From an optimization exercise on the open Yosys and OpenROAD flow, aimed at small area; shortcuts taken in it are not production practice. Not every run is shown, and edits may drop behaviour that the tests do not exercise. No functional check of the RTL was part of any run shown here. Power is estimated from default activity; no workload was simulated.

$ cat flow/design.v
`timescale 1ns / 1ps
`default_nettype none
module simple_fifo
#(
    parameter DATA_WIDTH = 8,
    parameter BUFFER_DEPTH_LOG2 = 8
)
(
    input wire [DATA_WIDTH-1:0]     din,
    input wire                      wr_en,
    output wire                     full,
    output wire [DATA_WIDTH-1:0]    dout,
    input wire                      rd_en,
    output wire                     empty,
    input wire  clk,
    input wire  rst
);
    localparam BUFFER_DEPTH = 2 ** BUFFER_DEPTH_LOG2;
    localparam BUFFER_DEPTH_CBITS = BUFFER_DEPTH_LOG2 + 1;
    reg [DATA_WIDTH-1:0]   fifo_data [BUFFER_DEPTH-1:0];
    reg [BUFFER_DEPTH_CBITS-1:0]   fifo_count;
    reg [BUFFER_DEPTH_LOG2-1:0]    fifo_rd_pointer;
    reg [BUFFER_DEPTH_LOG2-1:0]    fifo_wr_pointer;
    assign empty = (fifo_count == 0);
    assign full = (fifo_count == BUFFER_DEPTH);
    wire fifo_wr_en = (wr_en && !full);
    wire fifo_rd_en = (rd_en && !empty);
    always@(posedge clk) begin
        if(rst) begin
            fifo_count <= 0;
            fifo_rd_pointer <= 0;
            fifo_wr_pointer <= 0;
        end
        else if(fifo_rd_en && fifo_wr_en) begin
            fifo_rd_pointer <= fifo_rd_pointer + 1;
            fifo_wr_pointer <= fifo_wr_pointer + 1;
        end
        else if(fifo_rd_en) begin
            fifo_count <= fifo_count - 1;
            fifo_rd_pointer <= fifo_rd_pointer + 1;
        end
        else if(fifo_wr_en) begin
            fifo_count <= fifo_count + 1;
            fifo_wr_pointer <= fifo_wr_pointer + 1;
        end
    end
    assign dout = fifo_data[fifo_rd_pointer];
    always@(posedge clk) begin
        if(fifo_wr_en) begin
            fifo_data[fifo_wr_pointer] <= din;
        end
    end
endmodule
`default_nettype wire
`timescale 1ns / 1ps
`default_nettype none
module reg_slice_full
#(
    parameter DATA_WIDTH = 64
)
(
    input wire [DATA_WIDTH-1:0]       in_data,
    input wire                        in_valid,
    output wire                       in_ready,
    output wire [DATA_WIDTH-1:0]      out_data,
    output wire                       out_valid,
    input wire                        out_ready,
    input wire  clk,
    input wire  resetn
);
    reg [DATA_WIDTH-1:0]      reg_data[1:0];
    reg [1:0]                 reg_count;
    always@(posedge clk) begin
        if(~resetn) reg_count <= 0;
        else if(in_valid && in_ready && out_valid && out_ready)
            reg_count <= reg_count;
        else if(in_valid && in_ready)
            reg_count <= reg_count + 1;
        else if(out_valid && out_ready)
            reg_count <= reg_count -1;
    end
    always@(posedge clk) begin
        if(in_valid && in_ready) begin
            reg_data[0] <= in_data;
            if(!out_ready) reg_data[1] <= reg_data[0];
        end
    end
    assign out_data = (reg_count >= 2 ? reg_data[1] : reg_data[0]);
    assign out_valid = (reg_count > 0);
    assign in_ready = (reg_count < 2);
endmodule
`default_nettype wire
`timescale 1ns / 1ps
`default_nettype none
module axi4_master_decoupler
#(
    parameter AXI_ID_WIDTH = 4,
    parameter AXI_ADDR_WIDTH = 32,
    parameter AXI_DATA_WIDTH = 128,
    parameter OUTSTANDING_WREQ = 8,
    parameter OUTSTANDING_RREQ = 8,
    parameter INCLUDE_BACKPRESSURE = 1,
    parameter W_BEFORE_AW_CAPABLE = 0
)
(
    input wire [AXI_ID_WIDTH-1:0]           axi_s_awid,
    input wire [AXI_ADDR_WIDTH-1:0]         axi_s_awaddr,
    input wire [7:0]                        axi_s_awlen,
    input wire [2:0]                        axi_s_awsize,
    input wire [1:0]                        axi_s_awburst,
    input wire                              axi_s_awvalid,
    output wire                             axi_s_awready,
    input wire [AXI_DATA_WIDTH-1:0]         axi_s_wdata,
    input wire [(AXI_DATA_WIDTH/8)-1:0]     axi_s_wstrb,
    input wire                              axi_s_wlast,
    input wire                              axi_s_wvalid,
    output wire                             axi_s_wready,
    output wire [AXI_ID_WIDTH-1:0]          axi_s_bid,
    output wire [1:0]                       axi_s_bresp,
    output wire                             axi_s_bvalid,
    input wire                              axi_s_bready,
    input wire [AXI_ID_WIDTH-1:0]           axi_s_arid,
    input wire [AXI_ADDR_WIDTH-1:0]         axi_s_araddr,
    input wire [7:0]                        axi_s_arlen,
    input wire [2:0]                        axi_s_arsize,
    input wire [1:0]                        axi_s_arburst,
    input wire                              axi_s_arvalid,
    output wire                             axi_s_arready,
    output wire [AXI_ID_WIDTH-1:0]          axi_s_rid,
    output wire [AXI_DATA_WIDTH-1:0]        axi_s_rdata,
    output wire [1:0]                       axi_s_rresp,
    output wire                             axi_s_rlast,
    output wire                             axi_s_rvalid,
    input wire                              axi_s_rready,
    output wire [AXI_ID_WIDTH-1:0]          axi_m_awid,
    output reg [AXI_ADDR_WIDTH-1:0]         axi_m_awaddr,
    output wire [7:0]                       axi_m_awlen,
    output reg [2:0]                        axi_m_awsize,
    output reg [1:0]                        axi_m_awburst,
    output wire                             axi_m_awvalid,
    input wire                              axi_m_awready,
    output wire [AXI_DATA_WIDTH-1:0]        axi_m_wdata,
    output reg [(AXI_DATA_WIDTH/8)-1:0]     axi_m_wstrb,
    output wire                             axi_m_wlast,
    output wire                             axi_m_wvalid,
    input wire                              axi_m_wready,
    input wire [AXI_ID_WIDTH-1:0]           axi_m_bid,
    input wire [1:0]                        axi_m_bresp,
    input wire                              axi_m_bvalid,
    output wire                             axi_m_bready,
    output wire [AXI_ID_WIDTH-1:0]          axi_m_arid,
    output wire [AXI_ADDR_WIDTH-1:0]        axi_m_araddr,
    output wire [7:0]                       axi_m_arlen,
    output wire [2:0]                       axi_m_arsize,
    output wire [1:0]                       axi_m_arburst,
    output wire                             axi_m_arvalid,
    input wire                              axi_m_arready,
    input wire [AXI_ID_WIDTH-1:0]           axi_m_rid,
    input wire [AXI_DATA_WIDTH-1:0]         axi_m_rdata,
    input wire [1:0]                        axi_m_rresp,
    input wire                              axi_m_rlast,
    input wire                              axi_m_rvalid,
    output wire                             axi_m_rready,
    input wire              decouple,
    input wire              decouple_force,
    output wire             decouple_done,
    output wire [4:0]       decouple_status_vector,
    input wire  aclk,
    input wire  aresetn
);
    wire decoup_any = decouple || decouple_force;
    wire safe_awdecoup;
    reg effective_awvalid;
    reg effective_awready;
    reg [7:0] effective_awlen;
    reg sticky_awvalid;
    always@(*) begin
        if(safe_awdecoup) begin
            effective_awvalid = 0;
            effective_awready = 0;
            effective_awlen = axi_s_awlen;
            axi_m_awburst = axi_s_awburst;
            axi_m_awaddr = axi_s_awaddr;
            axi_m_awsize = axi_s_awsize;
        end
        else if(decouple_force && W_BEFORE_AW_CAPABLE && !sticky_awvalid) begin
            effective_awready = axi_m_awready;
            effective_awlen = (4096/(AXI_DATA_WIDTH/8)) - 1;   
            axi_m_awburst = 2'b01;                           
            axi_m_awaddr[11:0] = 0;                          
            axi_m_awsize = $clog2(AXI_DATA_WIDTH/8);
            effective_awvalid = 1;
            axi_m_awaddr[AXI_ADDR_WIDTH-1:12] = axi_s_awaddr[AXI_ADDR_WIDTH-1:12];
        end
        else begin
            effective_awlen = axi_s_awlen;
            axi_m_awburst = axi_s_awburst;
            axi_m_awaddr = axi_s_awaddr;
            axi_m_awsize = axi_s_awsize;
            effective_awvalid = axi_s_awvalid || sticky_awvalid;  
            effective_awready = axi_m_awready;
        end
    end
    assign axi_m_awlen = effective_awlen;
    assign axi_m_awvalid = effective_awvalid;
    assign axi_s_awready = effective_awready;
    assign axi_m_awid = axi_s_awid;
    wire safe_wdecoup;
    reg effective_wvalid;
    reg effective_wready;
    always@(*) begin
        if(safe_wdecoup) begin
           effective_wvalid = 0;
           effective_wready = 0;
           axi_m_wstrb = axi_s_wstrb;
        end
        else if(decouple_force) begin
           effective_wready = axi_m_wready;
           axi_m_wstrb = 0;
           effective_wvalid = 1;
        end
        else begin
            axi_m_wstrb = axi_s_wstrb;
            effective_wvalid = axi_s_wvalid;
            effective_wready = axi_m_wready;
        end
    end
    assign axi_m_wvalid = effective_wvalid;
    assign axi_s_wready = effective_wready;
    assign axi_m_wdata = axi_s_wdata;
    assign axi_m_wlast = axi_s_wlast;  
    wire safe_bdecoup;
    reg effective_bvalid;
    reg effective_bready;
    always@(*) begin
        if(safe_bdecoup) begin
           effective_bvalid = 0;
           effective_bready = 0;
        end
        else if(decouple_force) begin
           effective_bvalid = axi_m_bvalid;
           effective_bready = 1;
        end
        else begin
            effective_bvalid = axi_m_bvalid;
            effective_bready = axi_s_bready;
        end
    end
    assign axi_m_bready = effective_bready;
    assign axi_s_bvalid = effective_bvalid;
    assign axi_s_bid = axi_m_bid;
    assign axi_s_bresp = axi_m_bresp;
    reg [$clog2(OUTSTANDING_WREQ+1)-1:0] outst_wresp;
    wire no_outst_wresp = (outst_wresp == 0);
    wire aw_full = (outst_wresp >= OUTSTANDING_WREQ);
    always @(posedge aclk) begin
        if(~aresetn) 
            outst_wresp <= 0;
        else if(effective_awvalid && effective_awready && effective_bvalid && effective_bready)
            outst_wresp <= outst_wresp;
        else if(effective_awvalid && effective_awready)
            outst_wresp <= outst_wresp + 1;
        else if(effective_bvalid && effective_bready)
            outst_wresp <= outst_wresp - 1;
    end
    localparam OUTSTANDING_BEATS = OUTSTANDING_WREQ * 256 * (1 + W_BEFORE_AW_CAPABLE);
    reg signed [$clog2(OUTSTANDING_BEATS+1)-1:0] outst_wdata;
    wire no_outst_wdata = (outst_wdata == 0);
    wire neg_outst_data = W_BEFORE_AW_CAPABLE && (outst_wdata < 1'sb0);
    always @(posedge aclk) begin
        if(~aresetn)
            outst_wdata <= 0;
        else if(effective_awvalid && effective_awready && effective_wvalid && effective_wready)
            outst_wdata <= outst_wdata + effective_awlen;
        else if(effective_awvalid && effective_awready)
            outst_wdata <= outst_wdata + effective_awlen + 1;
        else if(effective_wvalid && effective_wready)
            outst_wdata <= outst_wdata - 1;
    end
    always@(posedge aclk) begin
    	if(~aresetn) sticky_awvalid <= 0;
    	else if(axi_s_awvalid && !axi_m_awready && !decoup_any) sticky_awvalid <= 1;
    	else if(axi_m_awready) sticky_awvalid <= 0;
    end 
    assign safe_awdecoup = (decoup_any && !neg_outst_data && !sticky_awvalid) || (aw_full && INCLUDE_BACKPRESSURE);
    assign safe_wdecoup = (decoup_any && (no_outst_wdata || neg_outst_data));
    assign safe_bdecoup = (decoup_any && no_outst_wresp);
    wire awdecoupled = (decoup_any && !neg_outst_data && !sticky_awvalid);  
    wire wdecoupled  = safe_wdecoup && safe_awdecoup;
    wire bdecoupled = safe_bdecoup && safe_awdecoup;
    reg sticky_arvalid;
    wire safe_ardecoup;
    wire effective_arvalid = (safe_ardecoup ? 0 : axi_s_arvalid || sticky_arvalid);
    wire effective_arready = (safe_ardecoup ? 0 : axi_m_arready);
    assign axi_m_arvalid = effective_arvalid;
    assign axi_s_arready = effective_arready;
    assign axi_m_araddr = axi_s_araddr;
    assign axi_m_arid = axi_s_arid;
    assign axi_m_arburst = axi_s_arburst;
    assign axi_m_arsize = axi_s_arsize;
    assign axi_m_arlen = axi_s_arlen;
    wire safe_rdecoup;
    reg effective_rvalid;
    reg effective_rready;
    always@(*) begin
        if(safe_rdecoup) begin
           effective_rvalid = 0;
           effective_rready = 0;
        end
        else if(decouple_force) begin
           effective_rvalid = axi_m_rvalid;
           effective_rready = 1;
        end
        else begin
            effective_rvalid = axi_m_rvalid;
            effective_rready = axi_s_rready;
        end
    end
    assign axi_s_rvalid = effective_rvalid;
    assign axi_m_rready = effective_rready;
    assign axi_s_rid = axi_m_rid;
    assign axi_s_rresp = axi_m_rresp;
    assign axi_s_rdata = axi_m_rdata;
    assign axi_s_rlast = axi_m_rlast; 
    reg [$clog2(OUTSTANDING_RREQ+1)-1:0] outst_rresp_last;
    wire no_outst_rresp = (outst_rresp_last == 0);
    wire ar_full = (outst_rresp_last >= OUTSTANDING_RREQ);
    always @(posedge aclk) begin
        if(~aresetn)
            outst_rresp_last <= 0;
        else if(effective_arvalid && effective_arready && effective_rvalid && effective_rready && axi_m_rlast)
            outst_rresp_last <= outst_rresp_last;
        else if(effective_arvalid && effective_arready)
            outst_rresp_last <= outst_rresp_last + 1;
        else if(effective_rvalid && effective_rready && axi_m_rlast)
            outst_rresp_last <= outst_rresp_last - 1;
    end
    always@(posedge aclk) begin
    	if(~aresetn) sticky_arvalid <= 0;
    	else if(axi_s_arvalid && !axi_m_arready && !decoup_any) sticky_arvalid <= 1;
    	else if(axi_m_arready) sticky_arvalid <= 0;
    end 
    assign safe_ardecoup = (decoup_any && !sticky_arvalid) || (ar_full && INCLUDE_BACKPRESSURE);
    assign safe_rdecoup = (decoup_any & no_outst_rresp);
    wire ardecoupled = (decoup_any && !sticky_arvalid);  
    wire rdecoupled = safe_rdecoup;
    assign decouple_done = no_outst_wdata && no_outst_wresp && no_outst_rresp && !sticky_awvalid && !sticky_arvalid && decouple;
    assign decouple_status_vector[0] = awdecoupled;
    assign decouple_status_vector[1] = wdecoupled;
    assign decouple_status_vector[2] = bdecoupled;
    assign decouple_status_vector[3] = ardecoupled;
    assign decouple_status_vector[4] = rdecoupled;
endmodule
`default_nettype wire
`timescale 1ns / 1ps
`default_nettype none
module axi4_master_verifier
#(
    parameter AXI_ID_WIDTH = 4,
    parameter AXI_ADDR_WIDTH = 32,
    parameter AXI_DATA_WIDTH = 128,
    parameter WTIMEOUT_CYCLES = 15,
    parameter BTIMEOUT_CYCLES = 15,
    parameter RTIMEOUT_CYCLES = 15,
    parameter OUTSTANDING_WREQ = 8
)
(
    input wire [AXI_ID_WIDTH-1:0]           axi_s_awid,
    input wire [AXI_ADDR_WIDTH-1:0]         axi_s_awaddr,
    input wire [7:0]                        axi_s_awlen,
    input wire [2:0]                        axi_s_awsize,
    input wire [1:0]                        axi_s_awburst,
    input wire                              axi_s_awvalid,
    output wire                             axi_s_awready,
    input wire [AXI_DATA_WIDTH-1:0]         axi_s_wdata,
    input wire [(AXI_DATA_WIDTH/8)-1:0]     axi_s_wstrb,
    input wire                              axi_s_wlast,
    input wire                              axi_s_wvalid,
    output wire                             axi_s_wready,
    output wire [AXI_ID_WIDTH-1:0]          axi_s_bid,
    output wire [1:0]                       axi_s_bresp,
    output wire                             axi_s_bvalid,
    input wire                              axi_s_bready,
    input wire [AXI_ID_WIDTH-1:0]           axi_s_arid,
    input wire [AXI_ADDR_WIDTH-1:0]         axi_s_araddr,
    input wire [7:0]                        axi_s_arlen,
    input wire [2:0]                        axi_s_arsize,
    input wire [1:0]                        axi_s_arburst,
    input wire                              axi_s_arvalid,
    output wire                             axi_s_arready,
    output wire [AXI_ID_WIDTH-1:0]          axi_s_rid,
    output wire [AXI_DATA_WIDTH-1:0]        axi_s_rdata,
    output wire [1:0]                       axi_s_rresp,
    output wire                             axi_s_rlast,
    output wire                             axi_s_rvalid,
    input wire                              axi_s_rready,
    output wire [AXI_ID_WIDTH-1:0]          axi_m_awid,
    output wire [AXI_ADDR_WIDTH-1:0]        axi_m_awaddr,
    output wire [7:0]                       axi_m_awlen,
    output wire [2:0]                       axi_m_awsize,
    output wire [1:0]                       axi_m_awburst,
    output wire [0:0]                       axi_m_awuser,
    output wire                             axi_m_awvalid,
    input wire                              axi_m_awready,
    output wire [AXI_DATA_WIDTH-1:0]        axi_m_wdata,
    output wire [(AXI_DATA_WIDTH/8)-1:0]    axi_m_wstrb,
    output wire                             axi_m_wlast,
    output wire                             axi_m_wvalid,
    input wire                              axi_m_wready,
    input wire [AXI_ID_WIDTH-1:0]           axi_m_bid,
    input wire [1:0]                        axi_m_bresp,
    input wire                              axi_m_bvalid,
    output wire                             axi_m_bready,
    output wire [AXI_ID_WIDTH-1:0]          axi_m_arid,
    output wire [AXI_ADDR_WIDTH-1:0]        axi_m_araddr,
    output wire [7:0]                       axi_m_arlen,
    output wire [2:0]                       axi_m_arsize,
    output wire [1:0]                       axi_m_arburst,
    output wire [0:0]                       axi_m_aruser,
    output wire                             axi_m_arvalid,
    input wire                              axi_m_arready,
    input wire [AXI_ID_WIDTH-1:0]           axi_m_rid,
    input wire [AXI_DATA_WIDTH-1:0]         axi_m_rdata,
    input wire [1:0]                        axi_m_rresp,
    input wire                              axi_m_rlast,
    input wire                              axi_m_rvalid,
    output wire                             axi_m_rready,
    output wire         timeout_error_irq,
    output wire [2:0]   timeout_status_vector,
    input wire          timeout_error_clear,
    input wire  aclk,
    input wire  aresetn
);
    wire [2:0] effective_awsize;
    wire [1:0] effective_awburst;
    wire [AXI_ADDR_WIDTH-1:0] effective_awaddr;
    wire effective_awready;
    wire effective_awvalid;
    localparam MAX_AWSIZE = $clog2(AXI_DATA_WIDTH/8);
    assign effective_awsize = (axi_s_awsize <= MAX_AWSIZE ? axi_s_awsize : MAX_AWSIZE);
    wire write_is_burst = (axi_s_awburst == 2'b10);
    wire write_is_valid_burst_len = 
        (axi_s_awlen == 8'd15) ||
        (axi_s_awlen == 8'd7 ) ||
        (axi_s_awlen == 8'd3 ) ||
        (axi_s_awlen == 8'd1 );
    assign effective_awburst = ((write_is_burst && !write_is_valid_burst_len) ? 2'b01 : axi_s_awburst);
    wire [AXI_ADDR_WIDTH-1:0] awaddr_align_masks [7:0];
    genvar j;
    generate
        for(j = 0; j < 8; j = j + 1) begin : align_mask_asgn
            assign awaddr_align_masks[j] = {(AXI_ADDR_WIDTH){1'b1}} << j;
        end
    endgenerate
    wire [AXI_ADDR_WIDTH-1:0] awaddr_aligned = axi_s_awaddr & awaddr_align_masks[effective_awsize];
    assign effective_awaddr = (effective_awburst == 2'b10 ? awaddr_aligned : axi_s_awaddr);
    wire [AXI_ADDR_WIDTH:0] write_last_addrp1 =  awaddr_aligned + ((axi_s_awlen + 1) << effective_awsize);
    wire [AXI_ADDR_WIDTH:0] write_last_addr = write_last_addrp1 - 1;
    wire aw4kcrossing = (effective_awburst == 2'b01) && (write_last_addr[AXI_ADDR_WIDTH-1:12] != axi_s_awaddr[AXI_ADDR_WIDTH-1:12]);
    wire fifo_rd_en;
    wire fifo_wr_en;
    wire fifo_full;
    wire fifo_empty;
    wire [7:0] awlen_fifo_out;
    simple_fifo
    #(
        .DATA_WIDTH (8),
        .BUFFER_DEPTH_LOG2 ($clog2(OUTSTANDING_WREQ))
    )
    awlen_fifo
    (
        .din        (axi_s_awlen),
        .wr_en      (fifo_wr_en),
        .full       (fifo_full),
        .dout       (awlen_fifo_out),
        .rd_en      (fifo_rd_en),
        .empty      (fifo_empty),
        .clk        (aclk),
        .rst        (~aresetn)
    );
    assign fifo_wr_en = effective_awvalid && effective_awready;
    reg [AXI_ID_WIDTH-1:0]          reg_awid;
    reg [AXI_ADDR_WIDTH-1:0]        reg_awaddr;
    reg [7:0]                       reg_awlen;
    reg [2:0]                       reg_awsize;
    reg [1:0]                       reg_awburst;
    reg [0:0]                       reg_awuser;
    reg                             reg_awvalid;
    wire                            reg_awready;
    always@(posedge aclk) begin
        if(~aresetn) reg_awvalid <= 0;
        else if(effective_awvalid && reg_awready) begin
            reg_awid <= axi_s_awid;
            reg_awaddr <= effective_awaddr;
            reg_awlen <= axi_s_awlen;
            reg_awsize <= effective_awsize;
            reg_awburst <= effective_awburst;
            reg_awuser <= {aw4kcrossing};
            reg_awvalid <= 1;
        end 
        else if(axi_m_awready) reg_awvalid <= 0;
    end 
    assign reg_awready = (axi_m_awready || !reg_awvalid);
    assign effective_awvalid = axi_s_awvalid && !fifo_full;
    assign effective_awready = reg_awready && !fifo_full;
    assign axi_m_awid = reg_awid;
    assign axi_m_awaddr = reg_awaddr;
    assign axi_m_awlen = reg_awlen;
    assign axi_m_awsize = reg_awsize;
    assign axi_m_awburst = reg_awburst;
    assign axi_m_awuser = reg_awuser;
    assign axi_m_awvalid = reg_awvalid;
    assign axi_s_awready = effective_awready;
    wire effective_wready;
    wire effective_wvalid;
    wire effective_wlast;
    reg [8:0] write_count;
    assign effective_wlast = (write_count == awlen_fifo_out);
    assign fifo_rd_en = effective_wlast & effective_wready & effective_wvalid;
    always@(posedge aclk) begin
       if(~aresetn)
           write_count <= 0;
       else if(effective_wready & effective_wvalid)
           if(effective_wlast) write_count <= 0;
           else write_count <= write_count + 1;
    end
    reg [$clog2(WTIMEOUT_CYCLES+2)-1:0] wtime_count;
    wire wtimeout = (wtime_count > WTIMEOUT_CYCLES);
    always@(posedge aclk) begin
       if(~aresetn || (effective_wready && effective_wvalid) || timeout_error_clear)
           wtime_count <= 1;
       else if(effective_wready && ~effective_wvalid)
           wtime_count <= wtime_count + 1;
    end
    reg [AXI_DATA_WIDTH-1:0]        reg_wdata;
    reg [(AXI_DATA_WIDTH/8)-1:0]    reg_wstrb;
    reg                             reg_wlast;
    reg                             reg_wvalid;
    wire 							reg_wready;
    always@(posedge aclk) begin
        if(~aresetn) reg_wvalid <= 0;
        else if(effective_wvalid && reg_wready) begin
            reg_wdata <= axi_s_wdata;
            reg_wstrb <= axi_s_wstrb;
            reg_wlast <= effective_wlast;
            reg_wvalid <= 1;
        end
        else if(axi_m_wready) reg_wvalid <= 0;
    end 
    assign reg_wready = (axi_m_wready || !reg_wvalid);
    assign effective_wready = reg_wready && !fifo_empty;
    assign effective_wvalid = axi_s_wvalid && !fifo_empty;
    assign axi_m_wdata = reg_wdata;
    assign axi_m_wstrb = reg_wstrb;
    assign axi_m_wlast = reg_wlast;  
    assign axi_m_wvalid = reg_wvalid;
    assign axi_s_wready = effective_wready;
    reg [$clog2(BTIMEOUT_CYCLES+2)-1:0] btime_count;
    wire btimeout = (btime_count > BTIMEOUT_CYCLES);
    always@(posedge aclk) begin
        if(~aresetn || (axi_s_bready && axi_m_bvalid) || timeout_error_clear)
            btime_count <= 1;
        else if(axi_m_bvalid && !axi_s_bready)
            btime_count <= btime_count + 1;
    end
    assign axi_m_bready = axi_s_bready;
    assign axi_s_bid = axi_m_bid;
    assign axi_s_bresp = axi_m_bresp;
    assign axi_s_bvalid = axi_m_bvalid;
    wire [2:0] effective_arsize;
    wire [1:0] effective_arburst;
    wire [AXI_ADDR_WIDTH-1:0] effective_araddr;
    localparam MAX_ARSIZE = $clog2(AXI_DATA_WIDTH/8);
    assign effective_arsize = (axi_s_arsize <= MAX_ARSIZE ? axi_s_arsize : MAX_ARSIZE);
    wire read_is_burst = (axi_s_arburst == 2'b10);
    wire read_is_valid_burst_len = 
        (axi_s_arlen == 8'd15) ||
        (axi_s_arlen == 8'd7 ) ||
        (axi_s_arlen == 8'd3 ) ||
        (axi_s_arlen == 8'd1 );
    assign effective_arburst = ((read_is_burst && !read_is_valid_burst_len) ? 2'b01 : axi_s_arburst);
    wire [AXI_ADDR_WIDTH-1:0] araddr_align_masks [7:0];
    generate
        for(j = 0; j < 8; j = j + 1) begin : align_mask_asgn2
            assign araddr_align_masks[j] = {(AXI_ADDR_WIDTH){1'b1}} << j;
        end
    endgenerate
    wire [AXI_ADDR_WIDTH-1:0] araddr_aligned = axi_s_araddr & araddr_align_masks[effective_arsize];
    assign effective_araddr = (effective_arburst == 2'b10 ? araddr_aligned : axi_s_araddr);
    wire [AXI_ADDR_WIDTH:0] read_last_addrp1 =  araddr_aligned + ((axi_s_arlen + 1) << effective_arsize);
    wire [AXI_ADDR_WIDTH:0] read_last_addr = read_last_addrp1 - 1;
    wire ar4kcrossing = (effective_arburst == 2'b01) && (read_last_addr[AXI_ADDR_WIDTH-1:12] != axi_s_araddr[AXI_ADDR_WIDTH-1:12]);
    reg [AXI_ID_WIDTH-1:0]          reg_arid;
    reg [AXI_ADDR_WIDTH-1:0]        reg_araddr;
    reg [7:0]                       reg_arlen;
    reg [2:0]                       reg_arsize;
    reg [1:0]                       reg_arburst;
    reg [0:0]                       reg_aruser;
    reg                             reg_arvalid;
    wire 							reg_arready;
    always@(posedge aclk) begin
        if(~aresetn) reg_arvalid <= 0;
        else if(axi_s_arvalid && reg_arready) begin
            reg_arid <= axi_s_arid;
            reg_araddr <= effective_araddr;
            reg_arlen <= axi_s_arlen;
            reg_arsize <= effective_arsize;
            reg_arburst <= effective_arburst;
            reg_aruser <= {ar4kcrossing};
            reg_arvalid <= axi_s_arvalid;
        end 
        else if(axi_m_arready) reg_arvalid <= 0;
    end 
    assign reg_arready = (axi_m_arready || !reg_arvalid);
    assign axi_m_arid = reg_arid;
    assign axi_m_araddr = reg_araddr;
    assign axi_m_arlen = reg_arlen;
    assign axi_m_arsize = reg_arsize;
    assign axi_m_arburst = reg_arburst;
    assign axi_m_aruser = reg_aruser;
    assign axi_m_arvalid = reg_arvalid;  
    assign axi_s_arready = reg_arready;
    reg [$clog2(RTIMEOUT_CYCLES+2)-1:0] rtime_count;
    wire rtimeout = (rtime_count > RTIMEOUT_CYCLES);
    always@(posedge aclk) begin
        if(~aresetn || (axi_s_rready && axi_m_rvalid)  || timeout_error_clear)
            rtime_count <= 1;
        else if(axi_m_rvalid && !axi_s_rready)
            rtime_count <= rtime_count + 1;
    end
    assign axi_m_rready = axi_s_rready;
    assign axi_s_rid = axi_m_rid;
    assign axi_s_rdata = axi_m_rdata;
    assign axi_s_rresp = axi_m_rresp;
    assign axi_s_rlast = axi_m_rlast;
    assign axi_s_rvalid = axi_m_rvalid;
    reg wtimeout_error;
    reg btimeout_error;
    reg rtimeout_error;
    reg timeout_error;
    always@(posedge aclk) begin
        if(~aresetn || timeout_error_clear) begin
            wtimeout_error <= 0;
            btimeout_error <= 0;
            rtimeout_error <= 0;
            timeout_error <= 0;
        end
        else begin
            if(wtimeout) wtimeout_error <= 1;
            if(btimeout) btimeout_error <= 1;
            if(rtimeout) rtimeout_error <= 1;
            if(wtimeout || btimeout || rtimeout) timeout_error <= 1;
        end
    end
    assign timeout_status_vector[0] = (wtimeout_error);
    assign timeout_status_vector[1] = (btimeout_error);
    assign timeout_status_vector[2] = (rtimeout_error);
    assign timeout_error_irq = wtimeout || btimeout || rtimeout || timeout_error;
endmodule
`default_nettype wire
`timescale 1ns / 1ps
`default_nettype none
module axi4_bw_shaper
#(
    parameter AXI_ID_WIDTH = 4,
    parameter AXI_ADDR_WIDTH = 32,
    parameter AXI_DATA_WIDTH = 128,
    parameter AXI_AX_USER_WIDTH = 1,
    parameter TOKEN_COUNT_INT_WIDTH = 16,
    parameter TOKEN_COUNT_FRAC_WIDTH = 8,
    parameter WTIMEOUT_CYCLES = 15,
    parameter BTIMEOUT_CYCLES = 15,
    parameter RTIMEOUT_CYCLES = 15,
    parameter OUTSTANDING_WREQ = 8,
    parameter AW_RETIMING_STAGES = 1,
    parameter AR_RETIMING_STAGES = 1
)
(
    input wire [AXI_ID_WIDTH-1:0]           axi_s_awid,
    input wire [AXI_ADDR_WIDTH-1:0]         axi_s_awaddr,
    input wire [7:0]                        axi_s_awlen,
    input wire [2:0]                        axi_s_awsize,
    input wire [1:0]                        axi_s_awburst,
    input wire [AXI_AX_USER_WIDTH-1:0]      axi_s_awuser,
    input wire                              axi_s_awvalid,
    output wire                             axi_s_awready,
    input wire [AXI_DATA_WIDTH-1:0]         axi_s_wdata,
    input wire [(AXI_DATA_WIDTH/8)-1:0]     axi_s_wstrb,
    input wire                              axi_s_wlast,
    input wire                              axi_s_wvalid,
    output wire                             axi_s_wready,
    output wire [AXI_ID_WIDTH-1:0]          axi_s_bid,
    output wire [1:0]                       axi_s_bresp,
    output wire                             axi_s_bvalid,
    input wire                              axi_s_bready,
    input wire [AXI_ID_WIDTH-1:0]           axi_s_arid,
    input wire [AXI_ADDR_WIDTH-1:0]         axi_s_araddr,
    input wire [7:0]                        axi_s_arlen,
    input wire [2:0]                        axi_s_arsize,
    input wire [1:0]                        axi_s_arburst,
    input wire [AXI_AX_USER_WIDTH-1:0]      axi_s_aruser,
    input wire                              axi_s_arvalid,
    output wire                             axi_s_arready,
    output wire [AXI_ID_WIDTH-1:0]          axi_s_rid,
    output wire [AXI_DATA_WIDTH-1:0]        axi_s_rdata,
    output wire [1:0]                       axi_s_rresp,
    output wire                             axi_s_rlast,
    output wire                             axi_s_rvalid,
    input wire                              axi_s_rready,
    output wire [AXI_ID_WIDTH-1:0]          axi_m_awid,
    output wire [AXI_ADDR_WIDTH-1:0]        axi_m_awaddr,
    output wire [7:0]                       axi_m_awlen,
    output wire [2:0]                       axi_m_awsize,
    output wire [1:0]                       axi_m_awburst,
    output wire [AXI_AX_USER_WIDTH-1:0]     axi_m_awuser,
    output wire                             axi_m_awvalid,
    input wire                              axi_m_awready,
    output wire [AXI_DATA_WIDTH-1:0]        axi_m_wdata,
    output wire [(AXI_DATA_WIDTH/8)-1:0]    axi_m_wstrb,
    output wire                             axi_m_wlast,
    output wire                             axi_m_wvalid,
    input wire                              axi_m_wready,
    input wire [AXI_ID_WIDTH-1:0]           axi_m_bid,
    input wire [1:0]                        axi_m_bresp,
    input wire                              axi_m_bvalid,
    output wire                             axi_m_bready,
    output wire [AXI_ID_WIDTH-1:0]          axi_m_arid,
    output wire [AXI_ADDR_WIDTH-1:0]        axi_m_araddr,
    output wire [7:0]                       axi_m_arlen,
    output wire [2:0]                       axi_m_arsize,
    output wire [1:0]                       axi_m_arburst,
    output wire [AXI_AX_USER_WIDTH-1:0]     axi_m_aruser,
    output wire                             axi_m_arvalid,
    input wire                              axi_m_arready,
    input wire [AXI_ID_WIDTH-1:0]           axi_m_rid,
    input wire [AXI_DATA_WIDTH-1:0]         axi_m_rdata,
    input wire [1:0]                        axi_m_rresp,
    input wire                              axi_m_rlast,
    input wire                              axi_m_rvalid,
    output wire                             axi_m_rready,
    input wire [TOKEN_COUNT_INT_WIDTH-1:0]  aw_init_token,
    input wire [TOKEN_COUNT_FRAC_WIDTH:0]   aw_upd_token,
    input wire [TOKEN_COUNT_INT_WIDTH-1:0]  ar_init_token,
    input wire [TOKEN_COUNT_FRAC_WIDTH:0]   ar_upd_token,
    input wire  aclk,
    input wire  aresetn
);
    localparam TOKEN_COUNT_TOTAL_WIDTH = TOKEN_COUNT_INT_WIDTH + TOKEN_COUNT_FRAC_WIDTH;
    wire aw_decouple;
    wire w_decouple;
    wire ar_decouple;
    assign axi_m_awid = axi_s_awid;
    assign axi_m_awaddr = axi_s_awaddr;
    assign axi_m_awlen = axi_s_awlen;
    assign axi_m_awsize = axi_s_awsize;
    assign axi_m_awburst = axi_s_awburst;
    assign axi_m_awuser = axi_s_awuser;
    assign axi_m_awvalid = (aw_decouple ? 1'b0 : axi_s_awvalid);
    assign axi_s_awready = (aw_decouple ? 1'b0 : axi_m_awready);
    assign axi_m_wdata = axi_s_wdata;
    assign axi_m_wstrb = axi_s_wstrb;
    assign axi_m_wlast = axi_s_wlast;
    assign axi_m_wvalid = (w_decouple ? 1'b0 : axi_s_wvalid);
    assign axi_s_wready = (w_decouple ? 1'b0 : axi_m_wready);
    assign axi_s_bid = axi_m_bid;
    assign axi_s_bresp = axi_m_bresp;
    assign axi_s_bvalid = axi_m_bvalid;
    assign axi_m_bready = axi_s_bready;
    assign axi_m_arid = axi_s_arid;
    assign axi_m_araddr = axi_s_araddr;
    assign axi_m_arlen = axi_s_arlen;
    assign axi_m_arsize = axi_s_arsize;
    assign axi_m_arburst = axi_s_arburst;
    assign axi_m_aruser = axi_s_aruser;
    assign axi_m_arvalid = (ar_decouple ? 1'b0 : axi_s_arvalid);
    assign axi_s_arready = (ar_decouple ? 1'b0 : axi_m_arready);
    assign axi_s_rid = axi_m_rid;
    assign axi_s_rdata = axi_m_rdata;
    assign axi_s_rresp = axi_m_rresp;
    assign axi_s_rlast = axi_m_rlast;
    assign axi_s_rvalid = axi_m_rvalid;
    assign axi_m_rready = axi_s_rready;
    wire aw_accepted = (axi_s_awvalid && axi_m_awready && !aw_decouple);
    wire w_last = (axi_s_wvalid && axi_m_wready && axi_s_wlast && !w_decouple);
    localparam WREQ_CBITS = $clog2(OUTSTANDING_WREQ + 1);
    reg unsigned [WREQ_CBITS-1:0] outst_trans;
    assign w_decouple = (outst_trans == 0);
    wire aw_fifo_decouple = (outst_trans >= OUTSTANDING_WREQ);
    always @(posedge aclk) begin
        if(~aresetn)
            outst_trans <= 0;
        else if(aw_accepted && w_last)
            outst_trans <= outst_trans;
        else if(aw_accepted)
            outst_trans <= outst_trans + 1;
        else if(w_last)
            outst_trans <= outst_trans - 1;
    end
    localparam EXTRA_BITS_OF = 2;
    reg [TOKEN_COUNT_TOTAL_WIDTH-1:0] current_aw_tokens;
    wire [TOKEN_COUNT_TOTAL_WIDTH+EXTRA_BITS_OF-1:0] token_aw_update;
    wire aw_overflow = |(token_aw_update[TOKEN_COUNT_TOTAL_WIDTH+:EXTRA_BITS_OF]);
    wire aw_token_gt_init = (current_aw_tokens > { aw_init_token, {TOKEN_COUNT_FRAC_WIDTH{1'b0}} });
    always@(posedge aclk) begin
        if(~aresetn) current_aw_tokens <= 0;
        else if(axi_m_awready && aw_token_gt_init && !axi_s_awvalid && w_decouple)  
            current_aw_tokens <= { aw_init_token, {TOKEN_COUNT_FRAC_WIDTH{1'b0}} };
        else if(aw_overflow) current_aw_tokens <= '1;  
        else current_aw_tokens <= token_aw_update[TOKEN_COUNT_TOTAL_WIDTH-1:0];  
    end 
    wire [TOKEN_COUNT_TOTAL_WIDTH-1:0] w_add;
    wire [TOKEN_COUNT_TOTAL_WIDTH-1:0] b_add;
    reg [TOKEN_COUNT_TOTAL_WIDTH-1:0] aw_all_sum [AW_RETIMING_STAGES:0];
    assign aw_all_sum[0] = w_add + b_add + aw_upd_token;
    generate for(genvar j = 0; j < AW_RETIMING_STAGES; j = j + 1) begin :retim_aw
        always@(posedge aclk) begin
            if(~aresetn) aw_all_sum[j+1] <= 0;
            else aw_all_sum[j+1] <= aw_all_sum[j];
        end 
    end endgenerate
    wire [TOKEN_COUNT_TOTAL_WIDTH-1:0] aw_token_need =
        { ( (axi_s_awlen+1)*(WTIMEOUT_CYCLES+1) + BTIMEOUT_CYCLES ), {TOKEN_COUNT_FRAC_WIDTH{1'b0}} };
    wire do_aw = (axi_s_awvalid && axi_m_awready && !aw_decouple);
    assign token_aw_update = current_aw_tokens + aw_all_sum[AW_RETIMING_STAGES] - (do_aw ? aw_token_need : 0);
    reg [$clog2(WTIMEOUT_CYCLES+1)-1:0] w_add_back;
    always@(posedge aclk) begin
        if(~aresetn || axi_s_wvalid) w_add_back <= WTIMEOUT_CYCLES;
        else if(axi_m_wready && !w_decouple && w_add_back != 0) w_add_back <= w_add_back - 1;
    end  
    assign w_add = ((axi_s_wvalid && axi_m_wready && !w_decouple) ? { w_add_back, {TOKEN_COUNT_FRAC_WIDTH{1'b0}} } : 0);
    reg [$clog2(BTIMEOUT_CYCLES+1)-1:0] b_add_back;
    always@(posedge aclk) begin
        if(~aresetn || axi_s_bready) b_add_back <= BTIMEOUT_CYCLES;
        else if(axi_m_bvalid && b_add_back != 0) b_add_back <= b_add_back - 1;
    end  
    assign b_add = ((axi_m_bvalid && axi_s_bready) ? { b_add_back, {TOKEN_COUNT_FRAC_WIDTH{1'b0}} } : 0);
    wire aw_throttled = (aw_token_need > current_aw_tokens);
    assign aw_decouple = aw_fifo_decouple || aw_throttled;
    reg [TOKEN_COUNT_TOTAL_WIDTH-1:0] current_ar_tokens;
    wire [TOKEN_COUNT_TOTAL_WIDTH+EXTRA_BITS_OF-1:0] token_ar_update;
    wire ar_overflow = |(token_ar_update[TOKEN_COUNT_TOTAL_WIDTH+:EXTRA_BITS_OF]);
    wire ar_token_gt_init = (current_ar_tokens > { ar_init_token, {TOKEN_COUNT_FRAC_WIDTH{1'b0}} });
    always@(posedge aclk) begin
        if(~aresetn) current_ar_tokens <= 0;
        else if(axi_m_arready && ar_token_gt_init && !axi_s_arvalid) 
            current_ar_tokens <= { ar_init_token, {TOKEN_COUNT_FRAC_WIDTH{1'b0}} };
        else if(ar_overflow) current_ar_tokens <= '1;
        else current_ar_tokens <= token_ar_update[TOKEN_COUNT_TOTAL_WIDTH-1:0];
    end 
    wire [TOKEN_COUNT_TOTAL_WIDTH-1:0] r_add;
    reg [TOKEN_COUNT_TOTAL_WIDTH-1:0] ar_all_sum [AR_RETIMING_STAGES:0];
    assign ar_all_sum[0] = r_add + ar_upd_token;
    generate for(genvar j = 0; j < AR_RETIMING_STAGES; j = j + 1) begin :retime_ar
        always@(posedge aclk) begin
            if(~aresetn) ar_all_sum[j+1] <= 0;
            else ar_all_sum[j+1] <= ar_all_sum[j];
        end 
    end endgenerate
    wire [TOKEN_COUNT_TOTAL_WIDTH-1:0] ar_token_need =
        { ( (axi_s_arlen+1)*(RTIMEOUT_CYCLES+1) ), {TOKEN_COUNT_FRAC_WIDTH{1'b0}} };
    wire do_ar = (axi_s_arvalid && axi_m_arready && !ar_decouple);
    assign token_ar_update = current_ar_tokens + ar_all_sum[AR_RETIMING_STAGES] - (do_ar ? ar_token_need : 0);
    reg [$clog2(RTIMEOUT_CYCLES+1)-1:0] r_add_back;
    always@(posedge aclk) begin
        if(~aresetn || axi_s_rready) r_add_back <= RTIMEOUT_CYCLES;
        else if(axi_m_rvalid && r_add_back != 0) r_add_back <= r_add_back - 1;
    end  
    assign r_add = ((axi_m_rvalid && axi_s_rready) ? { r_add_back, {TOKEN_COUNT_FRAC_WIDTH{1'b0}} } : 0);
    wire ar_throttled = (ar_token_need > current_ar_tokens);
    assign ar_decouple =  ar_throttled;
endmodule
`default_nettype wire
`timescale 1ns / 1ps
`default_nettype none
module axi4_bw_shaper_unified
#(
    parameter AXI_ID_WIDTH = 4,
    parameter AXI_ADDR_WIDTH = 32,
    parameter AXI_DATA_WIDTH = 128,
    parameter AXI_AX_USER_WIDTH = 1,
    parameter TOKEN_COUNT_INT_WIDTH = 16,
    parameter TOKEN_COUNT_FRAC_WIDTH = 8,
    parameter WTIMEOUT_CYCLES = 15,
    parameter BTIMEOUT_CYCLES = 15,
    parameter RTIMEOUT_CYCLES = 15,
    parameter OUTSTANDING_WREQ = 8,
    parameter SUM_RETIMING_STAGES = 1,
    parameter ALLOW_RD_WR_SAME_TIME = 1
)
(
    input wire [AXI_ID_WIDTH-1:0]           axi_s_awid,
    input wire [AXI_ADDR_WIDTH-1:0]         axi_s_awaddr,
    input wire [7:0]                        axi_s_awlen,
    input wire [2:0]                        axi_s_awsize,
    input wire [1:0]                        axi_s_awburst,
    input wire [AXI_AX_USER_WIDTH-1:0]      axi_s_awuser,
    input wire                              axi_s_awvalid,
    output wire                             axi_s_awready,
    input wire [AXI_DATA_WIDTH-1:0]         axi_s_wdata,
    input wire [(AXI_DATA_WIDTH/8)-1:0]     axi_s_wstrb,
    input wire                              axi_s_wlast,
    input wire                              axi_s_wvalid,
    output wire                             axi_s_wready,
    output wire [AXI_ID_WIDTH-1:0]          axi_s_bid,
    output wire [1:0]                       axi_s_bresp,
    output wire                             axi_s_bvalid,
    input wire                              axi_s_bready,
    input wire [AXI_ID_WIDTH-1:0]           axi_s_arid,
    input wire [AXI_ADDR_WIDTH-1:0]         axi_s_araddr,
    input wire [7:0]                        axi_s_arlen,
    input wire [2:0]                        axi_s_arsize,
    input wire [1:0]                        axi_s_arburst,
    input wire [AXI_AX_USER_WIDTH-1:0]      axi_s_aruser,
    input wire                              axi_s_arvalid,
    output wire                             axi_s_arready,
    output wire [AXI_ID_WIDTH-1:0]          axi_s_rid,
    output wire [AXI_DATA_WIDTH-1:0]        axi_s_rdata,
    output wire [1:0]                       axi_s_rresp,
    output wire                             axi_s_rlast,
    output wire                             axi_s_rvalid,
    input wire                              axi_s_rready,
    output wire [AXI_ID_WIDTH-1:0]          axi_m_awid,
    output wire [AXI_ADDR_WIDTH-1:0]        axi_m_awaddr,
    output wire [7:0]                       axi_m_awlen,
    output wire [2:0]                       axi_m_awsize,
    output wire [1:0]                       axi_m_awburst,
    output wire [AXI_AX_USER_WIDTH-1:0]     axi_m_awuser,
    output wire                             axi_m_awvalid,
    input wire                              axi_m_awready,
    output wire [AXI_DATA_WIDTH-1:0]        axi_m_wdata,
    output wire [(AXI_DATA_WIDTH/8)-1:0]    axi_m_wstrb,
    output wire                             axi_m_wlast,
    output wire                             axi_m_wvalid,
    input wire                              axi_m_wready,
    input wire [AXI_ID_WIDTH-1:0]           axi_m_bid,
    input wire [1:0]                        axi_m_bresp,
    input wire                              axi_m_bvalid,
    output wire                             axi_m_bready,
    output wire [AXI_ID_WIDTH-1:0]          axi_m_arid,
    output wire [AXI_ADDR_WIDTH-1:0]        axi_m_araddr,
    output wire [7:0]                       axi_m_arlen,
    output wire [2:0]                       axi_m_arsize,
    output wire [1:0]                       axi_m_arburst,
    output wire [AXI_AX_USER_WIDTH-1:0]     axi_m_aruser,
    output wire                             axi_m_arvalid,
    input wire                              axi_m_arready,
    input wire [AXI_ID_WIDTH-1:0]           axi_m_rid,
    input wire [AXI_DATA_WIDTH-1:0]         axi_m_rdata,
    input wire [1:0]                        axi_m_rresp,
    input wire                              axi_m_rlast,
    input wire                              axi_m_rvalid,
    output wire                             axi_m_rready,
    input wire [TOKEN_COUNT_INT_WIDTH-1:0]  init_token,
    input wire [TOKEN_COUNT_FRAC_WIDTH:0]   upd_token,
    input wire  aclk,
    input wire  aresetn
);
    localparam TOKEN_COUNT_TOTAL_WIDTH = TOKEN_COUNT_INT_WIDTH + TOKEN_COUNT_FRAC_WIDTH;
    wire aw_decouple;
    wire w_decouple;
    wire ar_decouple;
    assign axi_m_awid = axi_s_awid;
    assign axi_m_awaddr = axi_s_awaddr;
    assign axi_m_awlen = axi_s_awlen;
    assign axi_m_awsize = axi_s_awsize;
    assign axi_m_awburst = axi_s_awburst;
    assign axi_m_awuser = axi_s_awuser;
    assign axi_m_awvalid = (aw_decouple ? 1'b0 : axi_s_awvalid);
    assign axi_s_awready = (aw_decouple ? 1'b0 : axi_m_awready);
    assign axi_m_wdata = axi_s_wdata;
    assign axi_m_wstrb = axi_s_wstrb;
    assign axi_m_wlast = axi_s_wlast;
    assign axi_m_wvalid = (w_decouple ? 1'b0 : axi_s_wvalid);
    assign axi_s_wready = (w_decouple ? 1'b0 : axi_m_wready);
    assign axi_s_bid = axi_m_bid;
    assign axi_s_bresp = axi_m_bresp;
    assign axi_s_bvalid = axi_m_bvalid;
    assign axi_m_bready = axi_s_bready;
    assign axi_m_arid = axi_s_arid;
    assign axi_m_araddr = axi_s_araddr;
    assign axi_m_arlen = axi_s_arlen;
    assign axi_m_arsize = axi_s_arsize;
    assign axi_m_arburst = axi_s_arburst;
    assign axi_m_aruser = axi_s_aruser;
    assign axi_m_arvalid = (ar_decouple ? 1'b0 : axi_s_arvalid);
    assign axi_s_arready = (ar_decouple ? 1'b0 : axi_m_arready);
    assign axi_s_rid = axi_m_rid;
    assign axi_s_rdata = axi_m_rdata;
    assign axi_s_rresp = axi_m_rresp;
    assign axi_s_rlast = axi_m_rlast;
    assign axi_s_rvalid = axi_m_rvalid;
    assign axi_m_rready = axi_s_rready;
    wire aw_accepted = (axi_s_awvalid && axi_m_awready && !aw_decouple);
    wire ar_accepted = (axi_s_arvalid && axi_m_arready && !ar_decouple);
    wire w_last = (axi_s_wvalid && axi_m_wready && axi_s_wlast && !w_decouple);
    localparam WREQ_CBITS = $clog2(OUTSTANDING_WREQ + 1);
    reg unsigned [WREQ_CBITS-1:0] outst_trans;
    assign w_decouple = (outst_trans == 0);
    wire aw_fifo_decouple = (outst_trans >= OUTSTANDING_WREQ);
    always @(posedge aclk) begin
        if(~aresetn)
            outst_trans <= 0;
        else if(aw_accepted && w_last)
            outst_trans <= outst_trans;
        else if(aw_accepted)
            outst_trans <= outst_trans + 1;
        else if(w_last)
            outst_trans <= outst_trans - 1;
    end
    localparam EXTRA_BITS_OF = 2;
    reg [TOKEN_COUNT_TOTAL_WIDTH-1:0] current_tokens;
    wire [TOKEN_COUNT_TOTAL_WIDTH+EXTRA_BITS_OF-1:0] token_update;
    wire token_overflow = |(token_update[TOKEN_COUNT_TOTAL_WIDTH+:EXTRA_BITS_OF]);
    wire token_gt_init = (current_tokens > { init_token, {TOKEN_COUNT_FRAC_WIDTH{1'b0}} });
    always@(posedge aclk) begin
        if(~aresetn) current_tokens <= 0;
        else if(  ( (axi_m_awready && !axi_s_awvalid) ||
                    (axi_m_arready && !axi_s_arvalid) ) &&
                  w_decouple && token_gt_init )
            current_tokens <= { init_token, {TOKEN_COUNT_FRAC_WIDTH{1'b0}} };
        else if(token_overflow) current_tokens <= '1;
        else current_tokens <= token_update[TOKEN_COUNT_TOTAL_WIDTH-1:0];
    end 
    wire [TOKEN_COUNT_TOTAL_WIDTH-1:0] w_add;
    wire [TOKEN_COUNT_TOTAL_WIDTH-1:0] b_add;
    wire [TOKEN_COUNT_TOTAL_WIDTH-1:0] r_add;
    reg [TOKEN_COUNT_TOTAL_WIDTH-1:0] all_sum [SUM_RETIMING_STAGES:0];
    assign all_sum[0] = w_add + b_add + r_add + upd_token;
    generate for(genvar j = 0; j < SUM_RETIMING_STAGES; j = j + 1) begin :retim
        always@(posedge aclk) begin
            if(~aresetn) all_sum[j+1] <= 0;
            else all_sum[j+1] <= all_sum[j];
        end 
    end endgenerate
    wire [TOKEN_COUNT_TOTAL_WIDTH-1:0] aw_token_need =
        { ( (axi_s_awlen+1)*(WTIMEOUT_CYCLES+1) + BTIMEOUT_CYCLES ), {TOKEN_COUNT_FRAC_WIDTH{1'b0}} };
    wire [TOKEN_COUNT_TOTAL_WIDTH-1:0] ar_token_need =
        { ( (axi_s_arlen+1)*(RTIMEOUT_CYCLES+1) ), {TOKEN_COUNT_FRAC_WIDTH{1'b0}} };
    wire do_aw = (axi_s_awvalid && axi_m_awready && !aw_decouple);
    wire do_ar = (axi_s_arvalid && axi_m_arready && !ar_decouple);
    generate if(ALLOW_RD_WR_SAME_TIME)
        assign token_update = current_tokens + all_sum[SUM_RETIMING_STAGES] - (do_aw ? aw_token_need : 0) - (do_ar ? ar_token_need : 0);
    else
        assign token_update = current_tokens + all_sum[SUM_RETIMING_STAGES] - ( do_aw ? aw_token_need : (do_ar ? ar_token_need : 0) );
    endgenerate
    reg [$clog2(WTIMEOUT_CYCLES+1)-1:0] w_add_back;
    always@(posedge aclk) begin
        if(~aresetn || axi_s_wvalid) w_add_back <= WTIMEOUT_CYCLES;
        else if(axi_m_wready && !w_decouple && w_add_back != 0) w_add_back <= w_add_back - 1;
    end  
    assign w_add = ((axi_s_wvalid && axi_m_wready && !w_decouple) ? { w_add_back, {TOKEN_COUNT_FRAC_WIDTH{1'b0}} } : 0);
    reg [$clog2(BTIMEOUT_CYCLES+1)-1:0] b_add_back;
    always@(posedge aclk) begin
        if(~aresetn || axi_s_bready) b_add_back <= BTIMEOUT_CYCLES;
        else if(axi_m_bvalid && b_add_back != 0) b_add_back <= b_add_back - 1;
    end  
    assign b_add = (axi_m_bvalid && axi_s_bready) ? { b_add_back, {TOKEN_COUNT_FRAC_WIDTH{1'b0}} } : 0;
    reg [$clog2(RTIMEOUT_CYCLES+1)-1:0] r_add_back;
    always@(posedge aclk) begin
        if(~aresetn || axi_s_rready) r_add_back <= RTIMEOUT_CYCLES;
        else if(axi_m_rvalid && r_add_back != 0) r_add_back <= r_add_back - 1;
    end  
    assign r_add = ((axi_m_rvalid && axi_s_rready) ? { r_add_back, {TOKEN_COUNT_FRAC_WIDTH{1'b0}} } : 0);
    wire aw_throttled = (aw_token_need > current_tokens) || aw_fifo_decouple;
    wire ar_throttled = (ar_token_need > current_tokens);
    wire enough_for_both = ( (aw_token_need + ar_token_need) <= current_tokens);
    reg aw_has_priority;
    always@(posedge aclk) begin
        if(~aresetn) aw_has_priority <= 0;
        else if(aw_accepted) aw_has_priority <= 0;
        else if(ar_accepted) aw_has_priority <= 1;
    end
    reg sticky_awvalid;
    always@(posedge aclk) begin
        if(~aresetn) sticky_awvalid <= 0;
        else if(axi_m_awready) sticky_awvalid <= 0;
        else if(axi_s_awvalid && !aw_decouple) sticky_awvalid <= 1;
    end
    reg sticky_arvalid;
    always@(posedge aclk) begin
        if(~aresetn) sticky_arvalid <= 0;
        else if(axi_m_arready) sticky_arvalid <= 0;
        else if(axi_s_arvalid && !ar_decouple) sticky_arvalid <= 1;
    end
    assign aw_decouple =    !sticky_awvalid &&  
                            !( enough_for_both && ALLOW_RD_WR_SAME_TIME ) &&  
                            ( aw_throttled || sticky_arvalid || (!aw_has_priority && axi_s_arvalid && !ar_throttled) );  
    assign ar_decouple =    !sticky_arvalid &&  
                            !( enough_for_both && ALLOW_RD_WR_SAME_TIME ) &&  
                            ( ar_throttled || sticky_awvalid || (aw_has_priority && axi_s_awvalid && !aw_throttled) );  
endmodule
`default_nettype wire
`timescale 1ns / 1ps
`default_nettype none
module mem_iso_reg_file
#(
    parameter TOKEN_COUNT_INT_WIDTH = 16,
    parameter TOKEN_COUNT_FRAC_WIDTH = 8
)
(
    input wire  [31:0]                 awaddr,
    input wire                         awvalid,
    output reg                         awready,
    input wire  [31:0]                 wdata,
    input wire                         wvalid,
    output reg                         wready,
    output reg [1:0]                   bresp,
    output reg                         bvalid,
    input wire                         bready,
    input wire  [31:0]                 araddr,
    input wire                         arvalid,
    output reg                         arready,
    output reg [31:0]                  rdata,
    output reg [1:0]                   rresp,
    output reg                         rvalid,
    input wire                         rready,
    output reg          decouple,
    input wire          decouple_done,
    input wire [4:0]    decouple_status_vector,
    input wire          timeout_error_irq,
    output reg          timeout_error_clear,
    input wire [2:0]    timeout_status_vector,
    output reg [TOKEN_COUNT_INT_WIDTH-1:0]  aw_init_token,
    output reg [TOKEN_COUNT_FRAC_WIDTH:0]   aw_upd_token,
    output reg [TOKEN_COUNT_INT_WIDTH-1:0]  ar_init_token,
    output reg [TOKEN_COUNT_FRAC_WIDTH:0]   ar_upd_token,
    input wire aclk,
    input wire aresetn
);
    localparam DECOUPLE_REG_ADDR = 0;  
    localparam VERIFIER_REG_ADDR = 1;  
    localparam AW_INIT_REG_ADDR = 2;
    localparam AW_UPD_REG_ADDR = 3;
    localparam AR_INIT_REG_ADDR = 4;
    localparam AR_UPD_REG_ADDR = 5;
    reg [31:0]         awaddr_reg;
    reg [31:0]         araddr_reg;
    reg [31:0]         reg_data_out;
    always @(posedge aclk) begin
        if (~aresetn) awready <= 1'b0;
        else if (~awready && awvalid && wvalid) awready <= 1'b1;
        else awready <= 1'b0;
    end 
    always @(posedge aclk) begin
        if (~aresetn) awaddr_reg <= 0;
        else if (~awready && awvalid && wvalid) awaddr_reg <= awaddr; 
    end
    always @(posedge aclk) begin
        if (~aresetn) wready <= 1'b0;
        else if (~wready && wvalid && awvalid) wready <= 1'b1;
        else wready <= 1'b0;
    end
    always @(posedge aclk) begin
        if (~aresetn) begin
            bvalid  <= 1'b0;
            bresp   <= 2'b0;
        end else if (awready && awvalid && ~bvalid && wready && wvalid) begin
            bvalid <= 1'b1;
            bresp  <= 2'b0;  
        end else if (bready && bvalid)  begin
            bvalid <= 1'b0; 
            bresp  <= 2'b0;
        end  
    end
    always @(posedge aclk) begin
        if (~aresetn) arready <= 1'b0;
        else if (~arready && arvalid) arready <= 1'b1;
        else arready <= 1'b0;
    end
    always @(posedge aclk) begin
        if (~aresetn) araddr_reg  <= 32'b0;
        else if (~arready && arvalid) araddr_reg  <= araddr;
    end
    always @(posedge aclk) begin
        if (~aresetn) begin
            rvalid <= 1'b0;
            rresp  <= 1'b0;
        end else if (arready && arvalid && ~rvalid) begin
            rvalid <= 1'b1;
            rresp  <= 2'b0;  
        end else if (rvalid && rready) begin
            rvalid <= 1'b0;
            rresp  <= 2'b0;
        end                
    end
    wire slv_reg_wren = wready && wvalid && awready && awvalid;
    wire slv_reg_rden = arready & arvalid & ~rvalid;
    always @(posedge aclk) begin
        if (~aresetn) rdata  <= 0;
        else if (slv_reg_rden) rdata <= reg_data_out;
    end
    localparam ADDR_LSB = 2;
    localparam ADDR_WIDTH_ALIGNED = 12 - ADDR_LSB;
    wire [ADDR_WIDTH_ALIGNED-1:0]   wr_addr = awaddr_reg[ADDR_LSB+:ADDR_WIDTH_ALIGNED];
    always @(posedge aclk) begin
        timeout_error_clear <= 0;
        if(~aresetn) begin
            decouple <= 0;
            timeout_error_clear <= 0;
            aw_init_token <= 0;
            ar_init_token <= 0;
            aw_upd_token <= 0;
            ar_upd_token <= 0;
        end else if(slv_reg_wren) begin
            if(wr_addr == DECOUPLE_REG_ADDR) begin
                decouple <= wdata[0];
            end
            else if(wr_addr == VERIFIER_REG_ADDR) begin
                timeout_error_clear <= wdata[0];
            end
            else if(wr_addr == AW_INIT_REG_ADDR) begin
                aw_init_token <= wdata[0+:TOKEN_COUNT_INT_WIDTH];
            end 
            else if(wr_addr == AW_UPD_REG_ADDR) begin
                aw_upd_token <= wdata[0+:TOKEN_COUNT_FRAC_WIDTH+1];
            end
            else if(wr_addr == AR_INIT_REG_ADDR) begin
                ar_init_token <= wdata[0+:TOKEN_COUNT_INT_WIDTH];
            end 
            else if(wr_addr == AR_UPD_REG_ADDR) begin
                ar_upd_token <= wdata[0+:TOKEN_COUNT_FRAC_WIDTH+1];
            end
        end
    end 
    wire [ADDR_WIDTH_ALIGNED-1:0]   rd_addr = araddr_reg[ADDR_LSB+:ADDR_WIDTH_ALIGNED];
    always @(*) begin
        reg_data_out = 0;
        if(rd_addr == DECOUPLE_REG_ADDR) begin
            reg_data_out = {decouple_status_vector,decouple_done,decouple};
        end
        else if(rd_addr == VERIFIER_REG_ADDR) begin
            reg_data_out = {timeout_status_vector,timeout_error_irq,timeout_error_clear};
        end
        else if(rd_addr == AW_INIT_REG_ADDR) begin
            reg_data_out = aw_init_token;
        end 
        else if(rd_addr == AW_UPD_REG_ADDR) begin
            reg_data_out = aw_upd_token;
        end
        else if(rd_addr == AR_INIT_REG_ADDR) begin
            reg_data_out = ar_init_token;
        end 
        else if(rd_addr == AR_UPD_REG_ADDR) begin
            reg_data_out = ar_upd_token;
        end
    end 
endmodule
`default_nettype wire
`timescale 1ns / 1ps
`default_nettype none
module mem_iso_top
#(
    parameter AXI_ID_WIDTH = 5,
    parameter AXI_ADDR_WIDTH = 33,
    parameter AXI_DATA_WIDTH = 128,
    parameter INCLUDE_BW_SHAPER_SEP = 1,
    parameter INCLUDE_BW_SHAPER_UNI = 0,
    parameter OUTSTANDING_WREQ = 8,
    parameter OUTSTANDING_RREQ = 8,
    parameter WTIMEOUT_CYCLES = 15,
    parameter BTIMEOUT_CYCLES = 15,
    parameter RTIMEOUT_CYCLES = 15,
    parameter TOKEN_COUNT_INT_WIDTH = 16,
    parameter TOKEN_COUNT_FRAC_WIDTH = 8,
    parameter SUM_RETIMING_STAGES = 1
)
(
    input wire [AXI_ID_WIDTH-1:0]           axi_s_awid,
    input wire [AXI_ADDR_WIDTH-1:0]         axi_s_awaddr,
    input wire [7:0]                        axi_s_awlen,
    input wire [2:0]                        axi_s_awsize,
    input wire [1:0]                        axi_s_awburst,
    input wire                              axi_s_awvalid,
    output wire                             axi_s_awready,
    input wire [AXI_DATA_WIDTH-1:0]         axi_s_wdata,
    input wire [(AXI_DATA_WIDTH/8)-1:0]     axi_s_wstrb,
    input wire                              axi_s_wlast,
    input wire                              axi_s_wvalid,
    output wire                             axi_s_wready,
    output wire [AXI_ID_WIDTH-1:0]          axi_s_bid,
    output wire [1:0]                       axi_s_bresp,
    output wire                             axi_s_bvalid,
    input wire                              axi_s_bready,
    input wire [AXI_ID_WIDTH-1:0]           axi_s_arid,
    input wire [AXI_ADDR_WIDTH-1:0]         axi_s_araddr,
    input wire [7:0]                        axi_s_arlen,
    input wire [2:0]                        axi_s_arsize,
    input wire [1:0]                        axi_s_arburst,
    input wire                              axi_s_arvalid,
    output wire                             axi_s_arready,
    output wire [AXI_ID_WIDTH-1:0]          axi_s_rid,
    output wire [AXI_DATA_WIDTH-1:0]        axi_s_rdata,
    output wire [1:0]                       axi_s_rresp,
    output wire                             axi_s_rlast,
    output wire                             axi_s_rvalid,
    input wire                              axi_s_rready,
    output wire [AXI_ID_WIDTH-1:0]          axi_m_awid,
    output wire [AXI_ADDR_WIDTH-1:0]        axi_m_awaddr,
    output wire [7:0]                       axi_m_awlen,
    output wire [2:0]                       axi_m_awsize,
    output wire [1:0]                       axi_m_awburst,
    output wire                             axi_m_awuser,  
    output wire                             axi_m_awvalid,
    input wire                              axi_m_awready,
    output wire [AXI_DATA_WIDTH-1:0]        axi_m_wdata,
    output wire [(AXI_DATA_WIDTH/8)-1:0]    axi_m_wstrb,
    output wire                             axi_m_wlast,
    output wire                             axi_m_wvalid,
    input wire                              axi_m_wready,
    input wire [AXI_ID_WIDTH-1:0]           axi_m_bid,
    input wire [1:0]                        axi_m_bresp,
    input wire                              axi_m_bvalid,
    output wire                             axi_m_bready,
    output wire [AXI_ID_WIDTH-1:0]          axi_m_arid,
    output wire [AXI_ADDR_WIDTH-1:0]        axi_m_araddr,
    output wire [7:0]                       axi_m_arlen,
    output wire [2:0]                       axi_m_arsize,
    output wire [1:0]                       axi_m_arburst,
    output wire                             axi_m_aruser,
    output wire                             axi_m_arvalid,
    input wire                              axi_m_arready,
    input wire [AXI_ID_WIDTH-1:0]           axi_m_rid,
    input wire [AXI_DATA_WIDTH-1:0]         axi_m_rdata,
    input wire [1:0]                        axi_m_rresp,
    input wire                              axi_m_rlast,
    input wire                              axi_m_rvalid,
    output wire                             axi_m_rready,
    input wire  [31:0]                      ctrl_awaddr,
    input wire                              ctrl_awvalid,
    output reg                              ctrl_awready,
    input wire  [31:0]                      ctrl_wdata,
    input wire                              ctrl_wvalid,
    output reg                              ctrl_wready,
    output reg [1:0]                        ctrl_bresp,
    output reg                              ctrl_bvalid,
    input wire                              ctrl_bready,
    input wire  [31:0]                      ctrl_araddr,
    input wire                              ctrl_arvalid,
    output reg                              ctrl_arready,
    output reg [31:0]                       ctrl_rdata,
    output reg [1:0]                        ctrl_rresp,
    output reg                              ctrl_rvalid,
    input wire                              ctrl_rready,
    input wire  aclk,
    input wire  aresetn
);
    wire [AXI_ID_WIDTH-1:0]          axi_decoupled_awid;
    wire [AXI_ADDR_WIDTH-1:0]        axi_decoupled_awaddr;
    wire [7:0]                       axi_decoupled_awlen;
    wire [2:0]                       axi_decoupled_awsize;
    wire [1:0]                       axi_decoupled_awburst;
    wire                             axi_decoupled_awvalid;
    wire                             axi_decoupled_awready;
    wire [AXI_DATA_WIDTH-1:0]        axi_decoupled_wdata;
    wire [(AXI_DATA_WIDTH/8)-1:0]    axi_decoupled_wstrb;
    wire                             axi_decoupled_wlast;
    wire                             axi_decoupled_wvalid;
    wire                             axi_decoupled_wready;
    wire [AXI_ID_WIDTH-1:0]          axi_decoupled_bid;
    wire [1:0]                       axi_decoupled_bresp;
    wire                             axi_decoupled_bvalid;
    wire                             axi_decoupled_bready;
    wire [AXI_ID_WIDTH-1:0]          axi_decoupled_arid;
    wire [AXI_ADDR_WIDTH-1:0]        axi_decoupled_araddr;
    wire [7:0]                       axi_decoupled_arlen;
    wire [2:0]                       axi_decoupled_arsize;
    wire [1:0]                       axi_decoupled_arburst;
    wire                             axi_decoupled_arvalid;
    wire                             axi_decoupled_arready;
    wire [AXI_ID_WIDTH-1:0]          axi_decoupled_rid;
    wire [AXI_DATA_WIDTH-1:0]        axi_decoupled_rdata;
    wire [1:0]                       axi_decoupled_rresp;
    wire                             axi_decoupled_rlast;
    wire                             axi_decoupled_rvalid;
    wire                             axi_decoupled_rready;
    wire             decouple;
    wire             decouple_force;
    wire             decouple_done;
    wire [4:0]       decouple_status_vector;
    axi4_master_decoupler
    #(
        .AXI_ID_WIDTH            (AXI_ID_WIDTH),
        .AXI_ADDR_WIDTH          (AXI_ADDR_WIDTH),
        .AXI_DATA_WIDTH          (AXI_DATA_WIDTH),
        .OUTSTANDING_WREQ        (OUTSTANDING_WREQ),
        .OUTSTANDING_RREQ        (OUTSTANDING_RREQ),
        .INCLUDE_BACKPRESSURE    (1),
        .W_BEFORE_AW_CAPABLE     (0)  
    )
    decoupler_inst
    (
        .axi_s_awid             (axi_s_awid),
        .axi_s_awaddr           (axi_s_awaddr),
        .axi_s_awlen            (axi_s_awlen),
        .axi_s_awsize           (axi_s_awsize),
        .axi_s_awburst          (axi_s_awburst),
        .axi_s_awvalid          (axi_s_awvalid),
        .axi_s_awready          (axi_s_awready),
        .axi_s_wdata            (axi_s_wdata),
        .axi_s_wstrb            (axi_s_wstrb),
        .axi_s_wlast            (axi_s_wlast),
        .axi_s_wvalid           (axi_s_wvalid),
        .axi_s_wready           (axi_s_wready),
        .axi_s_bid              (axi_s_bid),
        .axi_s_bresp            (axi_s_bresp),
        .axi_s_bvalid           (axi_s_bvalid),
        .axi_s_bready           (axi_s_bready),
        .axi_s_arid             (axi_s_arid),
        .axi_s_araddr           (axi_s_araddr),
        .axi_s_arlen            (axi_s_arlen),
        .axi_s_arsize           (axi_s_arsize),
        .axi_s_arburst          (axi_s_arburst),
        .axi_s_arvalid          (axi_s_arvalid),
        .axi_s_arready          (axi_s_arready),
        .axi_s_rid              (axi_s_rid),
        .axi_s_rdata            (axi_s_rdata),
        .axi_s_rresp            (axi_s_rresp),
        .axi_s_rlast            (axi_s_rlast),
        .axi_s_rvalid           (axi_s_rvalid),
        .axi_s_rready           (axi_s_rready),
        .axi_m_awid           (axi_decoupled_awid),
        .axi_m_awaddr         (axi_decoupled_awaddr),
        .axi_m_awlen          (axi_decoupled_awlen),
        .axi_m_awsize         (axi_decoupled_awsize),
        .axi_m_awburst        (axi_decoupled_awburst),
        .axi_m_awvalid        (axi_decoupled_awvalid),
        .axi_m_awready        (axi_decoupled_awready),
        .axi_m_wdata          (axi_decoupled_wdata),
        .axi_m_wstrb          (axi_decoupled_wstrb),
        .axi_m_wlast          (axi_decoupled_wlast),
        .axi_m_wvalid         (axi_decoupled_wvalid),
        .axi_m_wready         (axi_decoupled_wready),
        .axi_m_bid            (axi_decoupled_bid),
        .axi_m_bresp          (axi_decoupled_bresp),
        .axi_m_bvalid         (axi_decoupled_bvalid),
        .axi_m_bready         (axi_decoupled_bready),
        .axi_m_arid           (axi_decoupled_arid),
        .axi_m_araddr         (axi_decoupled_araddr),
        .axi_m_arlen          (axi_decoupled_arlen),
        .axi_m_arsize         (axi_decoupled_arsize),
        .axi_m_arburst        (axi_decoupled_arburst),
        .axi_m_arvalid        (axi_decoupled_arvalid),
        .axi_m_arready        (axi_decoupled_arready),
        .axi_m_rid            (axi_decoupled_rid),
        .axi_m_rdata          (axi_decoupled_rdata),
        .axi_m_rresp          (axi_decoupled_rresp),
        .axi_m_rlast          (axi_decoupled_rlast),
        .axi_m_rvalid         (axi_decoupled_rvalid),
        .axi_m_rready         (axi_decoupled_rready),
        .decouple               (decouple),
        .decouple_force         (decouple_force),
        .decouple_done          (decouple_done),
        .decouple_status_vector (decouple_status_vector),
        .aclk                   (aclk),
        .aresetn                (aresetn)
    );
    wire [AXI_ID_WIDTH-1:0]          axi_verified_awid;
    wire [AXI_ADDR_WIDTH-1:0]        axi_verified_awaddr;
    wire [7:0]                       axi_verified_awlen;
    wire [2:0]                       axi_verified_awsize;
    wire [1:0]                       axi_verified_awburst;
    wire                             axi_verified_awuser;  
    wire                             axi_verified_awvalid;
    wire                             axi_verified_awready;
    wire [AXI_DATA_WIDTH-1:0]        axi_verified_wdata;
    wire [(AXI_DATA_WIDTH/8)-1:0]    axi_verified_wstrb;
    wire                             axi_verified_wlast;
    wire                             axi_verified_wvalid;
    wire                             axi_verified_wready;
    wire [AXI_ID_WIDTH-1:0]          axi_verified_bid;
    wire [1:0]                       axi_verified_bresp;
    wire                             axi_verified_bvalid;
    wire                             axi_verified_bready;
    wire [AXI_ID_WIDTH-1:0]          axi_verified_arid;
    wire [AXI_ADDR_WIDTH-1:0]        axi_verified_araddr;
    wire [7:0]                       axi_verified_arlen;
    wire [2:0]                       axi_verified_arsize;
    wire [1:0]                       axi_verified_arburst;
    wire                             axi_verified_aruser;  
    wire                             axi_verified_arvalid;
    wire                             axi_verified_arready;
    wire [AXI_ID_WIDTH-1:0]          axi_verified_rid;
    wire [AXI_DATA_WIDTH-1:0]        axi_verified_rdata;
    wire [1:0]                       axi_verified_rresp;
    wire                             axi_verified_rlast;
    wire                             axi_verified_rvalid;
    wire                             axi_verified_rready;
    wire          timeout_error_irq;
    wire [2:0]    timeout_status_vector;
    wire          timeout_error_clear;
    axi4_master_verifier
    #(
        .AXI_ID_WIDTH           (AXI_ID_WIDTH),
        .AXI_ADDR_WIDTH         (AXI_ADDR_WIDTH),
        .AXI_DATA_WIDTH         (AXI_DATA_WIDTH),
        .WTIMEOUT_CYCLES        (WTIMEOUT_CYCLES),
        .BTIMEOUT_CYCLES        (BTIMEOUT_CYCLES),
        .RTIMEOUT_CYCLES        (RTIMEOUT_CYCLES),
        .OUTSTANDING_WREQ       (OUTSTANDING_WREQ)
    )
    verifier_inst
    (
        .axi_s_awid            (axi_decoupled_awid),
        .axi_s_awaddr          (axi_decoupled_awaddr),
        .axi_s_awlen           (axi_decoupled_awlen),
        .axi_s_awsize          (axi_decoupled_awsize),
        .axi_s_awburst         (axi_decoupled_awburst),
        .axi_s_awvalid         (axi_decoupled_awvalid),
        .axi_s_awready         (axi_decoupled_awready),
        .axi_s_wdata           (axi_decoupled_wdata),
        .axi_s_wstrb           (axi_decoupled_wstrb),
        .axi_s_wlast           (axi_decoupled_wlast),
        .axi_s_wvalid          (axi_decoupled_wvalid),
        .axi_s_wready          (axi_decoupled_wready),
        .axi_s_bid             (axi_decoupled_bid),
        .axi_s_bresp           (axi_decoupled_bresp),
        .axi_s_bvalid          (axi_decoupled_bvalid),
        .axi_s_bready          (axi_decoupled_bready),
        .axi_s_arid            (axi_decoupled_arid),
        .axi_s_araddr          (axi_decoupled_araddr),
        .axi_s_arlen           (axi_decoupled_arlen),
        .axi_s_arsize          (axi_decoupled_arsize),
        .axi_s_arburst         (axi_decoupled_arburst),
        .axi_s_arvalid         (axi_decoupled_arvalid),
        .axi_s_arready         (axi_decoupled_arready),
        .axi_s_rid             (axi_decoupled_rid),
        .axi_s_rdata           (axi_decoupled_rdata),
        .axi_s_rresp           (axi_decoupled_rresp),
        .axi_s_rlast           (axi_decoupled_rlast),
        .axi_s_rvalid          (axi_decoupled_rvalid),
        .axi_s_rready          (axi_decoupled_rready),
        .axi_m_awid           (axi_verified_awid),
        .axi_m_awaddr         (axi_verified_awaddr),
        .axi_m_awlen          (axi_verified_awlen),
        .axi_m_awsize         (axi_verified_awsize),
        .axi_m_awburst        (axi_verified_awburst),
        .axi_m_awuser         (axi_verified_awuser),
        .axi_m_awvalid        (axi_verified_awvalid),
        .axi_m_awready        (axi_verified_awready),
        .axi_m_wdata          (axi_verified_wdata),
        .axi_m_wstrb          (axi_verified_wstrb),
        .axi_m_wlast          (axi_verified_wlast),
        .axi_m_wvalid         (axi_verified_wvalid),
        .axi_m_wready         (axi_verified_wready),
        .axi_m_bid            (axi_verified_bid),
        .axi_m_bresp          (axi_verified_bresp),
        .axi_m_bvalid         (axi_verified_bvalid),
        .axi_m_bready         (axi_verified_bready),
        .axi_m_arid           (axi_verified_arid),
        .axi_m_araddr         (axi_verified_araddr),
        .axi_m_arlen          (axi_verified_arlen),
        .axi_m_arsize         (axi_verified_arsize),
        .axi_m_arburst        (axi_verified_arburst),
        .axi_m_aruser         (axi_verified_aruser),
        .axi_m_arvalid        (axi_verified_arvalid),
        .axi_m_arready        (axi_verified_arready),
        .axi_m_rid            (axi_verified_rid),
        .axi_m_rdata          (axi_verified_rdata),
        .axi_m_rresp          (axi_verified_rresp),
        .axi_m_rlast          (axi_verified_rlast),
        .axi_m_rvalid         (axi_verified_rvalid),
        .axi_m_rready         (axi_verified_rready),
        .timeout_error_irq      (timeout_error_irq),
        .timeout_status_vector  (timeout_status_vector),
        .timeout_error_clear    (timeout_error_clear),
        .aclk                   (aclk),
        .aresetn                (aresetn)
    );
    assign decouple_force = timeout_error_irq;
    wire [AXI_ID_WIDTH-1:0]          axi_shaped_awid;
    wire [AXI_ADDR_WIDTH-1:0]        axi_shaped_awaddr;
    wire [7:0]                       axi_shaped_awlen;
    wire [2:0]                       axi_shaped_awsize;
    wire [1:0]                       axi_shaped_awburst;
    wire                             axi_shaped_awuser;
    wire                             axi_shaped_awvalid;
    wire                             axi_shaped_awready;
    wire [AXI_DATA_WIDTH-1:0]        axi_shaped_wdata;
    wire [(AXI_DATA_WIDTH/8)-1:0]    axi_shaped_wstrb;
    wire                             axi_shaped_wlast;
    wire                             axi_shaped_wvalid;
    wire                             axi_shaped_wready;
    wire [AXI_ID_WIDTH-1:0]          axi_shaped_bid;
    wire [1:0]                       axi_shaped_bresp;
    wire                             axi_shaped_bvalid;
    wire                             axi_shaped_bready;
    wire [AXI_ID_WIDTH-1:0]          axi_shaped_arid;
    wire [AXI_ADDR_WIDTH-1:0]        axi_shaped_araddr;
    wire [7:0]                       axi_shaped_arlen;
    wire [2:0]                       axi_shaped_arsize;
    wire [1:0]                       axi_shaped_arburst;
    wire                             axi_shaped_aruser;
    wire                             axi_shaped_arvalid;
    wire                             axi_shaped_arready;
    wire [AXI_ID_WIDTH-1:0]          axi_shaped_rid;
    wire [AXI_DATA_WIDTH-1:0]        axi_shaped_rdata;
    wire [1:0]                       axi_shaped_rresp;
    wire                             axi_shaped_rlast;
    wire                             axi_shaped_rvalid;
    wire                             axi_shaped_rready;
    wire [TOKEN_COUNT_INT_WIDTH-1:0]  aw_init_token;
    wire [TOKEN_COUNT_FRAC_WIDTH:0]   aw_upd_token;
    wire [TOKEN_COUNT_INT_WIDTH-1:0]  ar_init_token;
    wire [TOKEN_COUNT_FRAC_WIDTH:0]   ar_upd_token;
    generate if(INCLUDE_BW_SHAPER_SEP) begin : bw_shaper_sep_gen
        axi4_bw_shaper
        #(
            .AXI_ID_WIDTH               (AXI_ID_WIDTH),
            .AXI_ADDR_WIDTH             (AXI_ADDR_WIDTH),
            .AXI_DATA_WIDTH             (AXI_DATA_WIDTH),
            .AXI_AX_USER_WIDTH          (1),
            .TOKEN_COUNT_INT_WIDTH      (TOKEN_COUNT_INT_WIDTH),
            .TOKEN_COUNT_FRAC_WIDTH     (TOKEN_COUNT_FRAC_WIDTH),
            .WTIMEOUT_CYCLES            (WTIMEOUT_CYCLES),
            .BTIMEOUT_CYCLES            (BTIMEOUT_CYCLES),
            .RTIMEOUT_CYCLES            (RTIMEOUT_CYCLES),
            .OUTSTANDING_WREQ           (OUTSTANDING_WREQ),
            .AW_RETIMING_STAGES         (SUM_RETIMING_STAGES),
            .AR_RETIMING_STAGES         (SUM_RETIMING_STAGES)
        )
        bw_shaper_sep_inst
        (
            .axi_s_awid            (axi_verified_awid),
            .axi_s_awaddr          (axi_verified_awaddr),
            .axi_s_awlen           (axi_verified_awlen),
            .axi_s_awsize          (axi_verified_awsize),
            .axi_s_awburst         (axi_verified_awburst),
            .axi_s_awuser          (axi_verified_awuser),
            .axi_s_awvalid         (axi_verified_awvalid),
            .axi_s_awready         (axi_verified_awready),
            .axi_s_wdata           (axi_verified_wdata),
            .axi_s_wstrb           (axi_verified_wstrb),
            .axi_s_wlast           (axi_verified_wlast),
            .axi_s_wvalid          (axi_verified_wvalid),
            .axi_s_wready          (axi_verified_wready),
            .axi_s_bid             (axi_verified_bid),
            .axi_s_bresp           (axi_verified_bresp),
            .axi_s_bvalid          (axi_verified_bvalid),
            .axi_s_bready          (axi_verified_bready),
            .axi_s_arid            (axi_verified_arid),
            .axi_s_araddr          (axi_verified_araddr),
            .axi_s_arlen           (axi_verified_arlen),
            .axi_s_arsize          (axi_verified_arsize),
            .axi_s_arburst         (axi_verified_arburst),
            .axi_s_aruser          (axi_verified_aruser),
            .axi_s_arvalid         (axi_verified_arvalid),
            .axi_s_arready         (axi_verified_arready),
            .axi_s_rid             (axi_verified_rid),
            .axi_s_rdata           (axi_verified_rdata),
            .axi_s_rresp           (axi_verified_rresp),
            .axi_s_rlast           (axi_verified_rlast),
            .axi_s_rvalid          (axi_verified_rvalid),
            .axi_s_rready          (axi_verified_rready),
            .axi_m_awid           (axi_shaped_awid),
            .axi_m_awaddr         (axi_shaped_awaddr),
            .axi_m_awlen          (axi_shaped_awlen),
            .axi_m_awsize         (axi_shaped_awsize),
            .axi_m_awburst        (axi_shaped_awburst),
            .axi_m_awuser         (axi_shaped_awuser),
            .axi_m_awvalid        (axi_shaped_awvalid),
            .axi_m_awready        (axi_shaped_awready),
            .axi_m_wdata          (axi_shaped_wdata),
            .axi_m_wstrb          (axi_shaped_wstrb),
            .axi_m_wlast          (axi_shaped_wlast),
            .axi_m_wvalid         (axi_shaped_wvalid),
            .axi_m_wready         (axi_shaped_wready),
            .axi_m_bid            (axi_shaped_bid),
            .axi_m_bresp          (axi_shaped_bresp),
            .axi_m_bvalid         (axi_shaped_bvalid),
            .axi_m_bready         (axi_shaped_bready),
            .axi_m_arid           (axi_shaped_arid),
            .axi_m_araddr         (axi_shaped_araddr),
            .axi_m_arlen          (axi_shaped_arlen),
            .axi_m_arsize         (axi_shaped_arsize),
            .axi_m_arburst        (axi_shaped_arburst),
            .axi_m_aruser         (axi_shaped_aruser),
            .axi_m_arvalid        (axi_shaped_arvalid),
            .axi_m_arready        (axi_shaped_arready),
            .axi_m_rid            (axi_shaped_rid),
            .axi_m_rdata          (axi_shaped_rdata),
            .axi_m_rresp          (axi_shaped_rresp),
            .axi_m_rlast          (axi_shaped_rlast),
            .axi_m_rvalid         (axi_shaped_rvalid),
            .axi_m_rready         (axi_shaped_rready),
            .aw_init_token          (aw_init_token),
            .aw_upd_token           (aw_upd_token),
            .ar_init_token          (ar_init_token),
            .ar_upd_token           (ar_upd_token),
            .aclk                   (aclk),
            .aresetn                (aresetn)
        );
    end else if(INCLUDE_BW_SHAPER_UNI) begin : bw_shaper_uni_gen
        axi4_bw_shaper_unified
        #(
            .AXI_ID_WIDTH               (AXI_ID_WIDTH),
            .AXI_ADDR_WIDTH             (AXI_ADDR_WIDTH),
            .AXI_DATA_WIDTH             (AXI_DATA_WIDTH),
            .AXI_AX_USER_WIDTH          (1),
            .TOKEN_COUNT_INT_WIDTH      (TOKEN_COUNT_INT_WIDTH),
            .TOKEN_COUNT_FRAC_WIDTH     (TOKEN_COUNT_FRAC_WIDTH),
            .WTIMEOUT_CYCLES            (WTIMEOUT_CYCLES),
            .BTIMEOUT_CYCLES            (BTIMEOUT_CYCLES),
            .RTIMEOUT_CYCLES            (RTIMEOUT_CYCLES),
            .OUTSTANDING_WREQ           (OUTSTANDING_WREQ),
            .SUM_RETIMING_STAGES        (SUM_RETIMING_STAGES),
            .ALLOW_RD_WR_SAME_TIME      (1)
        )
        bw_shaper_uni_inst
        (
            .axi_s_awid            (axi_verified_awid),
            .axi_s_awaddr          (axi_verified_awaddr),
            .axi_s_awlen           (axi_verified_awlen),
            .axi_s_awsize          (axi_verified_awsize),
            .axi_s_awburst         (axi_verified_awburst),
            .axi_s_awuser          (axi_verified_awuser),
            .axi_s_awvalid         (axi_verified_awvalid),
            .axi_s_awready         (axi_verified_awready),
            .axi_s_wdata           (axi_verified_wdata),
            .axi_s_wstrb           (axi_verified_wstrb),
            .axi_s_wlast           (axi_verified_wlast),
            .axi_s_wvalid          (axi_verified_wvalid),
            .axi_s_wready          (axi_verified_wready),
            .axi_s_bid             (axi_verified_bid),
            .axi_s_bresp           (axi_verified_bresp),
            .axi_s_bvalid          (axi_verified_bvalid),
            .axi_s_bready          (axi_verified_bready),
            .axi_s_arid            (axi_verified_arid),
            .axi_s_araddr          (axi_verified_araddr),
            .axi_s_arlen           (axi_verified_arlen),
            .axi_s_arsize          (axi_verified_arsize),
            .axi_s_arburst         (axi_verified_arburst),
            .axi_s_aruser          (axi_verified_aruser),
            .axi_s_arvalid         (axi_verified_arvalid),
            .axi_s_arready         (axi_verified_arready),
            .axi_s_rid             (axi_verified_rid),
            .axi_s_rdata           (axi_verified_rdata),
            .axi_s_rresp           (axi_verified_rresp),
            .axi_s_rlast           (axi_verified_rlast),
            .axi_s_rvalid          (axi_verified_rvalid),
            .axi_s_rready          (axi_verified_rready),
            .axi_m_awid           (axi_shaped_awid),
            .axi_m_awaddr         (axi_shaped_awaddr),
            .axi_m_awlen          (axi_shaped_awlen),
            .axi_m_awsize         (axi_shaped_awsize),
            .axi_m_awburst        (axi_shaped_awburst),
            .axi_m_awuser         (axi_shaped_awuser),
            .axi_m_awvalid        (axi_shaped_awvalid),
            .axi_m_awready        (axi_shaped_awready),
            .axi_m_wdata          (axi_shaped_wdata),
            .axi_m_wstrb          (axi_shaped_wstrb),
            .axi_m_wlast          (axi_shaped_wlast),
            .axi_m_wvalid         (axi_shaped_wvalid),
            .axi_m_wready         (axi_shaped_wready),
            .axi_m_bid            (axi_shaped_bid),
            .axi_m_bresp          (axi_shaped_bresp),
            .axi_m_bvalid         (axi_shaped_bvalid),
            .axi_m_bready         (axi_shaped_bready),
            .axi_m_arid           (axi_shaped_arid),
            .axi_m_araddr         (axi_shaped_araddr),
            .axi_m_arlen          (axi_shaped_arlen),
            .axi_m_arsize         (axi_shaped_arsize),
            .axi_m_arburst        (axi_shaped_arburst),
            .axi_m_aruser         (axi_shaped_aruser),
            .axi_m_arvalid        (axi_shaped_arvalid),
            .axi_m_arready        (axi_shaped_arready),
            .axi_m_rid            (axi_shaped_rid),
            .axi_m_rdata          (axi_shaped_rdata),
            .axi_m_rresp          (axi_shaped_rresp),
            .axi_m_rlast          (axi_shaped_rlast),
            .axi_m_rvalid         (axi_shaped_rvalid),
            .axi_m_rready         (axi_shaped_rready),
            .init_token             (aw_init_token),
            .upd_token              (aw_upd_token),
            .aclk                   (aclk),
            .aresetn                (aresetn)
        );
    end else begin : no_nw_shaper_gen
        assign axi_shaped_awid = axi_verified_awid;
        assign axi_shaped_awaddr = axi_verified_awaddr;
        assign axi_shaped_awlen = axi_verified_awlen;
        assign axi_shaped_awsize = axi_verified_awsize;
        assign axi_shaped_awburst = axi_verified_awburst;
        assign axi_shaped_awuser = axi_verified_awuser;
        assign axi_shaped_awvalid = axi_verified_awvalid;
        assign axi_verified_awready = axi_shaped_awready;
        assign axi_shaped_wdata = axi_verified_wdata;
        assign axi_shaped_wstrb = axi_verified_wstrb;
        assign axi_shaped_wlast = axi_verified_wlast;
        assign axi_shaped_wvalid = axi_verified_wvalid;
        assign axi_verified_wready = axi_shaped_wready;
        assign axi_verified_bid = axi_shaped_bid;
        assign axi_verified_bresp = axi_shaped_bresp;
        assign axi_verified_bvalid = axi_shaped_bvalid;
        assign axi_shaped_bready = axi_verified_bready;
        assign axi_shaped_arid = axi_verified_arid;
        assign axi_shaped_araddr = axi_verified_araddr;
        assign axi_shaped_arlen = axi_verified_arlen;
        assign axi_shaped_arsize = axi_verified_arsize;
        assign axi_shaped_arburst = axi_verified_arburst;
        assign axi_shaped_aruser = axi_verified_aruser;
        assign axi_shaped_arvalid = axi_verified_arvalid;
        assign axi_verified_arready = axi_shaped_arready;
        assign axi_verified_rid = axi_shaped_rid;
        assign axi_verified_rdata = axi_shaped_rdata;
        assign axi_verified_rresp = axi_shaped_rresp;
        assign axi_verified_rlast = axi_shaped_rlast;
        assign axi_verified_rvalid = axi_shaped_rvalid;
        assign axi_shaped_rready = axi_verified_rready;
    end endgenerate
    reg_slice_full
    #(
        .DATA_WIDTH(AXI_ID_WIDTH + AXI_ADDR_WIDTH + 8 + 3 + 2 + 1)
    )
    aw_reg_slice
    (
        .in_data    ( { axi_shaped_awid,
                        axi_shaped_awaddr,
                        axi_shaped_awlen,
                        axi_shaped_awsize,
                        axi_shaped_awburst,
                        axi_shaped_awuser} ),
        .in_valid   (axi_shaped_awvalid),
        .in_ready   (axi_shaped_awready),
        .out_data   ( { axi_m_awid,
                        axi_m_awaddr,
                        axi_m_awlen,
                        axi_m_awsize,
                        axi_m_awburst,
                        axi_m_awuser} ),
        .out_valid  (axi_m_awvalid),
        .out_ready  (axi_m_awready),
        .clk        (aclk),
        .resetn     (aresetn)
    );
    reg_slice_full
    #(
        .DATA_WIDTH(AXI_DATA_WIDTH + (AXI_DATA_WIDTH/8) + 1)
    )
    w_reg_slice
    (
        .in_data    ( { axi_shaped_wdata,
                        axi_shaped_wstrb,
                        axi_shaped_wlast} ),
        .in_valid   (axi_shaped_wvalid),
        .in_ready   (axi_shaped_wready),
        .out_data   ( { axi_m_wdata,
                        axi_m_wstrb,
                        axi_m_wlast} ),
        .out_valid  (axi_m_wvalid),
        .out_ready  (axi_m_wready),
        .clk        (aclk),
        .resetn     (aresetn)
    );
    reg_slice_full
    #(
        .DATA_WIDTH(AXI_ID_WIDTH + 2)
    )
    b_reg_slice
    (
        .in_data    ( { axi_m_bid,
                        axi_m_bresp}),
        .in_valid   (axi_m_bvalid),
        .in_ready   (axi_m_bready),
        .out_data   ( { axi_shaped_bid,
                        axi_shaped_bresp}),
        .out_valid  (axi_shaped_bvalid),
        .out_ready  (axi_shaped_bready),
        .clk        (aclk),
        .resetn     (aresetn)
    );
    reg_slice_full
    #(
        .DATA_WIDTH(AXI_ID_WIDTH + AXI_ADDR_WIDTH + 8 + 3 + 2 + 1)
    )
    ar_reg_slice
    (
        .in_data    ( { axi_shaped_arid,
                        axi_shaped_araddr,
                        axi_shaped_arlen,
                        axi_shaped_arsize,
                        axi_shaped_arburst,
                        axi_shaped_aruser} ),
        .in_valid   (axi_shaped_arvalid),
        .in_ready   (axi_shaped_arready),
        .out_data   ( { axi_m_arid,
                        axi_m_araddr,
                        axi_m_arlen,
                        axi_m_arsize,
                        axi_m_arburst,
                        axi_m_aruser} ),
        .out_valid  (axi_m_arvalid),
        .out_ready  (axi_m_arready),
        .clk        (aclk),
        .resetn     (aresetn)
    );
    reg_slice_full
    #(
        .DATA_WIDTH(AXI_ID_WIDTH + AXI_DATA_WIDTH + 2 + 1)
    )
    r_reg_slice
    (
        .in_data    ( { axi_m_rid,
                        axi_m_rdata,
                        axi_m_rresp,
                        axi_m_rlast}),
        .in_valid   (axi_m_rvalid),
        .in_ready   (axi_m_rready),
        .out_data   ( { axi_shaped_rid,
                        axi_shaped_rdata,
                        axi_shaped_rresp,
                        axi_shaped_rlast}),
        .out_valid  (axi_shaped_rvalid),
        .out_ready  (axi_shaped_rready),
        .clk        (aclk),
        .resetn     (aresetn)
    );
    mem_iso_reg_file
    #(
        .TOKEN_COUNT_INT_WIDTH  (TOKEN_COUNT_INT_WIDTH),
        .TOKEN_COUNT_FRAC_WIDTH (TOKEN_COUNT_FRAC_WIDTH)
    )
    reg_file_inst
    (
        .awaddr        (ctrl_awaddr),
        .awvalid       (ctrl_awvalid),
        .awready       (ctrl_awready),
        .wdata         (ctrl_wdata),
        .wvalid        (ctrl_wvalid),
        .wready        (ctrl_wready),
        .bresp         (ctrl_bresp),
        .bvalid        (ctrl_bvalid),
        .bready        (ctrl_bready),
        .araddr        (ctrl_araddr),
        .arvalid       (ctrl_arvalid),
        .arready       (ctrl_arready),
        .rdata         (ctrl_rdata),
        .rresp         (ctrl_rresp),
        .rvalid        (ctrl_rvalid),
        .rready        (ctrl_rready),
        .decouple               (decouple),
        .timeout_error_clear    (timeout_error_clear),
        .aw_init_token          (aw_init_token),
        .aw_upd_token           (aw_upd_token),
        .ar_init_token          (ar_init_token),
        .ar_upd_token           (ar_upd_token),
        .decouple_done          (decouple_done),
        .decouple_status_vector (decouple_status_vector),
        .timeout_error_irq      (timeout_error_irq),
        .timeout_status_vector  (timeout_status_vector),
        .aclk               (aclk),
        .aresetn            (aresetn)
    );
endmodule
`default_nettype wire
$ cat flow/constraint.sdc
create_clock -name core_clock -period 5.5 [get_ports {aclk}]
set_input_delay 1.1000 -clock core_clock [delete_from_list [all_inputs] [get_ports {aclk}]]
set_output_delay 1.1000 -clock core_clock [all_outputs]
set_load 0.01 [all_outputs]
$ cat flow/config.mk
export PLATFORM = sky130hd
export DESIGN_NAME = mem_iso_top
export DESIGN_NICKNAME = mem_iso_top
export VERILOG_FILES = /design/flow/design.v
export SDC_FILE = /design/flow/constraint.sdc
export NUM_CORES = 4
export LEC_CHECK = 0
export CAP_MARGIN = 20
export CORE_MARGIN = 2
export CORE_UTILIZATION = 40
export SLEW_MARGIN = 20
$ cat flow/run.sh
#!/bin/bash
# synth_recipe.tcl (not shown) runs the flow's synth.tcl, then flattens the netlist and writes it again
# the make line also repeats each setting of config.mk as NAME=value (left out here)
make -C /OpenROAD-flow-scripts/flow DESIGN_CONFIG=/design/flow/config.mk WORK_HOME=/design/flow/orfs CLKGATE_MAP_FILE= SYNTH_SCRIPT=/design/flow/synth_recipe.tcl finish
### Path with the least slack, run 1

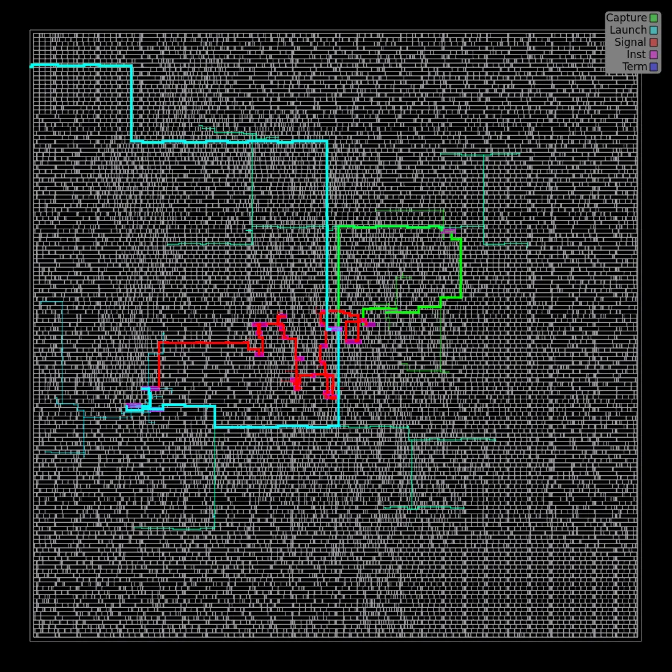
final worst slack: 214 ps
fin util: 51.9%
final setup TNS: 0 ps
final std cells w/o fill: 7,659

### M2 wires, run 1

Bar = 100 um.
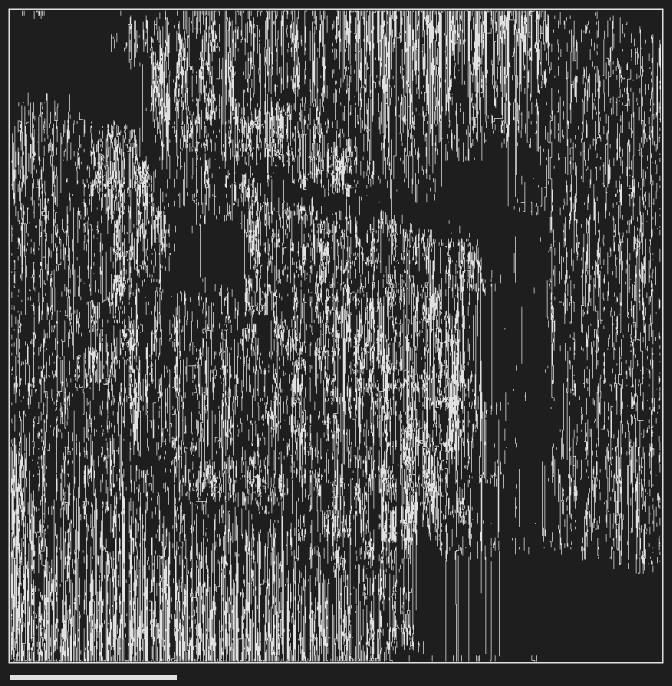
The longest straight run is 116 um. The layer carries 77.7 mm of wire. 5,449 nets have wire on it. The wires run mostly vertical. The layer holds 47% of the routed length.

### M3 wires, run 1

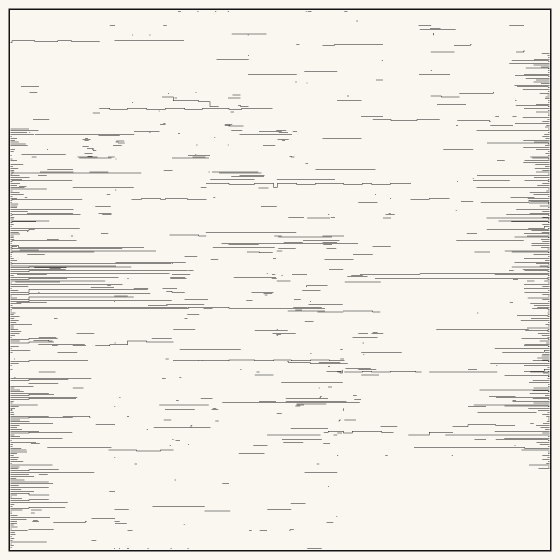
647 nets have wire on it. The wires run mostly horizontal. The layer carries 12,700 um of wire.
Via Count: 39,408
GR Util met3: 6.37%
drt total wl: 166,000 um

### Met4 routing, run 1

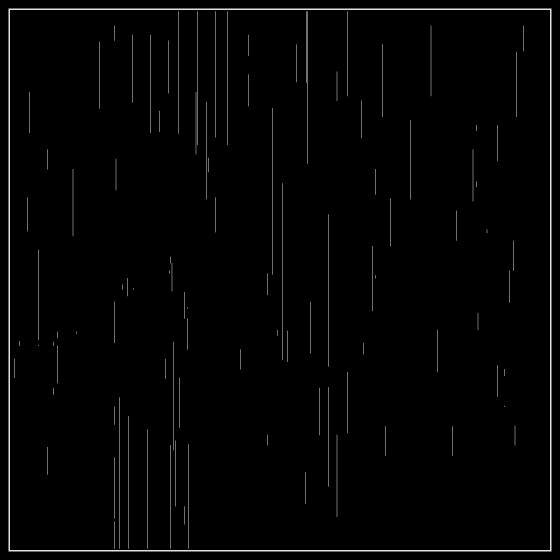
The wires run mostly vertical. The layer carries 3,490 um of wire. 55 nets have wire on it. The layer holds 2.1% of the routed length.

==> metrics.yaml, run 1 <==
pwr:
  power.density_mw_per_mm2: 434
  irDropWorstVdd_uv: 329
synth:
  syn_inst: 4525
  yosys.area.top_type: "edfxtp_1"
  ys_seq_elements: 1357
  synth_top_family_by_area: "multiplexers"
  ys.flop_type: "edfxtp_1"
worst_setup_path:
  worstPathArrival_ps: 5950
  critPathRequiredTime_ps: 6160
finish:
  drive_gt1_share_pct: 16.5
  fillers: 12861
  largest_reg_flops: 290
clock_network:
  numCtsBuffers: 149
  clock_latency_ps: 800
worst_hold_path:
  whs_path_depth: 0
timing:
  period_minus_slack_ps: 5290
  fmax_mhz: 189
  setup_viol: 0
  relSlewSlack_pct: 24.5
die:
  ios: 946
placed_design:
  portBuffers: 864
flow_run:
  cap_violations: 0
outcome:
  status: "finished clean"
route:
  drt_iter0_markers: 2594
  ant_nets: 0
==> run 1: per-layer routing <==
metal | share of wire [%] | vias up
li1 | - | 18784
met5 | 0.11 | -
met1 | 43 | 19271
met3 | 7.6 | 225
met4 | 2.1 | 30
met2 | 47 | 1098
==> run 1: worst max-delay path by stage <==
stage / start / end / slack (ps)
final: verifier_inst.reg_awlen[1]$_DFFE_PP_ / register / 210
after global placement: axi_s_arlen[0] / verifier_inst.reg_aruser$_DFFE_PP_ / -400
after CTS: verifier_inst.reg_awlen[1]$_DFFE_PP_ / register / 10
after global routing: verifier_inst.reg_awlen[1]$_DFFE_PP_ / register / -80
after detailed placement: axi_s_arlen[0] / verifier_inst.reg_aruser$_DFFE_PP_ / -500
after floorplan: verifier_inst.reg_awlen[0]$_DFFE_PP_ / register / 40
==> run 1: worst max-delay path: cells and delay by family (launching register included) <==
kind / cells / cell delay [ps]
xor+xnor: 2 / 330
compound gates: 13 / 2660
flops: 1 / 480
fa+ha+maj: 3 / 830
buf+inv: 1 / 140
simple gates: 5 / 700
==> run 1: cell type report <==
class | count | area, sq um | share of cell area, %
diodes | 10 | 25.0 | 0.0323
clock inverters | 89 | 1120 | 1.45
repair buffers | 1073 | 10400 | 13.5
inverters | 258 | 980 | 1.27
multi-input cells | 2743 | 20400 | 26.3
well taps | 1944 | 2430 | 3.14
clock buffers | 185 | 3890 | 5.03
flip-flops and latches | 1357 | 38200 | 49.3
==> run 1: Yosys cell counts, types with 8 or more instances <==
library cell / count
edfxtp_1: 1097
mux2_2: 403
nand2_1: 352
a21oi_1: 277
dfxtp_1: 260
inv_1: 255
nor2_1: 249
ha_1: 235
o21ai_0: 153
clkbuf_1: 137
xnor2_1: 98
xor2_1: 87
nor3_1: 82
nand3_1: 73
nor2b_1: 55
mux2i_1: 53
nand4_1: 51
a21o_1: 50
a31oi_1: 49
o21a_1: 36
nor4_1: 34
and2_1: 33
nand2b_1: 31
a211oi_1: 26
buf_4: 20
and3_1: 18
or2_2: 18
a211o_1: 15
buf_2: 15
or3_1: 15
mux4_1: 14
buf_1: 13
fa_1: 12
o21ai_1: 12
nor3b_1: 11
o211ai_1: 11
o31ai_1: 11
a221oi_1: 10
o22ai_1: 10
a22oi_1: 9
or4_1: 8
==> run 1: repair_timing <==
| item | CTS | global route |
|---|---|---|
| hold buffers | 0 | 0 |
| gates resized for setup | 8 | 51 |
| gates cloned | 0 | 2 |
| pin swaps | 1 | 20 |
| buffers inserted | 2 | 13 |
| endpoints found under the setup margin | 25 | 50 |
==> run 1: layout by cell type, fill, tap and decap left out, types with 47 or more instances in the layout <==
cell	instances
nand2_1	352
nand4_1	51
dfxtp_1	256
a21o_1	50
ha_1	229
edfxtp_1	1097
inv_1	253
nor2_1	241
mux2_2	403
xnor2_1	95
a21oi_1	274
nor3_1	79
clkbuf_16	152
o21ai_0	149
clkdlybuf4s50_1	861
xor2_1	86
nor2b_1	53
a31oi_1	47
nand3_1	69
mux2i_1	52
buf_4	190
==> run 1: cell families (layout without fill, tap and decap cells) <==
kind of cell             Yosys count  count (layout)
AO/OA/AOI/OAI                    750             750
XOR/XNOR                         186             186
adder cells (fa/ha/maj)          247             247
buffers and inverters            449            1605
flip-flops                      1357            1357
multiplexers                     472             472
other                              2              36
AND/OR/NAND/NOR                 1062            1062
==> run 1: per-stage QoR <==
stage	setup slack, ps	instance area [sq um]	instances	total power, mW	hold WS [ps]
floorplan	35.1	60100	4549	19.4	400
global placement	-399	72000	7358	23.1	400
detailed placement	-502	72000	7358	23.3	405
CTS	12.7	77000	7634	33.6	384
global route	-77.1	77400	7655	35.4	405
finish	214	77400	7659	33.6	392
==> run 1: power breakdown <==
| part | total [mW] | switching, mW | internal [mW] |
|---|---|---|---|
| clock network | 10.1 | 4.35 | 5.80 |
| registers | 13.9 | 0.750 | 13.2 |
| logic | 9.58 | 5.31 | 4.27 |
| total | 33.6 | 10.4 | 23.2 |
### Signal wires on met1, run 1

Bar = 100 um. Cells faint in the background.
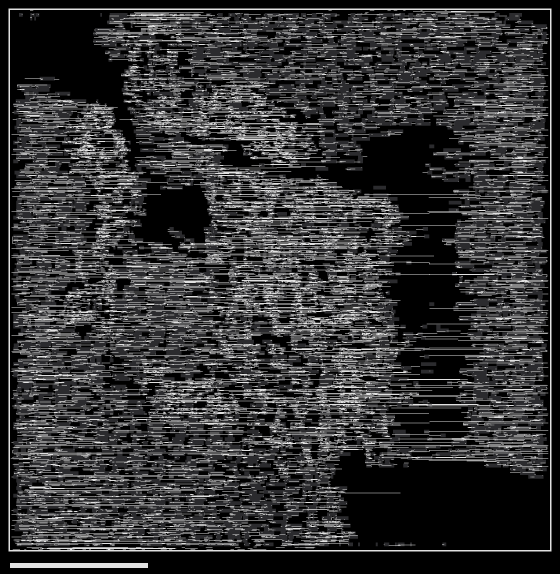

## Run 2: what changed since run 1
--- a/flow/config.mk
+++ b/flow/config.mk
@@ -7,2 +7,3 @@
 export LEC_CHECK = 0
+export ABC_AREA = 1
 export CAP_MARGIN = 20
### Signal wires on met1, run 2

Bar = 100 um. Cells faint in the background.
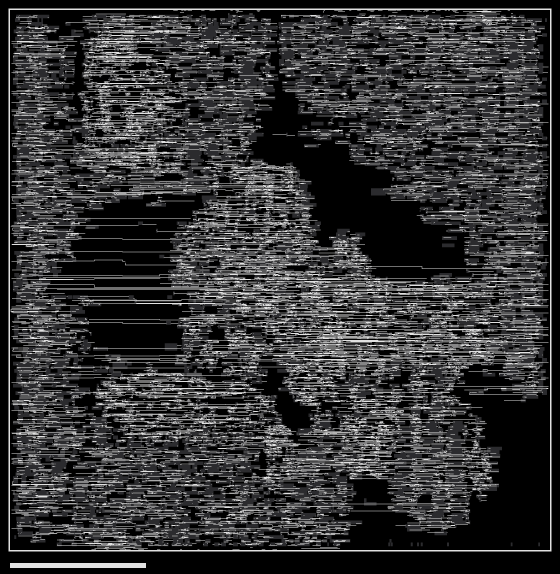
The wires run mostly horizontal. The layer holds 42% of the routed length. The longest straight run is 139 um. The layer carries 75.4 mm of wire.

==> run 2 against run 1 <==
- still clean
- combinational power rose by 6%
- register-to-register slack gained 310 ps
- count of clock-buffer cells in the layout grew 8
- synthesized area up 3.5%
- first-iteration DRC count increased by 21%
- synthesized cell count increased by 36%
- non-clock buffer count shrank 124
- cell count rose by 21%
- clock skew decreased by 3.5 ps
- maximum frequency increased by 4.1%
- worst hold slack better by 19 ps
- via count rose by 15%
- largest cell class unchanged
==> metrics.yaml, run 2 <==
clock_network:
  clock_latency_ps: 810  # was 800 ps
  numCtsBuffers: 148  # was 149
  cts_setup_buffers: 0  # was 2
  cts_resized: 0  # was 8
  holdBufCountCts: 0  # unchanged
finish:
  final_cell_mix: "1,961 x nand2_1, 1,097 x edfxtp_1, 862 x clkdlybuf4s50_1"  # was 1,097 x edfxtp_1, 861 x clkdlybuf4s50_1, 403 x mux2_2
  multiInputGateArea_sq_mm: 0.0207  # was 0.0204 sq mm
  fillers: 13937  # was 12,861
  layout_commonest_cell: "nand2_1"  # was edfxtp_1
  regArea_sq_mm: 0.0382  # unchanged
  final_cells: 9296  # was 7,659
  drive_gt1_share_pct: 6.35  # was 16.5%
  largest_reg_flops: 290  # unchanged
outcome:
  status: "finished clean"  # unchanged
timing:
  setup_viol: 0  # unchanged
  fmax_mhz: 197  # was 189 MHz
  fin_worst_hold_slack_ps: 411  # was 392 ps
  period_minus_slack_ps: 5080  # was 5290 ps
synth:
  ys.flop_type: "edfxtp_1"  # unchanged
  syn_inst: 6166  # was 4,525
  synth_common_cells: "1,961 x nand2_1, 1,097 x edfxtp_1, 643 x inv_1"  # was 1,097 x edfxtp_1, 403 x mux2_2, 352 x nand2_1
  yosys.area.top_type: "edfxtp_1"  # unchanged
  ys_seq_elements: 1357  # unchanged
pwr:
  power_mw: 34.6  # was 33.6 mW
  irDropWorstVdd_uv: 288  # was 329 uV
  power.density_mw_per_mm2: 441  # was 434 mW/mm^2
placed_design:
  portBuffers: 864  # unchanged
route:
  drt_iter0_markers: 3130  # was 2,594
worst_setup_path:
  max_stage_delay_ps: 640  # was 480 ps
  r2r_setup_slack_ps: 520  # was 210 ps
  critPathRequiredTime_ps: 4400  # was 6160 ps
  worstPathArrival_ps: 3980  # was 5950 ps
die:
  ios: 946  # unchanged
worst_hold_path:
  whs_path_depth: 0  # unchanged
flow_run:
  cap_violations: 0  # unchanged
### M2 wires, run 2

Bar = 100 um.
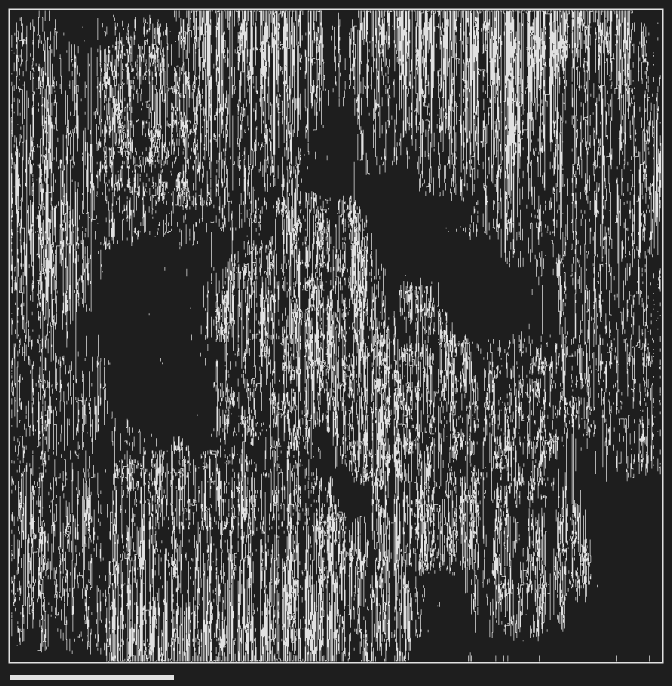
global routing usage on met2: 36.2%
Via Count: 45,310
drt total wl: 178,000 um

==> run 2: cell types whose count changed in the layout (fill, tap and decap cells not counted), moves of 55 or more <==
cell / delta
buf_4: -114
inv_1: +383
mux2_2: -403
nand2_1: +1609
nand3_1: +88
nor2_1: +175
o21ai_0: +125
xnor2_1: -55
==> run 2: metal layers <==
metal / share of wire, % / track usage, %
met5: 0.068 / 0
met4: 3.3 / 8.46
met3: 6.8 / 4.89
met2: 47 / 36.2
met1: 42 / 28.2
==> run 2: power by group <==
group | leakage (nW) | total [mW] | internal (mW) | switching (mW)
registers | 12.2 | 14.2 | 13.5 | 0.782
clock network | 2.41 | 10.1 | 5.84 | 4.30
logic | 17.1 | 10.2 | 3.72 | 6.50
==> run 2: how the worst max path moves through the flow <==
stage	startpoint	to	slack, ps	depth (start not counted)
after global placement	axi_s_awlen[2]	verifier_inst.reg_awuser$_DFFE_PP_	30	27
after detailed placement	axi_s_awlen[2]	verifier_inst.reg_awuser$_DFFE_PP_	-130	27
after global routing	verifier_inst.reg_awlen[0]$_DFFE_PP_	axi_s_awready	40	15
after floorplan	axi_m_rvalid	r_reg_slice.reg_data[1][0]$_DFFE_PP_	-490	4
final	verifier_inst.reg_awlen[0]$_DFFE_PP_	axi_s_awready	420	15
after CTS	verifier_inst.reg_arlen[0]$_DFFE_PP_	axi_s_arready	220	15
==> run 2: cell type report <==
| type | count | share of cell area (%) |
|---|---|---|
| well taps | 2044 | 3.26 |
| flip-flops and latches | 1357 | 48.6 |
| clock inverters | 81 | 1.33 |
| multi-input cells | 3981 | 26.4 |
| clock buffers | 193 | 5.11 |
| diodes | 25 | 0.0797 |
| repair buffers | 949 | 12.0 |
| inverters | 666 | 3.22 |
==> run 2: cell families (layout without fill, tap and decap cells) <==
logic type / Yosys count / after routing / share of synthesized area, %
compound gates: 786 / 786 / 7.61
other cells: 2 / 51 / 0.0121
simple gates: 2766 / 2766 / 18.1
buf+inv: 852 / 1889 / 5.44
fa+ha+maj: 247 / 247 / 5.13
flops: 1357 / 1357 / 61.5
xor+xnor: 156 / 156 / 2.20
==> run 2: critical path: cells and delay by family, from the launching register on <==
kind | cells | cell delay (ps)
fa+ha+maj | 1 | 310
simple gates | 9 | 1100
compound gates | 3 | 470
buf+inv | 1 | 640
xor+xnor | 1 | 240
flops | 1 | 460
==> run 2: stage by stage <==
stage / area [sq um] / TNS, ps / util [%] / worst slack [ps]
4_1_cts: 78400 / 0 / 50.9 / 224
5_1_grt: 78400 / 0 / 50.9 / 41.3
6_report: 78500 / 0 / 50.9 / 423
2_1_floorplan: 62200 / -66980 / - / -492
3_5_place_dp: 73300 / -130 / 47.6 / -130
3_3_place_gp: 73300 / 0 / 47.6 / 25.1
### M3 wires, run 2

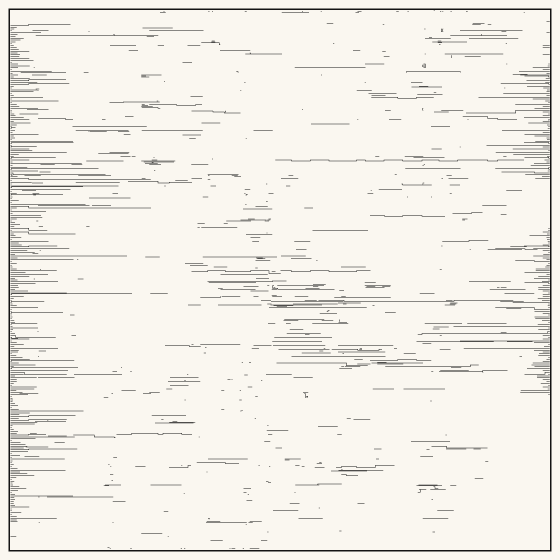

## Run 3: what changed since run 2
==> flow/flow/run.sh (new file) <==
#!/bin/bash
set -euo pipefail
export BUFFER_PORTS_ARGS="-buffer_cell sky130_fd_sc_hd__buf_1"
export CTS_ARGS="-sink_clustering_enable -repair_clock_nets -dont_use_dummy_load"
bash standard.sh > standard.log 2>&1
==> flow/standard.sh (new file) <==
#!/bin/bash
# synth_recipe.tcl (not shown) runs the flow's synth.tcl, then flattens the netlist and writes it again
# the make line also repeats each setting of config.mk as NAME=value (left out here)
make -C /OpenROAD-flow-scripts/flow DESIGN_CONFIG=/design/flow/config.mk WORK_HOME=/design/flow/orfs CLKGATE_MAP_FILE= SYNTH_SCRIPT=/design/flow/synth_recipe.tcl "${@:-finish}"
--- a/flow/config.mk
+++ b/flow/config.mk
@@ -7,3 +7,2 @@
 export LEC_CHECK = 0
-export ABC_AREA = 1
 export CAP_MARGIN = 20
removed: flow/run.sh
### M3 wires, run 3

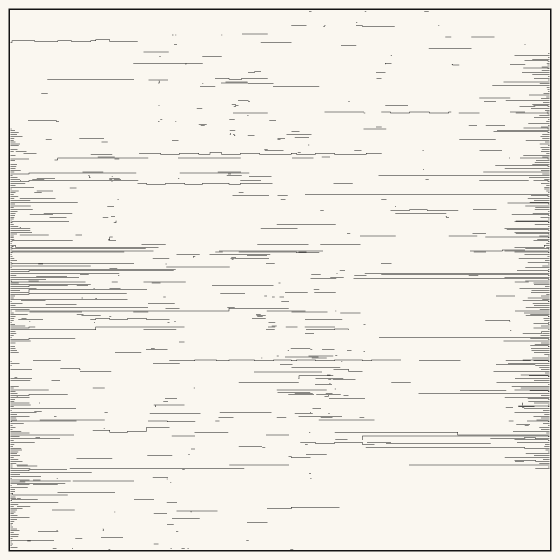
631 nets have wire on it. The wires run mostly horizontal. The longest straight run is 177 um.

==> run 3 against run 2 <==
- combinational power decreased by 19%
- via count decreased by 15%
- clock skew increased by 64 ps
- clock power decreased by 16%
- sequential share of layout area increased by 5.9 points
- die area decreased by 3.4%
- global-route usage decreased by 2.2 points
- worst hold slack got worse by 28 ps
- maximum frequency decreased by 3.7%
- sequential power about the same
- highest routed layer unchanged
==> metrics.yaml, run 3 <==
outcome:
  status: "finished clean"  # unchanged
pwr:
  power.density_mw_per_mm2: 437  # was 441 mW/mm^2
  irDropWorstVdd_uv: 358  # was 288 uV
  power_mw: 30.6  # was 34.6 mW
  p_leak_nw: 24.4  # was 31.7 nW
die:
  die_h_um: 391  # was 398 um
  core_sq_mm: 0.149  # was 0.154 sq mm
  ios: 946  # unchanged
finish:
  utilization_pct: 46.9  # was 50.9%
  layout_commonest_cell: "edfxtp_1"  # was nand2_1
  area_growth_pct: 16.7  # was 26.4%
  final_cells: 7448  # was 9,296
  drive_gt1_share_pct: 13.8  # was 6.35%
  multiInputGateArea_sq_mm: 0.0203  # was 0.0207 sq mm
  largest_reg_flops: 290  # unchanged
  fillers: 13480  # was 13,937
  regArea_sq_mm: 0.0382  # unchanged
  final_cell_mix: "1,097 x edfxtp_1, 863 x buf_1, 403 x mux2_2"  # was 1,961 x nand2_1, 1,097 x edfxtp_1, 862 x clkdlybuf4s50_1
timing:
  period_minus_slack_ps: 5270  # was 5080 ps
  tightest_slew_ps: 1110  # was 1050 ps
  setup_viol: 0  # unchanged
  fmax_mhz: 190  # was 197 MHz
  finalWorstSetupSlack_ps: 228  # was 423 ps
  relSlewSlack_pct: 26.0  # was 29.2%
  fin_setup_tns_ps: 0  # unchanged
  period_share_pct: 95.8  # was 92.3%
worst_setup_path:
  crit_slowest_cell: "fa_1"  # was clkdlybuf4s50_1
  critPathKind: "register to register"  # was register to output pin
  cp_cell_sequence: "and3_1, nand3_1, or2_2, xnor2_2, ha_1, a211o_1, a31o_2, a21oi_1, and3_1, ha_1, inv_1, fa_1, a211o_1, o211ai_1, a21oi_1, o21a_1, o21ai_1, or3b_4, o211a_1, nor2_4, clkbuf_4, a21oi_1"  # was nand3_1, nor2_1, nand4_1, xor2_1, ha_1, a21oi_1, o21ai_0, a21oi_1, nand2_1, nand2_1, nand3_1, nand2_2, nand2_1, nor2_1, clkdlybuf4s50_1
  worstPathArrival_ps: 5870  # was 3980 ps
  critPathRequiredTime_ps: 6100  # was 4400 ps
  max_stage_delay_ps: 420  # was 640 ps
placed_design:
  routabilityCongestion: 0.910  # was 0.898
  portBuffers: 864  # unchanged
  dp.cells: 7284  # was 8,997
  dp_slack_ps: -134  # was -130 ps
synth:
  yosys.area.top_type: "edfxtp_1"  # unchanged
  async_reset_ff_share_pct: 0  # unchanged
  synth_common_cells: "1,097 x edfxtp_1, 403 x mux2_2, 352 x nand2_1"  # was 1,961 x nand2_1, 1,097 x edfxtp_1, 643 x inv_1
  yosysTopAreaCellShare_pct: 55.0  # was 53.1%
  ys_seq_elements: 1357  # unchanged
  ys.flop_type: "edfxtp_1"  # unchanged
  synth_cell_types: 94  # was 72
  synth_area_sq_mm: 0.0599  # was 0.0620 sq mm
  yosysMostFrequentCell: "edfxtp_1"  # was nand2_1
  syn_inst: 4525  # was 6,166
  yosys-top-cells-area: "edfxtp_1 55%, dfxtp_1 8.7%, mux2_2 7.6%"  # was edfxtp_1 53%, nand2_1 12%, dfxtp_1 8.4%
clock_network:
  numCtsBuffers: 150  # was 148
  holdBufCountCts: 0  # unchanged
  clockRootBuffer: "clkbuf_16"  # unchanged
  clock_latency_ps: 820  # was 810 ps
  clk_pin_slew_worst_paths_ps: 60  # about the same
route:
  drt_iter0_markers: 2538  # was 3,130
  ant_nets: 0  # unchanged
  dr.pass1.iters: 5  # was 8
  avgViaCountPerCell: 5.20  # was 4.87
flow_run:
  cap_violations: 0  # unchanged
grt:
  grt_pass1_wl_um: 231000  # was 265,000 um
### Met4 routing, run 3

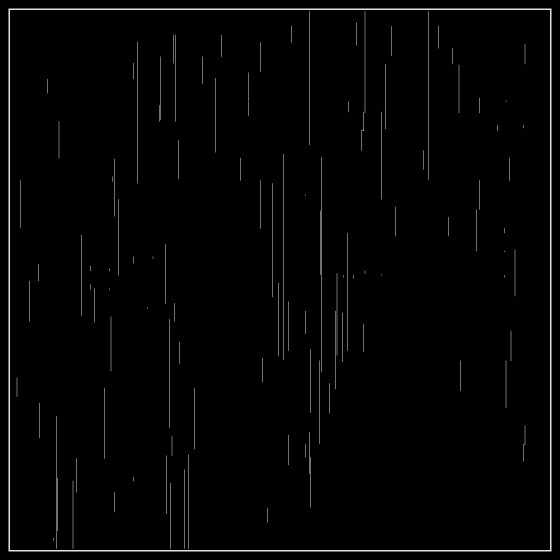
drt total wl: 156,000 um
Via Count: 38,705

==> run 3: cell types whose count changed in the layout (fill, tap and decap cells not counted), moves of 55 or more <==
cell | before | now
nand2_1 | 1961 | 352
buf_1 | 0 | 863
clkdlybuf4s50_1 | 862 | 0
mux2_2 | 0 | 403
inv_1 | 636 | 254
nor2_1 | 416 | 242
o21ai_0 | 274 | 149
nand3_1 | 157 | 72
xnor2_1 | 40 | 95
==> run 3: per-stage QoR <==
stage | hold WS (ps) | area (sq um)
after floorplan | 400 | 60100
after global placement | 400 | 66000
after detailed placement | 405 | 66000
after CTS | 371 | 69800
after global routing | 392 | 69900
final | 383 | 69900
==> run 3: cell families (layout without fill, tap and decap cells) <==
family / after synthesis / after routing / share of synthesized area (%)
adders and majority gates: 247 / 247 / 5.31
muxes: 472 / 472 / 9.14
xor gates and xnor gates: 186 / 186 / 2.73
AOI/OAI and AO/OA: 750 / 750 / 7.69
DFF: 1357 / 1357 / 63.6
and+or+nand+nor: 1062 / 1062 / 8.43
other: 2 / 36 / 0.0125
buffers and inverters: 449 / 1394 / 3.05
==> run 3: cell type report <==
cell class / count / share of cell area, %
Antenna cell: 10 / 0.0358
Clock buffer: 150 / 5.37
Inverter: 258 / 1.40
Multi-Input combinational cell: 2743 / 29.0
Sequential cell: 1357 / 54.6
Tap cell: 1944 / 3.48
Timing Repair Buffer: 986 / 6.20
==> run 3: what timing repair did <==
| action | in CTS | in global routing |
|---|---|---|
| pin swaps | 0 | 3 |
| resized for setup | 1 | 31 |
| buffers inserted | 0 | 3 |
| cloned | 0 | 1 |
| setup endpoints to repair | 2 | 47 |
==> run 3: worst max-delay path, delay by kind of cell (launching register included) <==
kind	cells	cell delay, ps
AOI/OAI and AO/OA	10	2020
xor gates and xnor gates	1	150
adders and majority gates	3	900
buffers and inverters	2	280
DFF	1	410
and+or+nand+nor	6	1400
==> run 3: metal layers <==
| metal | track usage, % | part of all wire [%] |
|---|---|---|
| met3 | 6.67 | 8.6 |
| met5 | 0 | 0.14 |
| met1 | 25.3 | 42 |
| met4 | 5.19 | 2.2 |
| met2 | 32.0 | 47 |
==> run 3: final timing paths <==
| path | start | end | slack [ps] | cells after the start |
|---|---|---|---|---|
| setup / recovery | verifier_inst.reg_arlen[1]$_DFFE_PP_ | register | 230 | 22 |
| hold / removal | verifier_inst.reg_wdata[107]$_DFFE_PP_ | w_reg_slice.reg_data[0][124]$_DFFE_PP_ | 380 | 0 |
| setup reg to reg | verifier_inst.reg_arlen[1]$_DFFE_PP_ | register | 230 | 22 |
| hold reg to reg | verifier_inst.reg_wdata[107]$_DFFE_PP_ | w_reg_slice.reg_data[0][124]$_DFFE_PP_ | 380 | 0 |
==> run 3: where the power goes <==
part	total [mW]	switching [mW]	internal, mW
Clock	8.46	3.71	4.75
Combinational	8.22	5.09	3.13
Sequential	13.9	0.730	13.2
### M2 wires, run 3

Bar = 100 um.
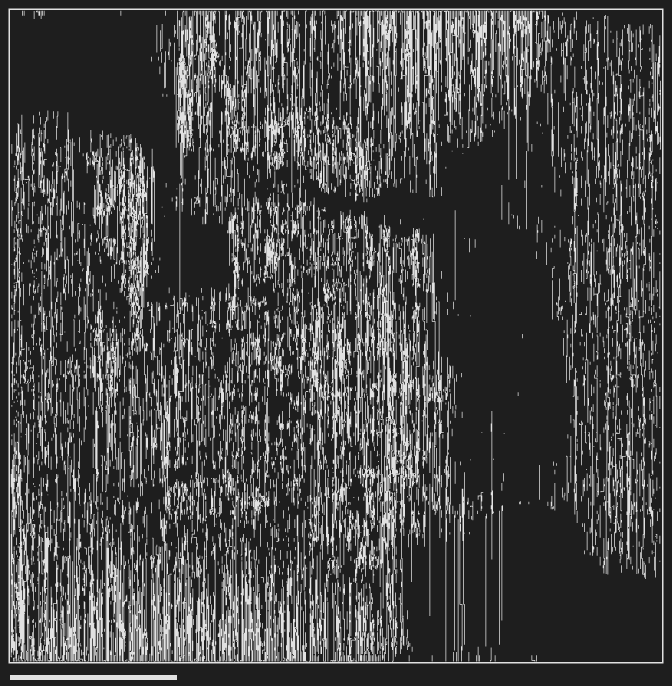

## Run 4: what changed since run 3
==> flow/flow/run.sh (replaced) <==
#!/bin/bash
set -euo pipefail
export BUFFER_PORTS_ARGS="-buffer_cell sky130_fd_sc_hd__buf_1"
export CTS_ARGS="-sink_clustering_enable -repair_clock_nets -dont_use_dummy_load -buf_list sky130_fd_sc_hd__clkbuf_4"
bash standard.sh > standard.log 2>&1
### M2 wires, run 4

Bar = 100 um.
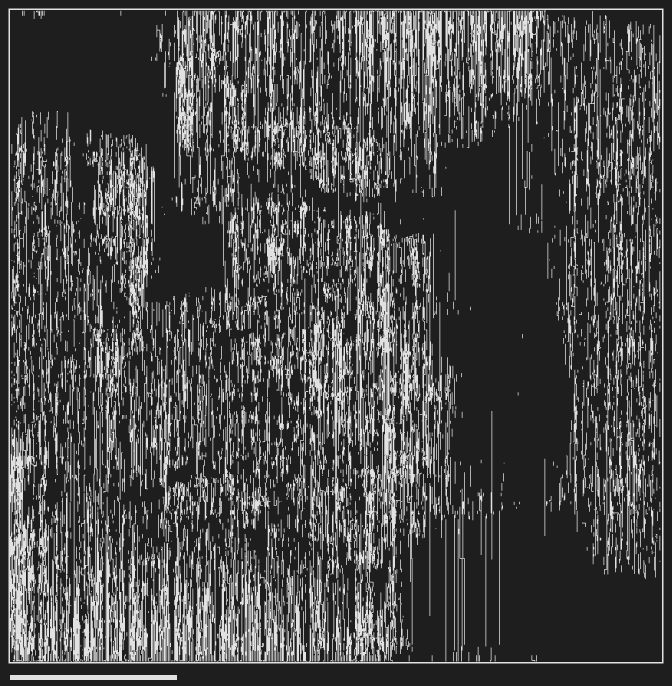
Via Count: 41,026
global routing usage on met2: 33.1%
drt total wl: 160,000 um

==> run 4 against run 3 <==
- synthesized cell count unchanged
- clock skew increased by 89 ps
- via count increased by 6.0%
- utilization increased by 1.4 points
- total power decreased by 5.0%
- cell count increased by 7.0%
- sequential cell count unchanged
- largest cell class unchanged
==> metrics.yaml, run 4 <==
placed_design:
  routabilityCongestion: 0.910  # unchanged
  portBuffers: 864  # unchanged
  place_area_sq_mm: 0.0660  # unchanged
finish:
  final_cell_mix: "1,097 x edfxtp_1, 861 x buf_1, 403 x mux2_2"  # was 1,097 x edfxtp_1, 863 x buf_1, 403 x mux2_2
  area_growth_pct: 20.1  # was 16.7%
  layout_commonest_cell: "edfxtp_1"  # unchanged
  largest_reg_flops: 290  # unchanged
  stdcell_area_sq_mm: 0.0720  # was 0.0699 sq mm
route:
  wl_met3_um: 13100  # was 13,300 um
  wl_met2_um: 76000  # was 72,600 um
  dr.pass1.iters: 5  # unchanged
  drt_iter0_markers: 2652  # was 2,538
  wl_met1_um: 67400  # was 66,100 um
  dr.max_layer_used: "met5"  # unchanged
  ant_nets: 0  # unchanged
  avgViaCountPerCell: 5.15  # was 5.20
timing:
  tightest_slew_ps: 1050  # was 1110 ps
  setup_viol: 0  # unchanged
  relSlewSlack_pct: 30.1  # was 26.0%
  fmax_mhz: 191  # was 190 MHz
  fin_worst_hold_slack_ps: 180  # was 383 ps
  period_minus_slack_ps: 5240  # was 5270 ps
  period_share_pct: 95.3  # was 95.8%
synth:
  syn_inst: 4525  # unchanged
  synth_common_cells: "1,097 x edfxtp_1, 403 x mux2_2, 352 x nand2_1"  # unchanged
  yosysTopAreaCellShare_pct: 55.0  # unchanged
  ys.flop_type: "edfxtp_1"  # unchanged
  yosys-top-cells-area: "edfxtp_1 55%, dfxtp_1 8.7%, mux2_2 7.6%"  # unchanged
  yosys.area.top_type: "edfxtp_1"  # unchanged
  ys_seq_elements: 1357  # unchanged
  yosysMostFrequentCell: "edfxtp_1"  # unchanged
  async_reset_ff_share_pct: 0  # unchanged
  synth_area_sq_mm: 0.0599  # unchanged
worst_hold_path:
  whs_path_depth: 1  # was 0
  holdCritStartpoint: "axi_s_araddr[4]"  # was verifier_inst.reg_wdata[107]$_DFFE_PP_
clock_network:
  numCtsBuffers: 373  # was 150
  clk_pin_slew_worst_paths_ps: 60  # about the same
outcome:
  status: "finished clean"  # unchanged
worst_setup_path:
  r2r_setup_slack_ps: 260  # was 230 ps
  critPathKind: "register to register"  # unchanged
  critPathRequiredTime_ps: 6490  # was 6100 ps
  r2r-start: "verifier_inst.reg_arlen[1]$_DFFE_PP_"  # unchanged
  reg2regPathDepth: 21  # was 22
pwr:
  p_leak_nw: 25.5  # was 24.4 nW
  irDropWorstVdd_uv: 261  # was 358 uV
die:
  core_sq_mm: 0.149  # unchanged
  die_h_um: 391  # unchanged
### Signal wires on met1, run 4

Bar = 100 um. Cells faint in the background.
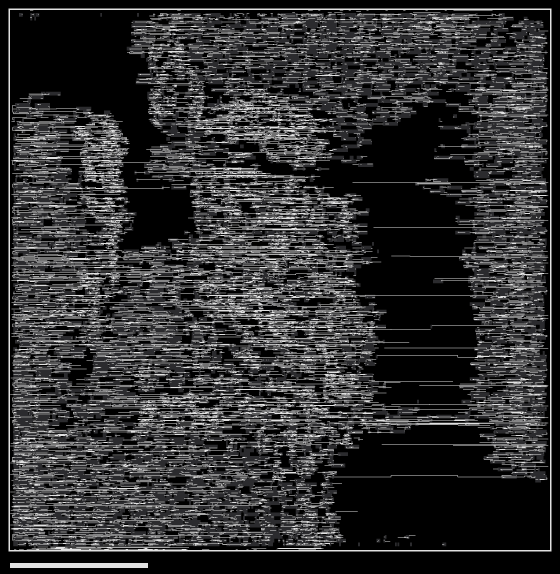
6,238 nets have wire on it. The layer holds 42% of the routed length. The layer carries 67.4 mm of wire.
M1 GR Usage: 25.6%

run 4: cell counts after synthesis:
No cell type changed its count.
run 4: metrics by stage:
step | std cells | setup TNS [ps] | util (%) | power, mW | setup slack (ps)
3_3_place_gp | 7283 | -46.0 | 44.2 | 22.0 | -46.0
6_report | 7973 | 0 | 48.2 | 29.1 | 261
5_1_grt | 7965 | -98.3 | 48.2 | 30.9 | -30.6
4_1_cts | 7953 | -12.9 | 48.1 | 29.2 | -12.9
2_1_floorplan | 4549 | 0 | - | 19.4 | 35.1
3_5_place_dp | 7284 | -166 | 44.2 | 22.2 | -134
run 4: layout make-up:
| type | count | area [sq um] |
|---|---|---|
| tap | 1944 | 2430 |
| multi-input combinational | 2743 | 20300 |
| inverter | 258 | 976 |
| fill | 13412 | 77300 |
| clock buffer | 373 | 2800 |
| antenna | 16 | 40.0 |
| timing repair buffer | 1282 | 7310 |
| sequential | 1357 | 38200 |
run 4: timing repair:
item                                   4_1_cts  5_1_grt
cloned                                       0        1
pin swaps                                    0        3
hold buffers                               296        0
setup buffers                                0        3
setup endpoints to repair                    9       49
gates resized for setup                      5       34
endpoints found under the hold margin      296        0
run 4: power breakdown:
group	internal [mW]	total (mW)	switching, mW
Sequential	13.2	13.9	0.739
Combinational	3.28	8.45	5.16
Clock	3.06	6.69	3.63
run 4: worst max path at each step:
stage / startpoint / to / slack, ps / cells after the start
after global routing: verifier_inst.reg_arlen[1]$_DFFE_PP_ / register / -30 / 22
final: verifier_inst.reg_arlen[1]$_DFFE_PP_ / register / 260 / 21
after global placement: axi_s_arlen[0] / verifier_inst.reg_aruser$_DFFE_PP_ / -50 / 21
after detailed placement: axi_s_arlen[3] / verifier_inst.reg_aruser$_DFFE_PP_ / -130 / 21
after CTS: verifier_inst.reg_arlen[1]$_DFFE_PP_ / axi_s_arready / -10 / 11
after floorplan: verifier_inst.reg_awlen[0]$_DFFE_PP_ / register / 40 / 26
run 4: kinds of logic after synthesis:
| kind of cell | Yosys count | synth area share (%) |
|---|---|---|
| AOI/OAI and AO/OA | 750 | 7.69 |
| xor gates and xnor gates | 186 | 2.73 |
| adders and majority gates | 247 | 5.31 |
| buffers and inverters | 449 | 3.05 |
| DFF | 1357 | 63.6 |
| muxes | 472 | 9.14 |
| other | 2 | 0.0125 |
| and+or+nand+nor | 1062 | 8.43 |
run 4: critical path: stages (launching register included):
cell	delay, ps
edfxtp_1	410
and3_1	170
nand3_1	110
or2_2	340
xnor2_2	150
ha_1	310
a211o_1	300
a31o_2	240
a21oi_1	180
and2_2	230
nand2_1	120
ha_1	280
nor2b_1	140
o2111ai_1	160
nand3_1	150
or4_1	490
a31o_2	290
a21oi_4	180
mux2_2	350
a31oi_1	210
xor2_1	160
a31oi_1	90
run 4: per-layer routing:
| metal | GRT usage, % | vias to the layer above |
|---|---|---|
| met1 | 25.6 | 19773 |
| li1 | - | 19693 |
| met3 | 6.61 | 255 |
| met2 | 33.1 | 1285 |
| met4 | 6.43 | 20 |
| met5 | 0 | - |

what the ideal ports hide:
How much do the figures lean on ideal ports? The routed layouts below were timed once more, with nothing changed but the port constraints. Step 1 sets driving cells, clkbuf_16 on the clock port and buf_2 on the other inputs (assumed; they add their load-dependent delay and slew). Step 2 times the ports against the registers' clock, not the clock port: input delays grow and output delays shrink by t, the midpoint of the rising clock arrivals with the driver on. a / b / c = no drivers / after step 1 / after step 2; a / b = the first two.
run | shift t [ns] | slack for setup (ns) | latest minus earliest clock arrival (ns) | worst register clock-pin slew, ns | pins driven straight from the clock port
run 1 | 0.855 | 0.214 / 0.214 / -0.501 | 0.061 / 0.061 | 0.07 / 0.07 | 1
run 2 | 0.868 | 0.423 / 0.340 / -0.161 | 0.052 / 0.052 | 0.06 / 0.06 | 1
run 3 | 0.843 | 0.228 / 0.228 / -0.242 | 0.122 / 0.121 | 0.06 / 0.06 | 1
run 4 | 1.273 | 0.261 / 0.261 / -0.241 | 0.236 / 0.237 | 0.07 / 0.07 | 1
With both steps, setup timing fails in every run listed, where it was met with ideal ports. The setup slack of run 1, which loses most, moves by 0.000 ns with the drivers and by -0.715 ns with both steps.
